From an optimization exercise on the open Yosys and OpenROAD flow, aimed at small area, a short achievable clock period and few clock cycles; shortcuts taken in it are not production practice.
Function was checked by simulation only, so behaviour that the tests miss may differ from the original.
The series may have gaps, and a smaller design here may also do less where the tests do not look.
Power is estimated from default activity; no workload was simulated.

===== flow/run.sh =====
#!/bin/bash
# synth_recipe.tcl (not shown) runs the flow's synth.tcl, then flattens the netlist and writes it again
# the make line also repeats each setting of config.mk as NAME=value (left out here)
make -C /OpenROAD-flow-scripts/flow DESIGN_CONFIG=/design/flow/config.mk WORK_HOME=/design/flow/orfs CLKGATE_MAP_FILE= SYNTH_SCRIPT=/design/flow/synth_recipe.tcl finish

===== flow/config.mk =====
export PLATFORM = sky130hd
export DESIGN_NAME = cache
export DESIGN_NICKNAME = cache
export VERILOG_FILES = /design/flow/design.v
export SDC_FILE = /design/flow/constraint.sdc
export NUM_CORES = 4
export LEC_CHECK = 0
export CAP_MARGIN = 20
export CORE_MARGIN = 2
export CORE_UTILIZATION = 40
export SLEW_MARGIN = 20

===== flow/constraint.sdc =====
create_clock -name core_clock -period 8.0 [get_ports {clk}]
set_input_delay 1.6000 -clock core_clock [delete_from_list [all_inputs] [get_ports {clk}]]
set_output_delay 1.6000 -clock core_clock [all_outputs]
set_load 0.01 [all_outputs]

===== flow/design.v =====
module Ram (
    input  wire        clka,
    input  wire        ena,
    input  wire [ 3:0] wea,
    input  wire [ 2:0] addra,
    input  wire [31:0] dina,
    output reg  [31:0] douta
);
reg [31:0] mem [0:7];
integer b;
always @(posedge clka) begin
    if (ena) begin
        for (b = 0; b < 4; b = b + 1) begin
            if (wea[b])
                mem[addra][b*8 +: 8] <= dina[b*8 +: 8];
        end
        douta <= {wea[3] ? dina[31:24] : mem[addra][31:24],
                  wea[2] ? dina[23:16] : mem[addra][23:16],
                  wea[1] ? dina[15: 8] : mem[addra][15: 8],
                  wea[0] ? dina[ 7: 0] : mem[addra][ 7: 0]};
    end
end
endmodule
module tagv_ram (
    input  wire        clka,
    input  wire        resetn,
    input  wire        ena,
    input  wire        wea,
    input  wire [ 2:0] addra,
    input  wire [25:0] dina,
    output reg  [25:0] douta
);
reg [24:0] tag_mem [0:7];
reg [ 7:0] v_mem;
always @(posedge clka) begin
    if (ena & wea)
        tag_mem[addra] <= dina[25:1];
end
always @(posedge clka) begin
    if (!resetn)
        v_mem <= 8'b0;
    else if (ena & wea)
        v_mem[addra] <= dina[0];
end
always @(posedge clka) begin
    if (ena)
        douta <= wea ? dina : {tag_mem[addra], v_mem[addra]};
end
endmodule
module cache(
    input  wire         clk,
    input  wire         resetn,
    input  wire         valid,
    input  wire         op,
    input  wire [ 2: 0] index,
    input  wire [24: 0] tag,
    input  wire [ 3: 0] offset,
    input  wire [ 3: 0] wstrb,
    input  wire [31: 0] wdata,
    output wire         addr_ok,
    output wire         data_ok,
    output wire [31: 0] rdata,
    output wire         rd_req,
    output wire [ 2: 0] rd_type,
    output wire [31: 0] rd_addr,
    input  wire         rd_rdy,
    input  wire         ret_valid,
    input  wire         ret_last,
    input  wire [31: 0] ret_data,
    output wire         wr_req,
    output wire [ 2: 0] wr_type,
    output wire [31: 0] wr_addr,
    output wire [ 3: 0] wr_wstrb,
    output wire [127:0] wr_data,
    input  wire         wr_rdy
);
parameter idle = 3'b000,lookup = 3'b001,miss = 3'b010,replace = 3'b011,refill = 3'b100;
reg op_reg; 
reg [ 2:0] index_reg;
reg [24:0] tag_reg;
reg [ 3:0] offset_reg;
reg [ 3:0] wstrb_reg;
reg [31:0] wdata_reg;
reg [2:0] state_main;
wire way0_hit;
wire way1_hit;
wire cache_hit;
wire [31:0] way0_load_word;
wire [31:0] way1_load_word;
wire load_res;
wire random; 
wire replace_data;
wire replace_tag;
wire replace_v;
wire replace_d;
reg [1:0] return_num;
reg w_way_reg;
reg [2:0] w_index_reg;
reg [3:0] w_offset_reg;
reg [3:0] w_wstrb_reg;
reg [31:0] w_data_reg;
wire [24:0] way0_tag;
wire way0_v;
wire wea_tagv0;
wire [2:0] addra_tagv0;
wire [25:0] dina_tagv0;
assign wea_tagv0 = ret_valid & ret_last & ~replace_way;
assign addra_tagv0 = ({3{state_main == lookup  || state_main == idle}} & index)
                 | ({3{state_main == miss || state_main == replace || state_main == refill}} & index_reg);
assign dina_tagv0 = {tag_reg,1'b1};                 
tagv_ram tagv_ram_way0 (
  .clka(clk),     
  .resetn(resetn),
  .ena(1'b1),       
  .wea(wea_tagv0),       
  .addra(addra_tagv0),   
  .dina(dina_tagv0),     
  .douta({way0_tag,way0_v})   
);
reg [7:0] way0_d_reg;
wire way0_d;
assign way0_d = way0_d_reg[index_reg];
always@(posedge clk)begin
    if(!resetn)
        way0_d_reg <= 8'b0;
    else if(wr_state & ~w_way_reg)
        way0_d_reg[w_index_reg] <= 1'b1;
    else if(state_main == refill & ret_valid & ret_last &~replace_way)
        way0_d_reg[index_reg] <= op_reg;    
end
wire [127:0] way0_data;
wire [2:0] addra_way0_bank0;
wire [3:0] wea_way0_bank0;
wire [31:0] dina_way0_bank0;
wire [2:0] addra_way0_bank1;
wire [3:0] wea_way0_bank1;
wire [31:0] dina_way0_bank1;
wire [2:0] addra_way0_bank3;
wire [3:0] wea_way0_bank3;
wire [31:0] dina_way0_bank3;
wire [2:0] addra_way0_bank2;
wire [3:0] wea_way0_bank2;
wire [31:0] dina_way0_bank2;
assign addra_way0_bank0 = (wr_state & ~w_offset_reg[3]&~w_offset_reg[2]) ? w_index_reg : 
                        addr_ok ? index : index_reg ;
assign wea_way0_bank0 = ({4{wr_state & ~w_offset_reg[3]&~w_offset_reg[2] & ~w_way_reg}} & w_wstrb_reg ) 
                     |({4{state_main == refill & (return_num == 2'd0) & ret_valid & ~replace_way}}); 
assign dina_way0_bank0 = ({32{wr_state}} & w_data_reg)  
                      | ({32{state_main == refill}})& (
                       ~offset_reg[3]&~offset_reg[2] & op_reg ? {
                                        wstrb_reg[3] ? wdata_reg[31:24] : ret_data[31:24],
                                        wstrb_reg[2] ? wdata_reg[23:16] : ret_data[23:16],
                                        wstrb_reg[1] ? wdata_reg[15: 8] : ret_data[15: 8],
                                        wstrb_reg[0] ? wdata_reg[ 7: 0] : ret_data[ 7: 0]
                                    } : ret_data);
Ram bank0_ram_way0 (  
  .clka(clk),     
  .ena(1'b1),       
  .wea(wea_way0_bank0),       
  .addra(addra_way0_bank0),   
  .dina(dina_way0_bank0),     
  .douta(way0_data[31:0])   
);
assign addra_way0_bank1 = (wr_state & ~w_offset_reg[3]&w_offset_reg[2]) ? w_index_reg : 
                        addr_ok ? index : index_reg ;
assign wea_way0_bank1 = ({4{wr_state & ~w_offset_reg[3]&w_offset_reg[2] & ~w_way_reg}} & w_wstrb_reg ) 
                     |({4{state_main == refill & (return_num == 2'd1) & ret_valid & ~replace_way}}); 
assign dina_way0_bank1 = ({32{wr_state}} & w_data_reg)  
                      | ({32{state_main == refill}})& (
                       ~offset_reg[3]& offset_reg[2] & op_reg ? {
                                        wstrb_reg[3] ? wdata_reg[31:24] : ret_data[31:24],
                                        wstrb_reg[2] ? wdata_reg[23:16] : ret_data[23:16],
                                        wstrb_reg[1] ? wdata_reg[15: 8] : ret_data[15: 8],
                                        wstrb_reg[0] ? wdata_reg[ 7: 0] : ret_data[ 7: 0]
                                    } : ret_data);
Ram bank1_ram_way0 (
  .clka(clk),     
  .ena(1'b1),       
  .wea(wea_way0_bank1),       
  .addra(addra_way0_bank1),   
  .dina(dina_way0_bank1),     
  .douta(way0_data[63:32])   
);
assign addra_way0_bank2 = (wr_state & w_offset_reg[3]&~w_offset_reg[2]) ? w_index_reg : 
                        addr_ok ? index : index_reg ;
assign wea_way0_bank2 = ({4{wr_state & w_offset_reg[3]&~w_offset_reg[2] & ~w_way_reg}} & w_wstrb_reg ) 
                     |({4{state_main == refill & (return_num == 2'd2) & ret_valid & ~replace_way}}); 
assign dina_way0_bank2 = ({32{wr_state}} & w_data_reg)  
                      | ({32{state_main == refill}})& (
                       offset_reg[3]&~offset_reg[2] & op_reg ? {
                                        wstrb_reg[3] ? wdata_reg[31:24] : ret_data[31:24],
                                        wstrb_reg[2] ? wdata_reg[23:16] : ret_data[23:16],
                                        wstrb_reg[1] ? wdata_reg[15: 8] : ret_data[15: 8],
                                        wstrb_reg[0] ? wdata_reg[ 7: 0] : ret_data[ 7: 0]
                                    } : ret_data);
Ram bank2_ram_way0 (
  .clka(clk),     
  .ena(1'b1),       
  .wea(wea_way0_bank2),       
  .addra(addra_way0_bank2),   
  .dina(dina_way0_bank2),     
  .douta(way0_data[95:64])   
);
assign addra_way0_bank3 = (wr_state & w_offset_reg[3]&w_offset_reg[2]) ? w_index_reg : 
                        addr_ok ? index : index_reg ;
assign wea_way0_bank3 = ({4{wr_state & w_offset_reg[3]&w_offset_reg[2] & ~w_way_reg}} & w_wstrb_reg ) 
                     |({4{state_main == refill & (return_num ==2'd3) & ret_valid & ~replace_way}}); 
assign dina_way0_bank3 = ({32{wr_state}} & w_data_reg)  
                      | (({32{state_main == refill}})& (
                       offset_reg[3]&offset_reg[2] & op_reg ? {
                                        wstrb_reg[3] ? wdata_reg[31:24] : ret_data[31:24],
                                        wstrb_reg[2] ? wdata_reg[23:16] : ret_data[23:16],
                                        wstrb_reg[1] ? wdata_reg[15: 8] : ret_data[15: 8],
                                        wstrb_reg[0] ? wdata_reg[ 7: 0] : ret_data[ 7: 0]
                                    } : ret_data));
Ram bank3_ram_way0 (
  .clka(clk),     
  .ena(1'b1),       
  .wea(wea_way0_bank3),       
  .addra(addra_way0_bank3),   
  .dina(dina_way0_bank3),     
  .douta(way0_data[127:96])   
);
wire [24:0] way1_tag;
wire way1_v;
wire wea_tagv1;
wire [2:0] addra_tagv1;
wire [25:0] dina_tagv1;
assign wea_tagv1 = ret_valid & ret_last & replace_way;
assign addra_tagv1 = ({3{state_main == lookup  || state_main == idle}} & index)
                 | ({3{state_main == miss || state_main == replace || state_main == refill}} & index_reg);
assign dina_tagv1 = {tag_reg,1'b1};                 
tagv_ram tagv_ram_way1 (
  .clka(clk),     
  .resetn(resetn),
  .ena(1'b1),       
  .wea(wea_tagv1),       
  .addra(addra_tagv1),   
  .dina(dina_tagv1),     
  .douta({way1_tag,way1_v})   
);
reg [7:0] way1_d_reg;
wire way1_d;
assign way1_d = way1_d_reg[index_reg];
always@(posedge clk)begin
    if(!resetn)
        way1_d_reg <= 8'b0;
    else if(wr_state & w_way_reg)
        way1_d_reg[w_index_reg] <= 1'b1;
    else if(state_main == refill & ret_valid & ret_last & replace_way)
        way1_d_reg[index_reg] <= op_reg;    
end
wire [127:0] way1_data;
wire [2:0] addra_way1_bank0;
wire [3:0] wea_way1_bank0;
wire [31:0] dina_way1_bank0;
wire [2:0] addra_way1_bank1;
wire [3:0] wea_way1_bank1;
wire [31:0] dina_way1_bank1;
wire [2:0] addra_way1_bank3;
wire [3:0] wea_way1_bank3;
wire [31:0] dina_way1_bank3;
wire [2:0] addra_way1_bank2;
wire [3:0] wea_way1_bank2;
wire [31:0] dina_way1_bank2;
assign addra_way1_bank0 = (wr_state & ~w_offset_reg[3]&~w_offset_reg[2]) ? w_index_reg : 
                        addr_ok ? index : index_reg ;
assign wea_way1_bank0 = ({4{wr_state & ~w_offset_reg[3]&~w_offset_reg[2] & w_way_reg}} & w_wstrb_reg ) 
                     |({4{state_main == refill & (return_num == 2'd0) & ret_valid & replace_way}}); 
assign dina_way1_bank0 = ({32{wr_state}} & w_data_reg)  
                      | ({32{state_main == refill}})& (
                       ~offset_reg[3]&~offset_reg[2] & op_reg ? {
                                        wstrb_reg[3] ? wdata_reg[31:24] : ret_data[31:24],
                                        wstrb_reg[2] ? wdata_reg[23:16] : ret_data[23:16],
                                        wstrb_reg[1] ? wdata_reg[15: 8] : ret_data[15: 8],
                                        wstrb_reg[0] ? wdata_reg[ 7: 0] : ret_data[ 7: 0]
                                    } : ret_data);
Ram bank0_ram_way1 (  
  .clka(clk),     
  .ena(1'b1),       
  .wea(wea_way1_bank0),       
  .addra(addra_way1_bank0),   
  .dina(dina_way1_bank0),     
  .douta(way1_data[31:0])   
);
assign addra_way1_bank1 = (wr_state & ~w_offset_reg[3]&w_offset_reg[2]) ? w_index_reg : 
                        addr_ok ? index : index_reg ;
assign wea_way1_bank1 = ({4{wr_state & ~w_offset_reg[3]&w_offset_reg[2] & w_way_reg}} & w_wstrb_reg ) 
                     |({4{state_main == refill & (return_num == 2'd1) & ret_valid & replace_way}}); 
assign dina_way1_bank1 = ({32{wr_state}} & w_data_reg)  
                      | ({32{state_main == refill}})& (
                       ~offset_reg[3]&offset_reg[2] & op_reg ? {
                                        wstrb_reg[3] ? wdata_reg[31:24] : ret_data[31:24],
                                        wstrb_reg[2] ? wdata_reg[23:16] : ret_data[23:16],
                                        wstrb_reg[1] ? wdata_reg[15: 8] : ret_data[15: 8],
                                        wstrb_reg[0] ? wdata_reg[ 7: 0] : ret_data[ 7: 0]
                                    } : ret_data);
Ram bank1_ram_way1 (
  .clka(clk),     
  .ena(1'b1),       
  .wea(wea_way1_bank1),       
  .addra(addra_way1_bank1),   
  .dina(dina_way1_bank1),     
  .douta(way1_data[63:32])   
);
assign addra_way1_bank2 = (wr_state & w_offset_reg[3]&~w_offset_reg[2]) ? w_index_reg : 
                        addr_ok ? index : index_reg ;
assign wea_way1_bank2 = ({4{wr_state & w_offset_reg[3]&~w_offset_reg[2] & w_way_reg}} & w_wstrb_reg ) 
                     |({4{state_main == refill & (return_num == 2'd2) & ret_valid & replace_way}}); 
assign dina_way1_bank2 = ({32{wr_state}} & w_data_reg)  
                      | ({32{state_main == refill}})& (
                       offset_reg[3]&~offset_reg[2] & op_reg ? {
                                        wstrb_reg[3] ? wdata_reg[31:24] : ret_data[31:24],
                                        wstrb_reg[2] ? wdata_reg[23:16] : ret_data[23:16],
                                        wstrb_reg[1] ? wdata_reg[15: 8] : ret_data[15: 8],
                                        wstrb_reg[0] ? wdata_reg[ 7: 0] : ret_data[ 7: 0]
                                    } : ret_data);
Ram bank2_ram_way1 (
  .clka(clk),     
  .ena(1'b1),       
  .wea(wea_way1_bank2),       
  .addra(addra_way1_bank2),   
  .dina(dina_way1_bank2),     
  .douta(way1_data[95:64])   
);
assign addra_way1_bank3 = (wr_state & w_offset_reg[3]&w_offset_reg[2]) ? w_index_reg : 
                        addr_ok ? index : index_reg ;
assign wea_way1_bank3 = ({4{wr_state & w_offset_reg[3]&w_offset_reg[2] & w_way_reg}} & w_wstrb_reg ) 
                     |({4{state_main == refill & (return_num == 2'd3) & ret_valid & replace_way}}); 
assign dina_way1_bank3 = ({32{wr_state}} & w_data_reg)  
                      | ({32{state_main == refill}})& (
                       (offset_reg[3]&offset_reg[2] & op_reg) ? {
                                        wstrb_reg[3] ? wdata_reg[31:24] : ret_data[31:24],
                                        wstrb_reg[2] ? wdata_reg[23:16] : ret_data[23:16],
                                        wstrb_reg[1] ? wdata_reg[15: 8] : ret_data[15: 8],
                                        wstrb_reg[0] ? wdata_reg[ 7: 0] : ret_data[ 7: 0]
                                    } : ret_data);
Ram bank3_ram_way1 (
  .clka(clk),     
  .ena(1'b1),       
  .wea(wea_way1_bank3),       
  .addra(addra_way1_bank3),   
  .dina(dina_way1_bank3),     
  .douta(way1_data[127:96])   
);
always@(posedge clk)begin
    if(!resetn)begin
        op_reg <= 1'b0; 
        index_reg <= 3'b0; 
        tag_reg <= 25'b0; 
        offset_reg <= 4'b0; 
        wstrb_reg <= 4'b0; 
        wdata_reg   <= 32'b0; 
    end
    else if((state_main == idle & valid & !hit_write_cf) |
            (state_main == lookup & (cache_hit & valid & (op | (!op & !hit_write_cf) ))))begin
        op_reg <= op; 
        index_reg <= index; 
        tag_reg <= tag; 
        offset_reg <= offset; 
        wstrb_reg <= wstrb; 
        wdata_reg   <= wdata;         
    end
end
assign way0_hit = way0_v && {way0_tag == tag_reg};
assign way1_hit = way1_v && {way1_tag == tag_reg};
assign cache_hit = way0_hit || way1_hit;
assign way0_load_word = way0_data[offset_reg[3:2]*32 +: 32];
assign way1_load_word = way1_data[offset_reg[3:2]*32 +: 32];
assign load_res = {32{way0_hit}} & way0_load_word
                | {32{way1_hit}} & way1_load_word
                | {32{~cache_hit}} & ret_data;
LFSR u_lfsr(
    .clk(clk),
    .reset(!resetn),
    .lfsr_bit(random)
);                
reg replace_way; 
always@(posedge clk)begin
    if(!resetn)begin
        replace_way <= 1'b0;
    end
    else if(state_main == miss & wr_rdy)begin
        replace_way <= random;
    end
end
always@(posedge clk)begin
    if(!resetn | (state_main == replace && rd_rdy))
        return_num <= 2'b0;
    else if(ret_valid)begin
        return_num <= return_num + 2'b1;
    end
end
always@(posedge clk)begin
    if(!resetn)begin
        state_main <= idle;
    end
    else if(state_main == idle)begin
        if(valid & !hit_write_cf)begin
            state_main <= lookup;       
        end
    end
    else if(state_main == lookup)begin
        if(cache_hit & (!valid | (valid & hit_write_cf)))begin
            state_main <= idle;
        end    
        else if(!cache_hit)begin
            state_main <= miss;
        end 
    end
    else if(state_main == miss)begin
        if(wr_rdy)begin
            state_main <= replace;
        end
    end
    else if(state_main == replace)begin
        if(rd_rdy)begin
            state_main <= refill;
        end
    end
    else if(state_main == refill)begin
        if(ret_valid & ret_last)begin
            state_main <= idle;
        end
    end
    else 
        state_main <= idle;
end
reg wr_state;
wire hit_write_sign;
wire hit_write_cf;
assign hit_write_sign = (state_main == lookup) & op_reg & cache_hit;
assign hit_write_cf = ( (state_main == lookup) & op_reg & (!op & valid) & ({tag,index,offset} == {tag_reg,index_reg,offset_reg}) ) 
                    | ( wr_state & (!op & valid) & (offset[3:2] == w_offset_reg[3:2]));
always@(posedge clk)begin
    if(!resetn)begin
        wr_state <= 1'b0;
        w_way_reg <= 1'b0;
        w_index_reg <= 3'b0;
        w_offset_reg <= 4'b0;
        w_wstrb_reg <= 4'b0;
        w_data_reg <= 32'b0;
    end
    else if(~wr_state)begin
        if(hit_write_sign)begin
            wr_state <= 1'b1;
            w_way_reg <= way1_hit;
            w_index_reg <= index_reg;
            w_offset_reg <= offset_reg;
            w_wstrb_reg <= wstrb_reg;
            w_data_reg <= wdata_reg; 
        end 
    end
    else if(wr_state)begin
        if(hit_write_sign)begin
            w_way_reg <= way1_hit;
            w_index_reg <= index_reg;
            w_offset_reg <= offset_reg;
            w_wstrb_reg <= wstrb_reg;
            w_data_reg <= wdata_reg; 
        end
        else begin
            wr_state <= 1'b0;
        end    
    end
    else 
        wr_state <= 1'b0;
end
assign addr_ok = ((state_main == idle) & !hit_write_cf) || 
                 (state_main == lookup & (cache_hit & valid & (op | (!op & !hit_write_cf) ))); 
assign data_ok = (state_main == lookup & (cache_hit)) ||
                 (state_main == refill && ret_valid && return_num == offset_reg[3:2]);
assign rdata = ({32{state_main == lookup & way0_hit}} & way0_load_word)
             | ({32{state_main == lookup & way1_hit}} & way1_load_word)
             | ({32{state_main == refill}} & ret_data);                  
assign rd_req = (state_main == replace);
assign rd_type = 3'b100;
assign rd_addr = {tag_reg,index_reg,4'd0};
reg wr_req_reg;
assign wr_req = wr_req_reg & 
            ((replace_way) ? (way1_d & way1_v) : (way0_d & way0_v));
assign wr_type = 3'b100;
assign wr_addr = {(replace_way ? way1_tag : way0_tag),index_reg,4'd0};
assign wr_wstrb = 4'b1111;
assign wr_data = replace_way ? way1_data : way0_data;
always@(posedge clk)begin
    if(!resetn)
        wr_req_reg <= 1'b0;
    else if(state_main == miss & wr_rdy)
        wr_req_reg <= 1'b1;
    else if(wr_rdy)
        wr_req_reg <= 1'b0;
end                 
endmodule
module LFSR (
    input wire clk,
    input wire reset,
    output reg lfsr_bit
);
    reg [7:0] lfsr;
    always @(posedge clk) begin
        if (reset) begin
            lfsr <= 8'h1;  
        end else begin
            lfsr <= {lfsr[6:0], lfsr[7] ^ lfsr[5]};  
        end
    end
    always @(posedge clk) begin
        if (reset) begin
            lfsr_bit <= 1'b0;
        end else begin
            lfsr_bit <= lfsr[0];  
        end
    end
endmodule

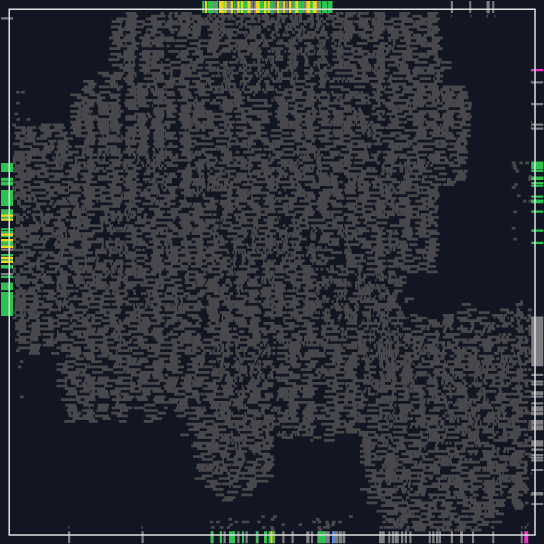
Figure 1: run 1, pin placement.
Scale: 1 px per um. Pins as bars across the die edge, other pins in gray.
port	color	pins	direction	edge
ret_valid	blue	1	input	bottom
wr_data	green	128	output	57 left, 38 top, 17 bottom, 16 right
rd_type	magenta	3	output	2 bottom, 1 right
ret_data	yellow	32	input	24 top, 7 left, 1 bottom
Die Height: 524 um
Die Width: 524 um
Port Buffers: 327

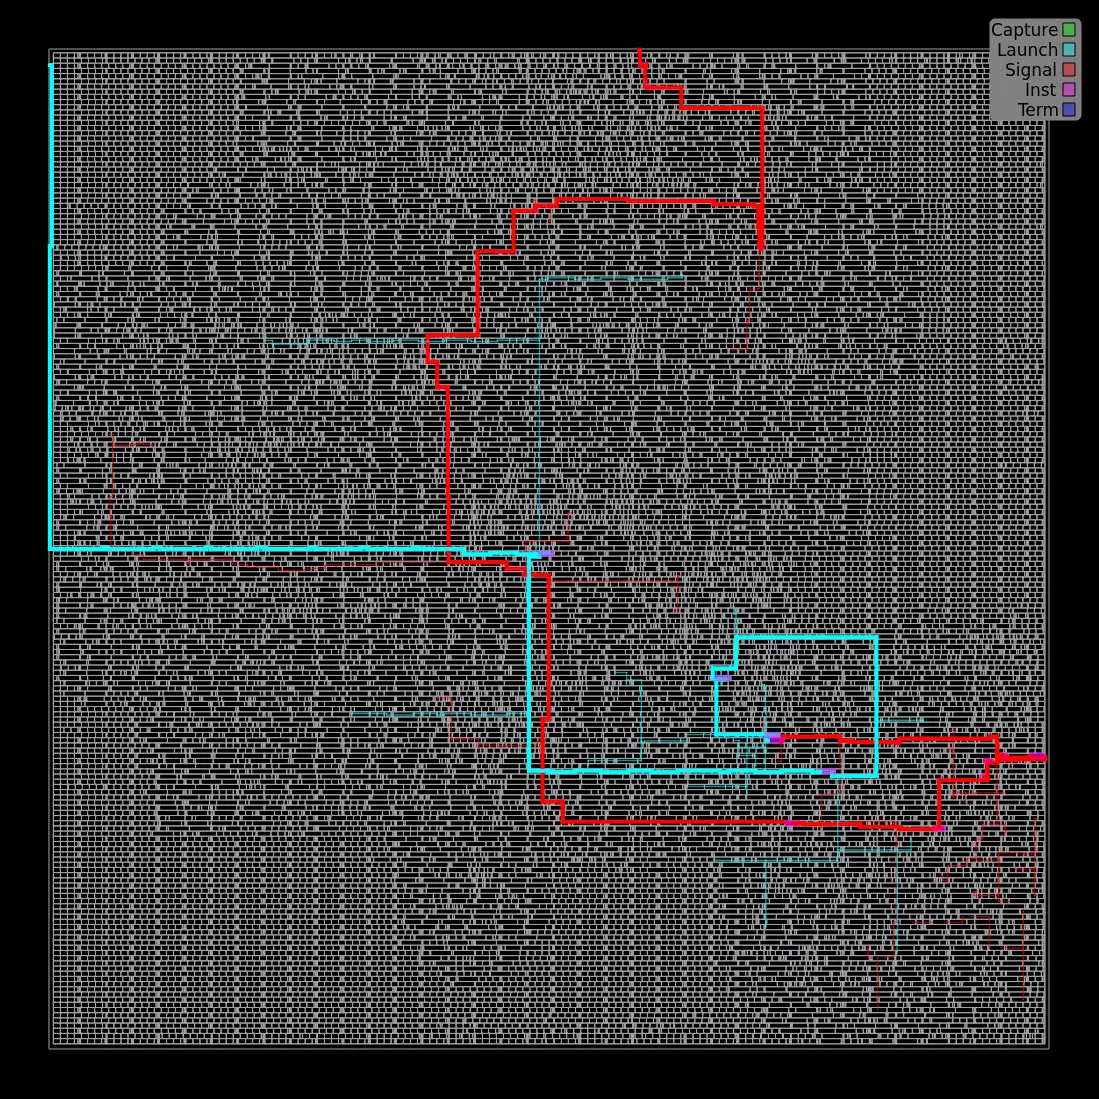
Figure 2: run 1, critical path on the layout.
setup ws final: 275 ps
Finished Layout Cells: 10300
post-route minimum period: 7720 ps
final setup TNS: 0 ps
fin util: 47.4%

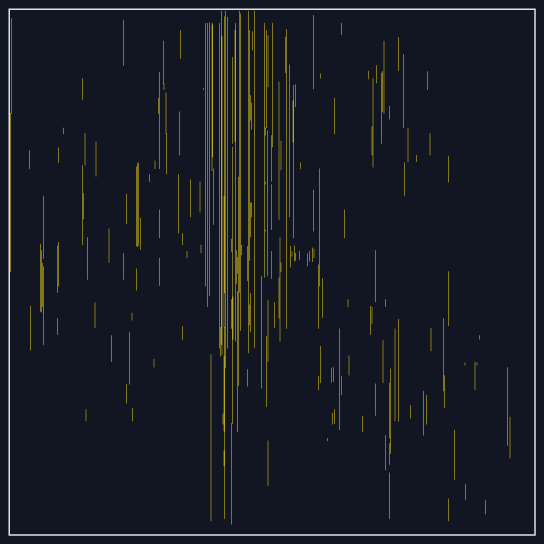
Figure 3: run 1, signal wires on met4.
Scale: 1 px per um.
nets with wire on the layer	136
longest straight run	357 um
wire length on this layer	13700 um
main direction	vertical
Vias: 59900
DRT Wirelength: 323 mm

==> results.py, run 1 <==
metrics = {
    "outcome": {
        "run_status": "finished clean",
    },
    "synth": {
        "synth-simple-area-share_pct": 3.64,
        "syn-cell-area_sq_um": 108000,
        "yosysTopAreaCell": "edfxtp_1",
        "syn_avg_cell_area_sq_um": 18.7,
        "synth_top_cell_area_share_pct": 67.9,
        "postSynthCellCount": 5801,
        "synthFlopType": "edfxtp_1",
        "yosys_warnings": 4,
        "synth-xor-area-share_pct": 0.526,
    },
    "worst_setup_path": {
        "crit_top_cell": "buf_4",
        "worstPathMaxFanout": 26,
        "crit_path_cell_trace": "buf_4, mux4_2, mux2_2, xor2_1, nor4b_2, nand4_4, buf_4, o22ai_1, a21o_1, clkdlybuf4s50_1",
        "critPathTopFamily": "buffers and inverters",
        "crit_type": "flop to output pin",
        "required_ps": 6400,
        "timing.reg2reg.setup_slack_ps": 950,
        "rr_endpoint": "bank3_ram_way0.mem[5][2]",
        "max_stage_delay_ps": 640,
    },
    "pwr": {
        "power.switching_mw": 10.9,
        "sequentialPowerShare_pct": 42.5,
        "power.density_nw_per_um2": 289,
        "p_total_mw": 37.0,
        "p_int_mw": 26.1,
        "switching_share_pct": 29.6,
        "combPwrFrac_pct": 22.7,
        "cellLeakagePower_nw": 41.9,
    },
    "layout": {
        "buf_share_pct": 5.58,
        "multi_input_area_share_pct": 23.4,
        "multi_input_area_sq_um": 29900,
        "largest_class": "sequential cells",
        "numSequentialCells": 2624,
        "n_all_buffers": 805,
        "drive_gt1_share_pct": 24.9,
        "area_growth_pct": 18.1,
        "nFillCells": 22600,
        "register_area_sq_um": 77100,
        "n_clock_buffer": 379,
    },
    "floorplan": {
        "coreArea_sq_um": 270000,
        "start_util_pct": 40.1,
    },
    "clock_network": {
        "clockBufferDepth": 4,
        "path_clk_slew_ps": 60,
        "cts_root_buf": "clkbuf_16",
        "cts_buffers": 287,
        "cts_htree_levels": 5,
    },
    "worst_hold_path": {
        "whs_endpoint": "u_lfsr.lfsr[3]",
        "hold_path_class": "flop to flop",
        "hp-start": "u_lfsr.lfsr[2]",
    },
    "grt": {
        "grtUsageMet1_pct": 31.1,
        "use_met3_pct": 4.56,
        "grt_max_degree": 94,
        "grt_overflow": 0,
        "use_met2_pct": 36.9,
        "track_usage_pct": 23.0,
    },
    "detailed_routing": {
        "wl_met1_mm": 129,
        "routed.top_layer": "met5",
        "dr.first_iter.drc_count": 6863,
        "ant_nets": 0,
        "detail_route.vias_per_cell": 5.79,
        "drcViolationCount": 0,
        "drt_pre_antenna_iters": 9,
        "wl_met3_mm": 26.1,
    },
    "timing": {
        "fin_crit_sh_pct": 96.6,
        "fmax_ghz": 0.129,
        "skew_ps": 71.7,
        "hold_viol_final": 0,
    },
    "placed_design": {
        "dp_hpwl_mm": 224,
    },
}
Testbench counts for the RTL of run 1, summed over its fixed seeds: cycles 141,471.
[run 1: Yosys cell counts, types with 4 or more instances]
master / number
mux2_2: 44
nand2b_1: 13
nand4_1: 51
o21bai_2: 6
and2_1: 11
buf_1: 74
nand3_1: 29
mux2i_1: 737
nor3b_1: 4
buf_2: 61
o21ai_0: 185
nor3_1: 289
a22o_1: 23
dfxtp_1: 176
a21o_1: 34
or3_1: 17
and3_1: 15
nor2_1: 198
a31oi_1: 11
inv_1: 16
xor2_1: 18
o211a_1: 5
buf_4: 37
a22oi_1: 23
clkbuf_1: 219
edfxtp_1: 2448
o211ai_1: 37
nand4b_1: 12
mux4_2: 614
ha_1: 14
or2_2: 6
a222oi_1: 12
inv_2: 8
a21oi_1: 41
xnor2_1: 47
nand2_1: 138
o31ai_1: 11
o22ai_1: 50
nor4_1: 12
nor2b_1: 5
[run 1: stage by stage]
| stage | util [%] | cell area, sq um | hold slack [ps] |
|---|---|---|---|
| 3_3_place_gp | 43.8 | 118000 | 419 |
| 3_5_place_dp | 43.8 | 118000 | 421 |
| 5_1_grt | 47.3 | 128000 | 458 |
| 2_1_floorplan | - | 108000 | 412 |
| 6_report | 47.4 | 128000 | 437 |
| 4_1_cts | 47.2 | 127000 | 441 |
[run 1: power by group through the flow]
stage | logic (mW) | registers, mW | clock network, mW
finish | 8.40 | 15.7 | 12.9
global route | 8.73 | 15.8 | 13.6
CTS | 8.32 | 15.8 | 13.1
detailed placement | 8.29 | 16.1 | 0
global placement | 8.25 | 16.1 | 0
floorplan | 5.03 | 15.5 | 0
[run 1: cells in the final DEF, fill, tap and decap left out, types with 18 or more instances in the layout]
master              n
clkbuf_1           72
nand3_1            29
buf_4             456
dfxtp_1           157
mux2_2             44
a22oi_1            23
o21ai_2            43
nand4_1            51
nor2_1            188
mux4_2            614
o211ai_1           37
nand2_1           136
clkinv_2           54
clkdlybuf4s50_1   327
o21ai_1            26
clkbuf_16         296
xor2_1             18
clkinv_1           35
conb_1             18
o21ai_0           118
o22ai_1            46
xnor2_1            47
nor3_1            281
a22o_1             23
mux2i_1           733
diode_2            18
edfxtp_1         2448
a21oi_1            41
a21o_1             34
--- run 2 (changed files replaced; the others as in run 1) ---
==> flow/design.v <==
module cache(
    input  wire         clk,
    input  wire         resetn,
    input  wire         valid,
    input  wire         op,
    input  wire [ 2: 0] index,
    input  wire [24: 0] tag,
    input  wire [ 3: 0] offset,
    input  wire [ 3: 0] wstrb,
    input  wire [31: 0] wdata,
    output wire         addr_ok,
    output wire         data_ok,
    output wire [31: 0] rdata,
    output wire         rd_req,
    output wire [ 2: 0] rd_type,
    output wire [31: 0] rd_addr,
    input  wire         rd_rdy,
    input  wire         ret_valid,
    input  wire         ret_last,
    input  wire [31: 0] ret_data,
    output wire         wr_req,
    output wire [ 2: 0] wr_type,
    output wire [31: 0] wr_addr,
    output wire [ 3: 0] wr_wstrb,
    output wire [127:0] wr_data,
    input  wire         wr_rdy
);
reg  [24:0] tag_mem  [0:15];
reg  [15:0] vld;
reg  [15:0] drt;
reg  [ 7:0] lru;                 
wire [31:0] data_mem [0:63];
reg        r_done;               
reg        r_wait;               
reg        r_onrf;               
reg        r_op;
reg [ 2:0] r_index;
reg [24:0] r_tag;
reg [ 1:0] r_word;
reg [ 3:0] r_wstrb;
reg [31:0] r_wdata;
reg        r_way;                
reg [31:0] rdata_q;
reg         pend;                
reg         p_wb;                
reg         wb_stale;            
reg         wrdy_q;              
reg [127:0] wb_buf;
reg [ 24:0] wb_tag;
reg         burst;               
reg         rf;                  
reg         f_way;
reg [  2:0] f_index;
reg [  1:0] f_cnt;               
reg [  1:0] a_cnt;               
reg         rq_valid;            
reg [ 31:0] rq_data;
wire st_now = r_done & r_op;     
wire [ 1:0] iw   = offset[3:2];
wire [ 2:0] sidx = pend ? r_index : index;       
wire [24:0] t0 = tag_mem[{1'b0, sidx}];
wire [24:0] t1 = tag_mem[{1'b1, sidx}];
wire v0 = vld[{1'b0, sidx}];
wire v1 = vld[{1'b1, sidx}];
wire m0 = v0 & (t0 == tag);
wire m1 = v1 & (t1 == tag);
wire hit = m0 | m1;
wire rf_set  = rf & (f_index == sidx);
wire onrf    = rf_set & hit & (m1 == f_way);
wire beat    = burst & ret_valid;
wire in_arr  = iw < f_cnt;
wire in_rq   = rq_valid & (iw == f_cnt);
wire arr_now = beat & (iw == a_cnt);
wire avail   = ~onrf | in_arr | in_rq | arr_now;
wire collide = op & ~onrf & beat & (a_cnt == iw);
wire l_done  = hit & avail & ~collide;
wire l_onrf  = hit & ~avail;
wire vsel   = rf_set ? ~f_way : (~v0 ? 1'b0 : (~v1 ? 1'b1 : lru[sidx]));
wire vdirty = vsel ? (v1 & drt[{1'b1, sidx}]) : (v0 & drt[{1'b0, sidx}]);
wire stale  = st_now & (r_index == sidx) & (r_way == vsel);
wire [127:0] line0 = {data_mem[{1'b0, sidx, 2'd3}], data_mem[{1'b0, sidx, 2'd2}],
                      data_mem[{1'b0, sidx, 2'd1}], data_mem[{1'b0, sidx, 2'd0}]};
wire [127:0] line1 = {data_mem[{1'b1, sidx, 2'd3}], data_mem[{1'b1, sidx, 2'd2}],
                      data_mem[{1'b1, sidx, 2'd1}], data_mem[{1'b1, sidx, 2'd0}]};
wire [31:0] a0 = line0[iw*32 +: 32];
wire [31:0] a1 = line1[iw*32 +: 32];
wire rqf0 = rq_valid & ~f_way & (f_index == sidx) & (f_cnt == iw);
wire rqf1 = rq_valid &  f_way & (f_index == sidx) & (f_cnt == iw);
wire stf0 = st_now & ~r_way & (r_index == sidx) & (r_word == iw);
wire stf1 = st_now &  r_way & (r_index == sidx) & (r_word == iw);
wire [31:0] b0 = rqf0 ? rq_data : a0;
wire [31:0] b1 = rqf1 ? rq_data : a1;
wire [31:0] s0, s1;
genvar gb;
generate
for (gb = 0; gb < 4; gb = gb + 1) begin : fwd
    assign s0[gb*8 +: 8] = (stf0 & r_wstrb[gb]) ? r_wdata[gb*8 +: 8] : b0[gb*8 +: 8];
    assign s1[gb*8 +: 8] = (stf1 & r_wstrb[gb]) ? r_wdata[gb*8 +: 8] : b1[gb*8 +: 8];
end
endgenerate
wire [31:0] l_rdata = (r_wait | onrf & arr_now) ? ret_data : (m1 ? s1 : s0);
wire r_beat = beat & (a_cnt == r_word);
wire w_done = r_onrf ? r_beat : (~pend & ~r_beat);      
wire acc = valid & ~r_wait;
assign addr_ok  = ~r_wait;
assign data_ok  = r_done;
assign rdata    = rdata_q;
assign wr_req   = pend & p_wb & ~wb_stale;
assign rd_req   = pend & ~burst & (~p_wb | (wrdy_q & ~wb_stale));
assign rd_type  = 3'b100;
assign rd_addr  = {r_tag, r_index, 4'd0};
assign wr_type  = 3'b100;
assign wr_wstrb = 4'b1111;
assign wr_addr  = {wb_tag, r_index, 4'd0};
assign wr_data  = wb_buf;
wire wb_take = wr_req & wr_rdy;
wire rd_take = rd_req & rd_rdy;
always @(posedge clk) begin
    if (!resetn) begin
        r_done <= 1'b0;
        r_wait <= 1'b0;
        r_onrf <= 1'b0;
    end else if (acc) begin
        r_done <= l_done;
        r_wait <= ~l_done;
        r_onrf <= l_onrf;
    end else if (r_wait) begin
        if (rd_take)
            r_onrf <= 1'b1;
        if (w_done) begin
            r_done <= 1'b1;
            r_wait <= 1'b0;
            r_onrf <= 1'b0;
        end
    end else begin
        r_done <= 1'b0;
    end
end
always @(posedge clk) begin
    if (acc) begin
        r_op    <= op;
        r_index <= index;
        r_tag   <= tag;
        r_word  <= iw;
        r_wstrb <= wstrb;
        r_wdata <= wdata;
        r_way   <= hit ? m1 : vsel;
    end
end
always @(posedge clk) begin
    rdata_q <= l_rdata;
end
always @(posedge clk) begin
    wb_buf <= (pend ? r_way : vsel) ? line1 : line0;
    wb_tag <= (pend ? r_way : vsel) ? t1 : t0;
    rq_data <= ret_data;
end
always @(posedge clk) begin
    if (!resetn) begin
        pend     <= 1'b0;
        p_wb     <= 1'b0;
        wb_stale <= 1'b0;
        wrdy_q   <= 1'b0;
        burst    <= 1'b0;
        rf       <= 1'b0;
        f_way    <= 1'b0;
        f_index  <= 3'd0;
        f_cnt    <= 2'd0;
        a_cnt    <= 2'd0;
        rq_valid <= 1'b0;
    end else begin
        wrdy_q   <= wr_rdy & ~wb_take;
        wb_stale <= acc & ~hit & stale;
        rq_valid <= beat;
        if (beat) begin
            a_cnt <= a_cnt + 2'd1;
            if (ret_last)
                burst <= 1'b0;
        end
        if (rq_valid) begin
            f_cnt <= f_cnt + 2'd1;
            if (f_cnt == 2'd3)
                rf <= 1'b0;
        end
        if (acc & ~hit) begin
            pend <= 1'b1;
            p_wb <= vdirty;
        end
        if (wb_take)
            p_wb <= 1'b0;
        if (rd_take) begin
            pend    <= 1'b0;
            burst   <= 1'b1;
            rf      <= 1'b1;
            f_way   <= r_way;
            f_index <= r_index;
            f_cnt   <= 2'd0;
            a_cnt   <= 2'd0;
        end
    end
end
always @(posedge clk) begin
    if (rd_take)
        tag_mem[{r_way, r_index}] <= r_tag;
end
always @(posedge clk) begin
    if (!resetn) begin
        vld <= 16'd0;
        lru <= 8'd0;
    end else begin
        if (rd_take)
            vld[{r_way, r_index}] <= 1'b1;
        if (acc)
            lru[index] <= hit ? ~m1 : ~vsel;
    end
end
always @(posedge clk) begin
    if (rd_take)
        drt[{r_way, r_index}] <= 1'b0;
    else if (acc & op & l_done)
        drt[{m1, index}] <= 1'b1;
    else if (r_wait & r_op & w_done)
        drt[{r_way, r_index}] <= 1'b1;
end
genvar gw, gs, gj;
generate
for (gj = 0; gj < 4; gj = gj + 1) begin : lane
    wire rq_here = rq_valid & (f_cnt == gj);
    wire st_here = st_now & (r_word == gj);
    wire [31:0] bus;
    for (gb = 0; gb < 4; gb = gb + 1) begin : bb
        assign bus[gb*8 +: 8] = (st_here & r_wstrb[gb]) ? r_wdata[gb*8 +: 8] : rq_data[gb*8 +: 8];
    end
    for (gw = 0; gw < 2; gw = gw + 1) begin : way
        for (gs = 0; gs < 8; gs = gs + 1) begin : set
            wire fill = rq_here & (f_way == gw) & (f_index == gs);
            wire st   = st_here & (r_way == gw) & (r_index == gs);
            reg [31:0] q;
            assign data_mem[gw*32 + gs*4 + gj] = q;
            for (gb = 0; gb < 4; gb = gb + 1) begin : bl
                always @(posedge clk) begin
                    if (fill | st & r_wstrb[gb])
                        q[gb*8 +: 8] <= bus[gb*8 +: 8];
                end
            end
        end
    end
end
endgenerate
endmodule
==> flow/config.mk <==
export PLATFORM = sky130hd
export DESIGN_NAME = cache
export DESIGN_NICKNAME = cache
export VERILOG_FILES = /design/flow/design.v
export SDC_FILE = /design/flow/constraint.sdc
export NUM_CORES = 4
export LEC_CHECK = 0
export CAP_MARGIN = 20
export CORE_MARGIN = 2
export CORE_UTILIZATION = 40
export SETUP_SLACK_MARGIN = 4.5
export SLEW_MARGIN = 20
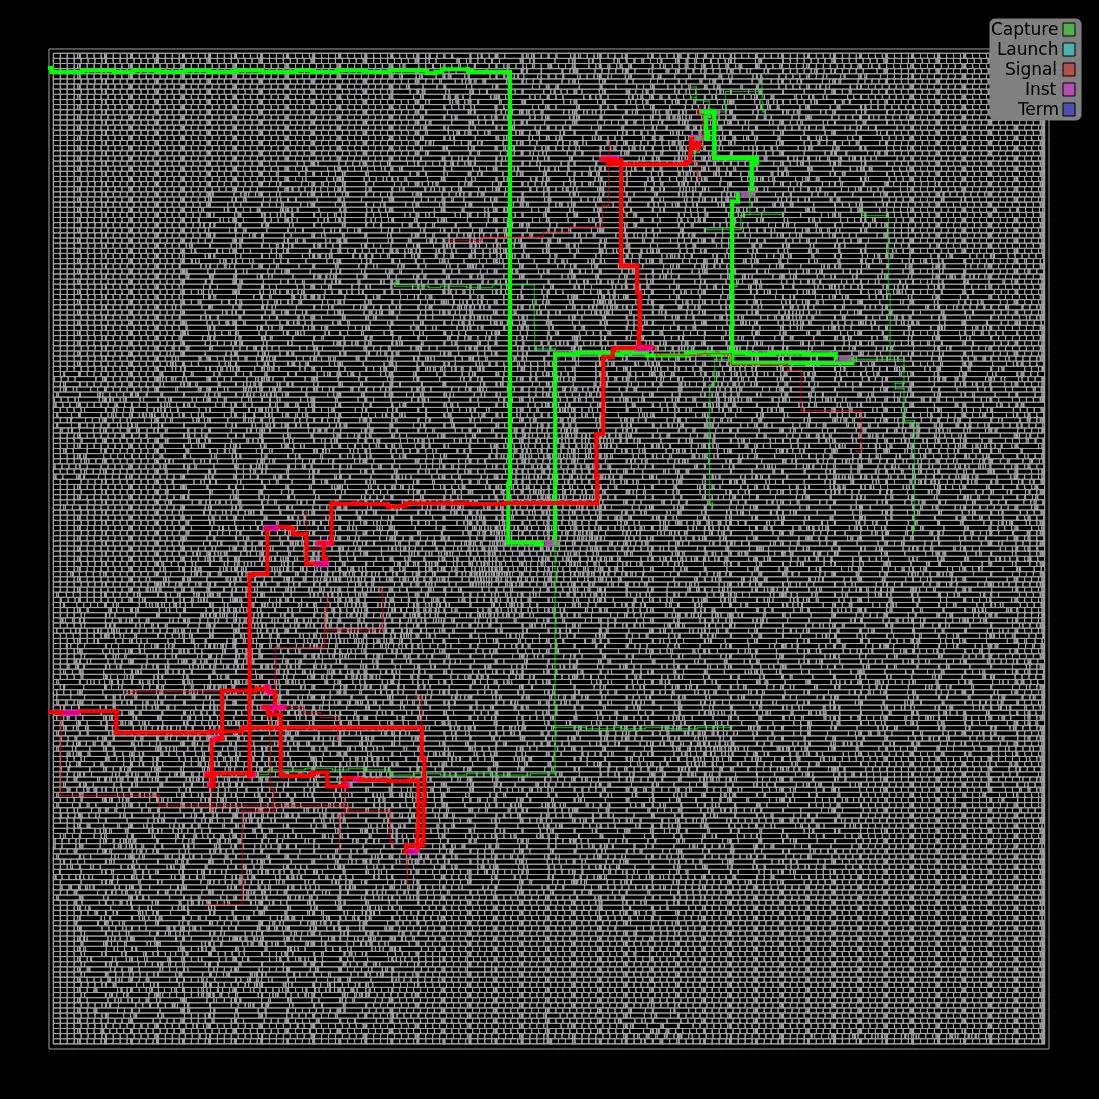
Figure 4: run 2, critical path on the layout.
fin util: 50.8%
Finished Layout Cells: 11900
setup ws final: 3640 ps
post-route minimum period: 4360 ps

==> results.py, run 2 <==
metrics = {
    "outcome": {
        "run_status": "finished clean",
    },
    "timing": {
        "skew_ps": 74.3,
        "grt_setup_unrepaired": "true",
        "fmax_ghz": 0.229,
        "relSlewSlack_pct": 17.1,
        "final_max_slew_viol_count": 0,
        "tns_ps": 0,
        "fin_crit_sh_pct": 54.5,
        "hold_viol_final": 0,
        "tightest_slew_ps": 1240,
        "setup_violations": 0,
    },
    "grt": {
        "grtUsageMet1_pct": 42.0,
        "grt_max_degree": 92,
        "track_usage_pct": 31.4,
        "use_met2_pct": 45.8,
        "grt_pass1_vias": 73200,
        "top_usage_layer": "met2",
        "antenna_found_initial": 45,
        "use_met3_pct": 10.3,
        "grt_pass1_wl_mm": 609,
        "grt_overflow": 0,
    },
    "synth": {
        "syn-cell-area_sq_um": 111000,
        "ys_seq_area_share_pct": 73.4,
        "synth.distinct_cells": 91,
        "ys_ff_latch": 2791,
        "synth-simple-area-share_pct": 4.64,
        "synth_top_cell_area_share_pct": 68.7,
        "yosysTopAreaCell": "edfxtp_1",
        "yosysMostFrequentCell": "edfxtp_1",
        "synth_edf_count": 2532,
        "postSynthCellCount": 7016,
        "synth_compound_area_share_pct": 14.2,
        "synth_top_family_by_area": "compound AO/OA/AOI/OAI gates",
        "synthMuxAreaShare_pct": 4.57,
        "synth_fa_ha_area_share_pct": 0.192,
        "async_flop_share_pct": 0,
        "syn_avg_cell_area_sq_um": 15.8,
        "synthTopCellsByCount": "2532 x edfxtp_1, 608 x a22oi_1, 294 x nor2_1",
        "synth-xor-area-share_pct": 0.569,
        "yosys-top-cells-area": "edfxtp_1 69%, dfxtp_1 4.7%, a22oi_1 4.1%, mux2i_1 1.9%, a221oi_1 1.4%",
        "synthFlopType": "edfxtp_1",
        "yosys_warnings": 1,
    },
    "placed_design": {
        "place_inst": 10900,
        "dpl_worst_slack_ps": 1160,
        "finalWeightedCongestion": 0.976,
        "dp_hpwl_mm": 263,
        "portBuffers": 325,
    },
    "job": {
        "drv_cap": 0,
    },
    "clock_network": {
        "clk_latency_ps": 950,
        "cts_tree": "yes",
        "cts_hold_buf": 0,
        "clockBufferDepth": 4,
        "numClockSinks": 2791,
        "path_clk_slew_ps": 60,
        "cts_root_buf": "clkbuf_16",
        "cts_buffers": 299,
        "cts_htree_levels": 5,
    },
    "detailed_routing": {
        "routed.top_layer": "met5",
        "detail_route.vias_per_cell": 6.65,
        "wl_met3_mm": 70.5,
        "drt_pre_antenna_iters": 9,
        "drcViolationCount": 0,
        "wire_per_inst_um": 38.8,
        "wl_met1_mm": 168,
        "vias": 79200,
        "dr_wl_met2_mm": 197,
        "dr.first_iter.drc_count": 14000,
        "wirelength_mm": 462,
        "ant_nets": 0,
    },
    "layout": {
        "largest_reg_flops": 2048,
        "fin_nets": 8050,
        "top_register": "lane.way.set.q",
        "mostFrequentLayoutCells": "2532 x edfxtp_1, 606 x a22oi_1, 475 x buf_4",
        "drive_gt1_share_pct": 25.4,
        "area_growth_pct": 26.7,
        "largestRegisters": "lane.way.set.q (2048), tag_mem (400), wb_buf (128)",
    },
    "pwr": {
        "combPwrFrac_pct": 15.6,
        "clkPwrFrac_pct": 39.0,
        "sequentialPowerShare_pct": 45.4,
        "ir_worst_vdd_v": 0.000180,
        "power.density_nw_per_um2": 258,
        "p_int_mw": 26.6,
        "cellLeakagePower_nw": 47.0,
        "power.switching_mw": 9.56,
        "switching_share_pct": 26.4,
    },
    "worst_setup_path": {
        "crit_path_end_kind": "flop",
        "crit_type": "input port to flop",
        "worstSetupStartpointType": "input port",
        "critPathArrivalTime_ps": 5160,
        "timing.reg2reg.setup_slack_ps": 3660,
        "worstSetupStartpoint": "index[0]",
        "r2r_start": "pend",
        "required_ps": 8800,
        "cp-endpoint": "rdata_q[20]",
        "reg2reg_depth": 17,
        "rr_endpoint": "rdata_q[27]",
        "worstPathMaxFanout": 10,
    },
    "floorplan": {
        "die_area_sq_um": 281000,
        "io_pins": 346,
        "die_w_um": 530,
        "chipHeight_um": 530,
        "fp-row-count": 193,
        "coreArea_sq_um": 276000,
        "start_util_pct": 40.1,
    },
    "worst_hold_path": {
        "hold_path_class": "flop to flop",
        "hold_depth": 2,
    },
}
Testbench counts for the RTL of run 2, summed over its fixed seeds: cycles 96,078.
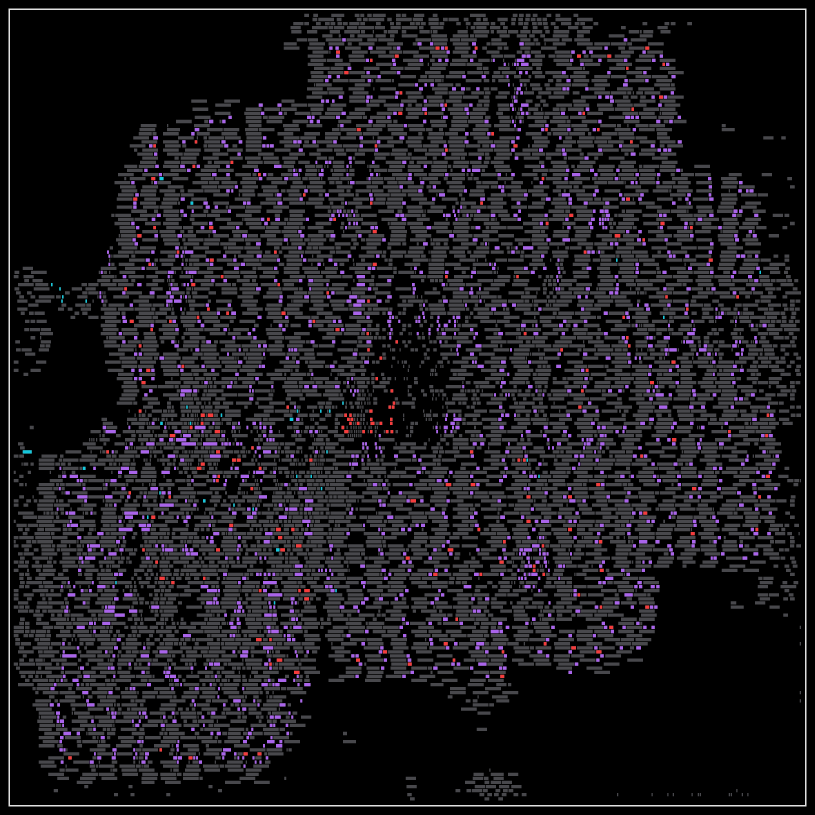
Figure 5: run 2, gate-type map.
Scale: 1.5 px per um.
family	color	cells
and/or cells	red	218
inv cells	cyan	36
aoi and oai cells	purple	1683
commonest non-fill, non-tap cell in the layout: edfxtp_1
fraction of area in multi-input gates: 22.1%

run 2: cell count changes in the layout (fill, tap and decap cells not counted), sizes merged, moves of 108 or more:
cell	previous run	this run
a22oi	23	608
a21oi	41	167
mux2i	737	216
a221oi	0	181
nand2	138	286
o21ai	187	295
nor3	289	55
buf	477	757
mux4	614	60
run 2: area by class of cell:
| cell class | instances | area [sq um] |
|---|---|---|
| antenna | 33 | 82.6 |
| clock buffer | 392 | 8260 |
| clock inverter | 155 | 1620 |
| fill | 22300 | 136000 |
| inverter | 36 | 171 |
| multi-input combinational | 3686 | 31000 |
| sequential | 2791 | 81200 |
| tap | 3705 | 4640 |
| timing repair buffer | 1111 | 13200 |
run 2: how the worst min path moves through the flow:
stage,startpoint,end,slack [ps]
2_1_floorplan,lru[6],lru[6],430
3_3_place_gp,lru[6],lru[6],440
3_5_place_dp,lru[2],lru[2],450
4_1_cts,lru[2],lru[2],460
5_1_grt,lru[6],lru[6],470
6_report,lru[2],lru[2],460
run 2: worst max-delay path: stages:
cell and delay, ps:
buf_16 140, nor3b_4 340, nor2_4 110, buf_4 180, bufbuf_16 300, o221ai_1 180, o22a_1 260, xnor2_1 150
nor4_1 350, nand4_1 230, nor2_4 280, a31oi_4 190, buf_12 170, buf_12 130, clkbuf_16 180, clkbuf_16 180
nor2_1 100, a21oi_1 50
run 2: what timing repair did:
item,4_1_cts,5_1_grt
gates cloned,73,16
setup endpoints to repair,1429,878
pin swaps,87,93
resized for setup,784,319
setup buffers,308,77
run 2: metrics by stage:
step	area [sq um]	hold slack [ps]	power, mW
floorplan	111000	432	18.6
global placement	119000	444	20.7
detailed placement	119000	453	20.7
CTS	138000	461	35.7
global route	140000	473	36.8
finish	140000	461	36.2
run 2: cells by family after synthesis:
family	after synthesis
buffers and inverters	564
muxes	413
other	2
and+or+nand+nor	1029
adders and majority gates	17
xor gates and xnor gates	71
DFF	2791
AOI/OAI and AO/OA	2129
run 2: power groups by stage:
| stage | clock network (mW) | logic, mW | registers (mW) |
|---|---|---|---|
| after floorplan | 0 | 1.84 | 16.8 |
| after global placement | 0 | 3.93 | 16.7 |
| after detailed placement | 0 | 3.95 | 16.8 |
| after CTS | 14.1 | 5.15 | 16.4 |
| after global routing | 14.7 | 5.74 | 16.4 |
| final | 14.1 | 5.66 | 16.4 |
--- run 3 (changed files replaced; the others as in run 2) ---
==> flow/design.v <==
module cache(
    input  wire         clk,
    input  wire         resetn,
    input  wire         valid,
    input  wire         op,
    input  wire [ 2: 0] index,
    input  wire [24: 0] tag,
    input  wire [ 3: 0] offset,
    input  wire [ 3: 0] wstrb,
    input  wire [31: 0] wdata,
    output wire         addr_ok,
    output wire         data_ok,
    output wire [31: 0] rdata,
    output wire         rd_req,
    output wire [ 2: 0] rd_type,
    output wire [31: 0] rd_addr,
    input  wire         rd_rdy,
    input  wire         ret_valid,
    input  wire         ret_last,
    input  wire [31: 0] ret_data,
    output wire         wr_req,
    output wire [ 2: 0] wr_type,
    output wire [31: 0] wr_addr,
    output wire [ 3: 0] wr_wstrb,
    output wire [127:0] wr_data,
    input  wire         wr_rdy
);
reg  [24:0] tag_mem  [0:15];
reg  [15:0] vld;
reg  [15:0] drt;
reg  [ 7:0] lru;                 
wire [31:0] data_mem [0:63];
reg        r_done;               
reg        r_wait;               
reg        r_free;               
reg        r_onrf;               
reg        r_op;
reg [ 2:0] r_index;
reg [ 7:0] r_set;                
reg [24:0] r_tag;
reg [ 1:0] r_word;
reg [ 3:0] r_lane;               
reg [ 3:0] r_wstrb;
reg [31:0] r_wdata;
reg        r_way;                
reg [31:0] rdata_q;
reg        st_now;               
reg         pend;                
reg         p_wb;                
reg         wrdy_q;              
reg         rd_req_q;
reg         wr_req_q;
reg [127:0] wb_buf;
reg [ 24:0] wb_tag;
reg         burst;               
reg         rf;                  
reg         f_way;
reg [  2:0] f_index;
reg [  7:0] f_set;               
reg [  1:0] f_cnt;               
reg [  1:0] a_cnt;               
reg         rq_valid;            
reg [  3:0] rq_lane;             
reg [ 31:0] rq_data;
reg  [7:0] vf_s;                 
reg  [7:0] vv_s;                 
wire [7:0] rf_s;                 
wire [7:0] vs_s;                 
wire [7:0] vd_s;                 
genvar gs;
generate
for (gs = 0; gs < 8; gs = gs + 1) begin : pset
    assign rf_s[gs] = rf & f_set[gs];
    assign vs_s[gs] = vf_s[gs] ? vv_s[gs] : lru[gs];
    assign vd_s[gs] = vs_s[gs] ? (vld[8+gs] & drt[8+gs]) : (vld[gs] & drt[gs]);
end
endgenerate
wire [ 1:0] iw = offset[3:2];
wire [24:0] t0 = tag_mem[{1'b0, index}];
wire [24:0] t1 = tag_mem[{1'b1, index}];
wire [15:0] eq;
genvar ge;
generate
for (ge = 0; ge < 16; ge = ge + 1) begin : cmp
    assign eq[ge] = vld[ge] & (tag_mem[ge] == tag);
end
endgenerate
wire m0 = eq[{1'b0, index}];
wire m1 = eq[{1'b1, index}];
wire hit = m0 | m1;
wire rf_set  = rf_s[index];
wire rf0     = rf_set & ~f_way;              
wire rf1     = rf_set &  f_way;
wire beat    = burst & ret_valid;
wire in_arr  = iw < f_cnt;
wire in_rq   = rq_lane[iw];
wire arr_now = beat & (iw == a_cnt);
wire w_avail = in_arr | in_rq | arr_now;     
wire lane_busy = op & beat & (a_cnt == iw);  
wire done0   = rf0 ? w_avail : ~lane_busy;
wire done1   = rf1 ? w_avail : ~lane_busy;
wire l_done  = m0 & done0 | m1 & done1;
wire l_onrf  = m0 & rf0 & ~w_avail | m1 & rf1 & ~w_avail;
wire same_r = st_now & r_set[index];         
wire vsel   = vs_s[index];
wire vdirty = vd_s[index] | same_r & (r_way == vsel);
wire stale  = same_r & (r_way == vsel);     
wire [127:0] line0 = {data_mem[{1'b0, index, 2'd3}], data_mem[{1'b0, index, 2'd2}],
                      data_mem[{1'b0, index, 2'd1}], data_mem[{1'b0, index, 2'd0}]};
wire [127:0] line1 = {data_mem[{1'b1, index, 2'd3}], data_mem[{1'b1, index, 2'd2}],
                      data_mem[{1'b1, index, 2'd1}], data_mem[{1'b1, index, 2'd0}]};
wire rqf  = rq_lane[iw] & f_set[index];
wire rqf0 = rqf & ~f_way;
wire rqf1 = rqf &  f_way;
wire stf  = st_now & r_set[index] & r_lane[iw];
wire stf0 = stf & ~r_way;
wire stf1 = stf &  r_way;
wire ret0 = r_wait | rf0 & arr_now;
wire ret1 = r_wait | rf1 & arr_now;
wire [3:0] iw1h = 4'd1 << iw;
wire [31:0] x0, x1;
genvar gb;
generate
for (gb = 0; gb < 4; gb = gb + 1) begin : fwd
    wire st0  = ~ret0 & stf0 & r_wstrb[gb];
    wire st1  = ~ret1 & stf1 & r_wstrb[gb];
    wire rq0  = ~ret0 & ~st0 & rqf0;
    wire rq1  = ~ret1 & ~st1 & rqf1;
    wire [3:0] ar0 = {4{~ret0 & ~st0 & ~rqf0}} & iw1h;
    wire [3:0] ar1 = {4{~ret1 & ~st1 & ~rqf1}} & iw1h;
    assign x0[gb*8 +: 8] = {8{ret0}} & ret_data[gb*8 +: 8]
                         | {8{st0}} & r_wdata[gb*8 +: 8]
                         | {8{rq0}} & rq_data[gb*8 +: 8]
                         | {8{ar0[0]}} & line0[  0 + gb*8 +: 8]
                         | {8{ar0[1]}} & line0[ 32 + gb*8 +: 8]
                         | {8{ar0[2]}} & line0[ 64 + gb*8 +: 8]
                         | {8{ar0[3]}} & line0[ 96 + gb*8 +: 8];
    assign x1[gb*8 +: 8] = {8{ret1}} & ret_data[gb*8 +: 8]
                         | {8{st1}} & r_wdata[gb*8 +: 8]
                         | {8{rq1}} & rq_data[gb*8 +: 8]
                         | {8{ar1[0]}} & line1[  0 + gb*8 +: 8]
                         | {8{ar1[1]}} & line1[ 32 + gb*8 +: 8]
                         | {8{ar1[2]}} & line1[ 64 + gb*8 +: 8]
                         | {8{ar1[3]}} & line1[ 96 + gb*8 +: 8];
end
endgenerate
wire [31:0] l_rdata = m1 ? x1 : x0;
wire [127:0] vline;
genvar gv;
generate
for (gv = 0; gv < 16; gv = gv + 1) begin : vmerge
    wire m  = stale & r_lane[gv / 4] & r_wstrb[gv % 4];
    wire u0 = ~m & ~vsel;
    wire u1 = ~m &  vsel;
    assign vline[gv*8 +: 8] = {8{m}} & r_wdata[(gv % 4)*8 +: 8]
                            | {8{u0}} & line0[gv*8 +: 8]
                            | {8{u1}} & line1[gv*8 +: 8];
end
endgenerate
wire r_beat = beat & (a_cnt == r_word);
wire w_done = r_onrf ? r_beat : (~pend & ~r_beat);      
wire acc = valid & r_free;
assign addr_ok  = r_free;
assign data_ok  = r_done;
assign rdata    = rdata_q;
assign wr_req   = wr_req_q;
assign rd_req   = rd_req_q;
assign rd_type  = 3'b100;
assign rd_addr  = {r_tag, r_index, 4'd0};
assign wr_type  = 3'b100;
assign wr_wstrb = 4'b1111;
assign wr_addr  = {wb_tag, r_index, 4'd0};
assign wr_data  = wb_buf;
wire wb_take = wr_req & wr_rdy;
wire rd_take = rd_req & rd_rdy;
wire miss_now = acc & ~hit;
wire pend_n   = ~rd_take & (pend | miss_now);
wire p_wb_n   = pend ? (p_wb & ~wb_take) : vdirty;
wire burst_n  = rd_take | burst & ~(beat & ret_last);
wire wrdy_n   = wr_rdy & ~wb_take;
wire        rf_n    = rd_take | rf & ~(rq_valid & (f_cnt == 2'd3));
wire [ 7:0] fset_n  = rd_take ? r_set : f_set;
wire        fway_n  = rd_take ? r_way : f_way;
wire [15:0] vld_n   = vld | {16{rd_take}} & (16'd1 << {r_way, r_index});
wire [ 7:0] rfs_n   = {8{rf_n}} & fset_n;
always @(posedge clk) begin
    if (!resetn) begin
        r_done <= 1'b0;
        r_wait <= 1'b0;
        r_free <= 1'b1;
        r_onrf <= 1'b0;
        st_now <= 1'b0;
    end else if (acc) begin
        r_done <= l_done;
        r_wait <= ~l_done;
        r_free <= l_done;
        r_onrf <= l_onrf;
        st_now <= op & l_done;
    end else if (r_wait) begin
        if (rd_take)
            r_onrf <= 1'b1;
        if (w_done) begin
            r_done <= 1'b1;
            r_wait <= 1'b0;
            r_free <= 1'b1;
            r_onrf <= 1'b0;
            st_now <= r_op;
        end
    end else begin
        r_done <= 1'b0;
        st_now <= 1'b0;
    end
end
always @(posedge clk) begin
    if (acc) begin
        r_op    <= op;
        r_index <= index;
        r_set   <= 8'd1 << index;
        r_tag   <= tag;
        r_word  <= iw;
        r_lane  <= 4'd1 << iw;
        r_wstrb <= wstrb;
        r_wdata <= wdata;
        r_way   <= m1 | ~m0 & vsel;
    end
end
always @(posedge clk) begin
    rdata_q <= l_rdata;
end
always @(posedge clk) begin
    if (!pend) begin
        wb_buf <= vline;
        wb_tag <= vsel ? t1 : t0;
    end
    rq_data <= ret_data;
end
always @(posedge clk) begin
    if (!resetn) begin
        pend     <= 1'b0;
        p_wb     <= 1'b0;
        wrdy_q   <= 1'b0;
        rd_req_q <= 1'b0;
        wr_req_q <= 1'b0;
        burst    <= 1'b0;
        rf       <= 1'b0;
        f_way    <= 1'b0;
        f_index  <= 3'd0;
        f_set    <= 8'd0;
        f_cnt    <= 2'd0;
        a_cnt    <= 2'd0;
        rq_valid <= 1'b0;
        rq_lane  <= 4'd0;
        vf_s     <= 8'hff;
        vv_s     <= 8'h00;
    end else begin
        vf_s     <= rfs_n | ~vld_n[7:0] | ~vld_n[15:8];
        vv_s     <= (rfs_n & {8{~fway_n}}) | (~rfs_n & vld_n[7:0]);
        wrdy_q   <= wrdy_n;
        rd_req_q <= pend_n & ~burst_n & (~p_wb_n | wrdy_n);
        wr_req_q <= pend_n & p_wb_n;
        rq_valid <= beat;
        rq_lane  <= {4{beat}} & (4'd1 << a_cnt);
        if (beat) begin
            a_cnt <= a_cnt + 2'd1;
            if (ret_last)
                burst <= 1'b0;
        end
        if (rq_valid) begin
            f_cnt <= f_cnt + 2'd1;
            if (f_cnt == 2'd3)
                rf <= 1'b0;
        end
        if (acc & ~hit) begin
            pend <= 1'b1;
            p_wb <= vdirty;
        end
        if (wb_take)
            p_wb <= 1'b0;
        if (rd_take) begin
            pend    <= 1'b0;
            burst   <= 1'b1;
            rf      <= 1'b1;
            f_way   <= r_way;
            f_index <= r_index;
            f_set   <= r_set;
            f_cnt   <= 2'd0;
            a_cnt   <= 2'd0;
        end
    end
end
always @(posedge clk) begin
    if (rd_take)
        tag_mem[{r_way, r_index}] <= r_tag;
end
always @(posedge clk) begin
    if (!resetn) begin
        vld <= 16'd0;
        lru <= 8'd0;
    end else begin
        if (rd_take)
            vld[{r_way, r_index}] <= 1'b1;
        if (acc)
            lru[index] <= ~(m1 | ~m0 & vsel);
    end
end
always @(posedge clk) begin
    if (rd_take)
        drt[{r_way, r_index}] <= 1'b0;
    else if (st_now)
        drt[{r_way, r_index}] <= 1'b1;
end
genvar gw, gj;
generate
for (gj = 0; gj < 4; gj = gj + 1) begin : lane
    wire st_here = st_now & r_lane[gj];
    wire [31:0] bus;
    for (gb = 0; gb < 4; gb = gb + 1) begin : bb
        assign bus[gb*8 +: 8] = (st_here & r_wstrb[gb]) ? r_wdata[gb*8 +: 8] : rq_data[gb*8 +: 8];
    end
    for (gw = 0; gw < 2; gw = gw + 1) begin : way
        for (gs = 0; gs < 8; gs = gs + 1) begin : set
            wire fill = rq_lane[gj] & (f_way == gw) & f_set[gs];
            wire st   = st_here & (r_way == gw) & r_set[gs];
            reg [31:0] q;
            assign data_mem[gw*32 + gs*4 + gj] = q;
            for (gb = 0; gb < 4; gb = gb + 1) begin : bl
                always @(posedge clk) begin
                    if (fill | st & r_wstrb[gb])
                        q[gb*8 +: 8] <= bus[gb*8 +: 8];
                end
            end
        end
    end
end
endgenerate
endmodule
==> flow/config.mk <==
export PLATFORM = sky130hd
export DESIGN_NAME = cache
export DESIGN_NICKNAME = cache
export VERILOG_FILES = /design/flow/design.v
export SDC_FILE = /design/flow/constraint.sdc
export NUM_CORES = 4
export LEC_CHECK = 0
export CAP_MARGIN = 20
export CORE_MARGIN = 2
export CORE_UTILIZATION = 50
export CTS_CLUSTER_DIAMETER = 60
export CTS_CLUSTER_SIZE = 20
export PLACE_DENSITY = 0.6
export SETUP_SLACK_MARGIN = 4.0
export SLEW_MARGIN = 20
export TNS_END_PERCENT = 5
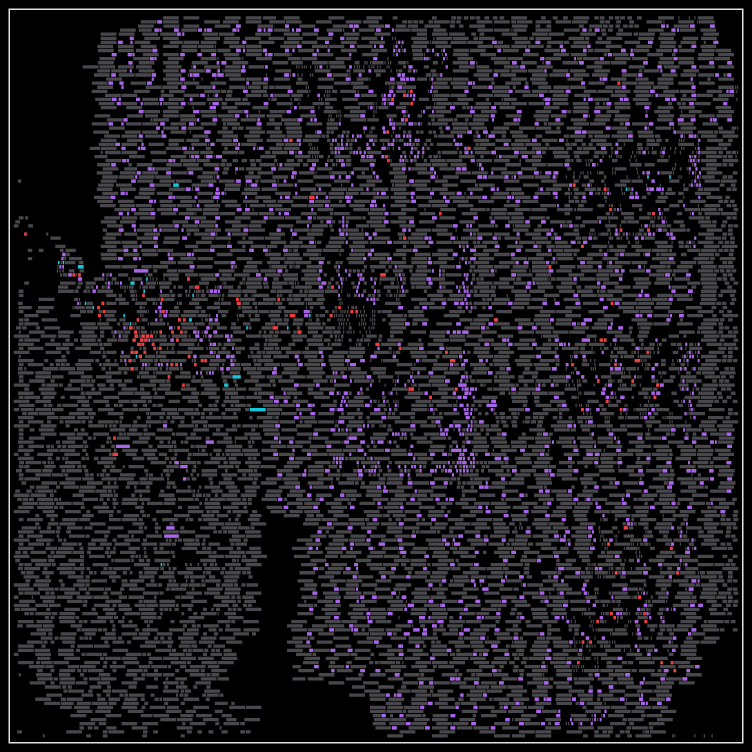
Figure 6: run 3, gate-type map.
Scale: 1.5 px per um.
family	color	cells
inv cells	cyan	24
aoi and oai cells	purple	1624
and/or cells	red	123
fraction of area in multi-input gates: 24.0%
Finished Layout Cells: 11100

==> results.py, run 3 <==
metrics = {
    "synth": {
        "ys_ff_latch": 2830,
        "postSynthCellCount": 7487,
        "yosys-top-cells-area": "edfxtp_1 69%, a222oi_1 4.3%, mux4_2 3.4%, dfxtp_1 2.3%, mux2_2 1.8%",
        "synthFlopType": "edfxtp_1",
        "yosys_warnings": 1,
        "yosysMostFrequentCell": "edfxtp_1",
        "synth-xor-area-share_pct": 3.05,
        "yosysTopAreaCell": "edfxtp_1",
        "synthMuxAreaShare_pct": 5.84,
        "syn-cell-area_sq_um": 117000,
        "synth_top_cell_area_share_pct": 69.1,
    },
    "detailed_routing": {
        "vias": 78500,
        "wire_per_inst_um": 40.1,
        "wirelength_mm": 447,
        "drcViolationCount": 0,
        "detail_route.vias_per_cell": 7.05,
        "dr.first_iter.drc_count": 15300,
        "drt_pre_antenna_iters": 10,
        "ant_nets": 0,
    },
    "layout": {
        "drive_gt1_share_pct": 18.6,
        "top_register": "lane.way.set.q",
        "largest_reg_flops": 2048,
        "largestRegisters": "lane.way.set.q (2048), tag_mem (400), wb_buf (128)",
        "layout_commonest_cell": "edfxtp_1",
        "finish.instance_area_sq_um": 134000,
    },
    "worst_setup_path": {
        "crit_type": "input port to flop",
        "worstSetupStartpointType": "input port",
        "worstPathMaxFanout": 34,
        "reg2reg_depth": 4,
        "crit_path_end_kind": "flop",
    },
    "placed_design": {
        "finalWeightedCongestion": 0.987,
        "dpl_cell_area_sq_um": 125000,
        "dp_hpwl_mm": 291,
    },
    "pwr": {
        "power.switching_mw": 7.95,
        "cellLeakagePower_nw": 43.5,
        "p_int_mw": 22.7,
        "clkPwrFrac_pct": 33.9,
        "combPwrFrac_pct": 11.2,
        "p_total_mw": 30.6,
        "switching_share_pct": 25.9,
    },
    "clock_network": {
        "cts_htree_levels": 4,
        "path_clk_slew_ps": 90,
        "cts_buffers": 194,
        "clockBufferDepth": 3,
        "cts_root_buf": "clkbuf_16",
        "numClockSinks": 2830,
        "clk_latency_ps": 900,
    },
    "timing": {
        "grt_setup_unrepaired": "true",
        "final_max_slew_viol_count": 0,
        "fin_crit_sh_pct": 51.2,
        "fmax_ghz": 0.244,
        "tightest_slew_ps": 1250,
        "relSlewSlack_pct": 16.8,
        "setup_violations": 0,
        "tns_ps": 0,
        "fin_crit_ps": 4100,
    },
    "floorplan": {
        "fp-row-count": 177,
        "coreArea_sq_um": 233000,
        "io_pins": 346,
        "start_util_pct": 50.3,
        "die_area_sq_um": 238000,
    },
    "outcome": {
        "run_status": "finished clean",
    },
    "worst_hold_path": {
        "hold_depth": 2,
    },
    "grt": {
        "antenna_found_initial": 37,
        "grt_max_degree": 126,
    },
}
Testbench counts for the RTL of run 3, summed over its fixed seeds: cycles 96,078.
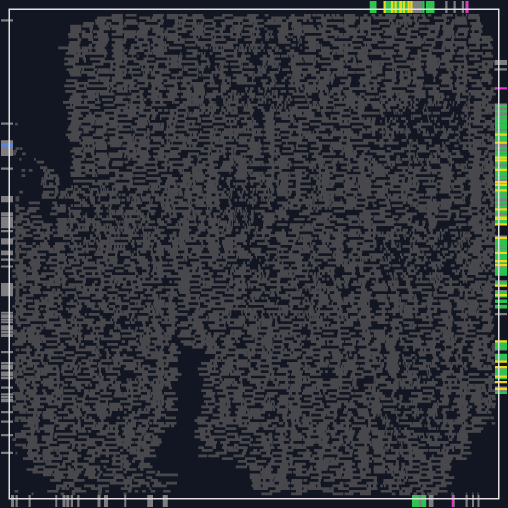
Figure 7: run 3, pin placement.
Scale: 1 px per um. Pins as bars across the die edge, other pins in gray.
port	color	pins	direction	edge
ret_valid	blue	1	input	left
wr_data	green	128	output	87 right, 32 top, 9 bottom
rd_type	magenta	3	output	1 bottom, 1 right, 1 top
ret_data	yellow	32	input	24 right, 8 top
all pins by edge	165 right, 76 left, 61 top, 44 bottom
Die Height: 488 um
Die Width: 488 um
Port Buffers: 325

-- run 3: cell types whose count changed in the layout (fill, tap and decap cells not counted), moves of 105 or more --
cell	delta
xnor2_1	+197
a21oi_1	+176
a222oi_1	+402
nor2_1	+266
clkbuf_16	-111
xor2_1	+138
a22oi_1	-541
mux4_2	+116
edfxtp_1	+165
buf_4	-129
dfxtp_1	-110
a22o_1	-105
-- run 3: metrics by stage --
step	instances	hold WS, ps	setup WS (ps)
2_1_floorplan	7503	442	3580
3_3_place_gp	10700	473	1720
3_5_place_dp	10700	483	1700
4_1_cts	11100	494	3880
5_1_grt	11100	514	3930
6_report	11100	494	3900
-- run 3: final timing paths --
| check | slack (ps) | endpoint | startpoint |
|---|---|---|---|
| hold reg to reg | 490 | lru[5] | lru[5] |
| hold / removal | 490 | lru[5] | lru[5] |
| setup / recovery | 3900 | rdata_q[20] | ret_valid |
| setup reg to reg | 4040 | lane[3].way[1].set[0].q[27] | r_lane[3] |
-- run 3: critical path: stages --
cell and delay [ps]:
clkdlybuf4s50_1 570, nand2_1 120, nor3_1 220, buf_4 210
a41o_2 270, buf_4 580, nand2b_4 380, a21oi_4 140
nor2b_1 190, a221o_1 260, a221o_1 290
-- run 3: per-layer routing --
layer	track usage (%)	up-vias	wire, um
met4	16.0	20	23400
li1	-	31100	-
met5	0.531	-	256
met1	50.2	40100	166000
met2	52.2	6289	191000
met3	12.8	1004	66200
-- run 3: cells by family (layout without fill, tap and decap cells) --
kind of cell	after synthesis	in the layout
fa+ha+maj	21	21
mux	439	439
other cells	2	45
buf+inv	657	1132
compound gates	1848	1848
simple gates	1282	1288
flops	2830	2830
xor+xnor	408	408
-- run 3: cell type report --
class	count	area, sq um
fill	18000	98500
sequential	2830	83700
multi-input combinational	4022	32300
timing repair buffer	769	7830
clock buffer	230	5150
tap	3132	3920
clock inverter	109	1180
inverter	23	145
antenna	27	67.6
timing repair inverter	1	11.3
-- run 3: what timing repair did --
item / in CTS / in global routing
cloned: 15 / 8
endpoints found under the hold margin: 0 / 0
setup buffers: 58 / 23
hold buffers: 0 / 0
resized for setup: 215 / 152
pin swaps: 18 / 32
setup endpoints to repair: 182 / 159
-- run 3: power groups by stage --
stage               clock, mW  sequential, mW  combinational (mW)
floorplan                   0            17.1                1.58
global placement            0            17.1                3.06
detailed placement          0            17.1                3.08
CTS                      10.4            16.8                3.24
global route             11.0            16.8                3.53
finish                   10.4            16.8                3.44

-- port drivers added, routing unchanged --
Ports are ideal in the flow. The routed layouts listed here were re-timed in OpenROAD. Step 1 (the two cells are an assumption about what drives the block):
set clk [get_ports {clk}]
set_driving_cell -lib_cell sky130_fd_sc_hd__clkbuf_16 $clk
set_driving_cell -lib_cell sky130_fd_sc_hd__buf_2 [delete_from_list [all_inputs] $clk]
Step 2 adds t to the input delays and takes it off the output delays; t is the mean of the earliest and latest rising clock arrival at the registers after step 1. Input paths then give back, and output paths get back, about the clock's delay inside the block. Three values: no drivers, after step 1, after step 2; two values: the first two.
run	t (ns)	setup slack, ns	pins driven straight from the clock port
run 1	0.971	0.275 / 0.172 / 0.809	1
run 2	1.023	3.643 / 3.407 / 2.383	1
run 3	0.985	3.904 / 3.773 / 2.788	1
After both steps setup and hold are still met in every run listed. The setup slack of run 2, which loses most, moves by -0.236 ns with the drivers and by -1.260 ns with both steps.
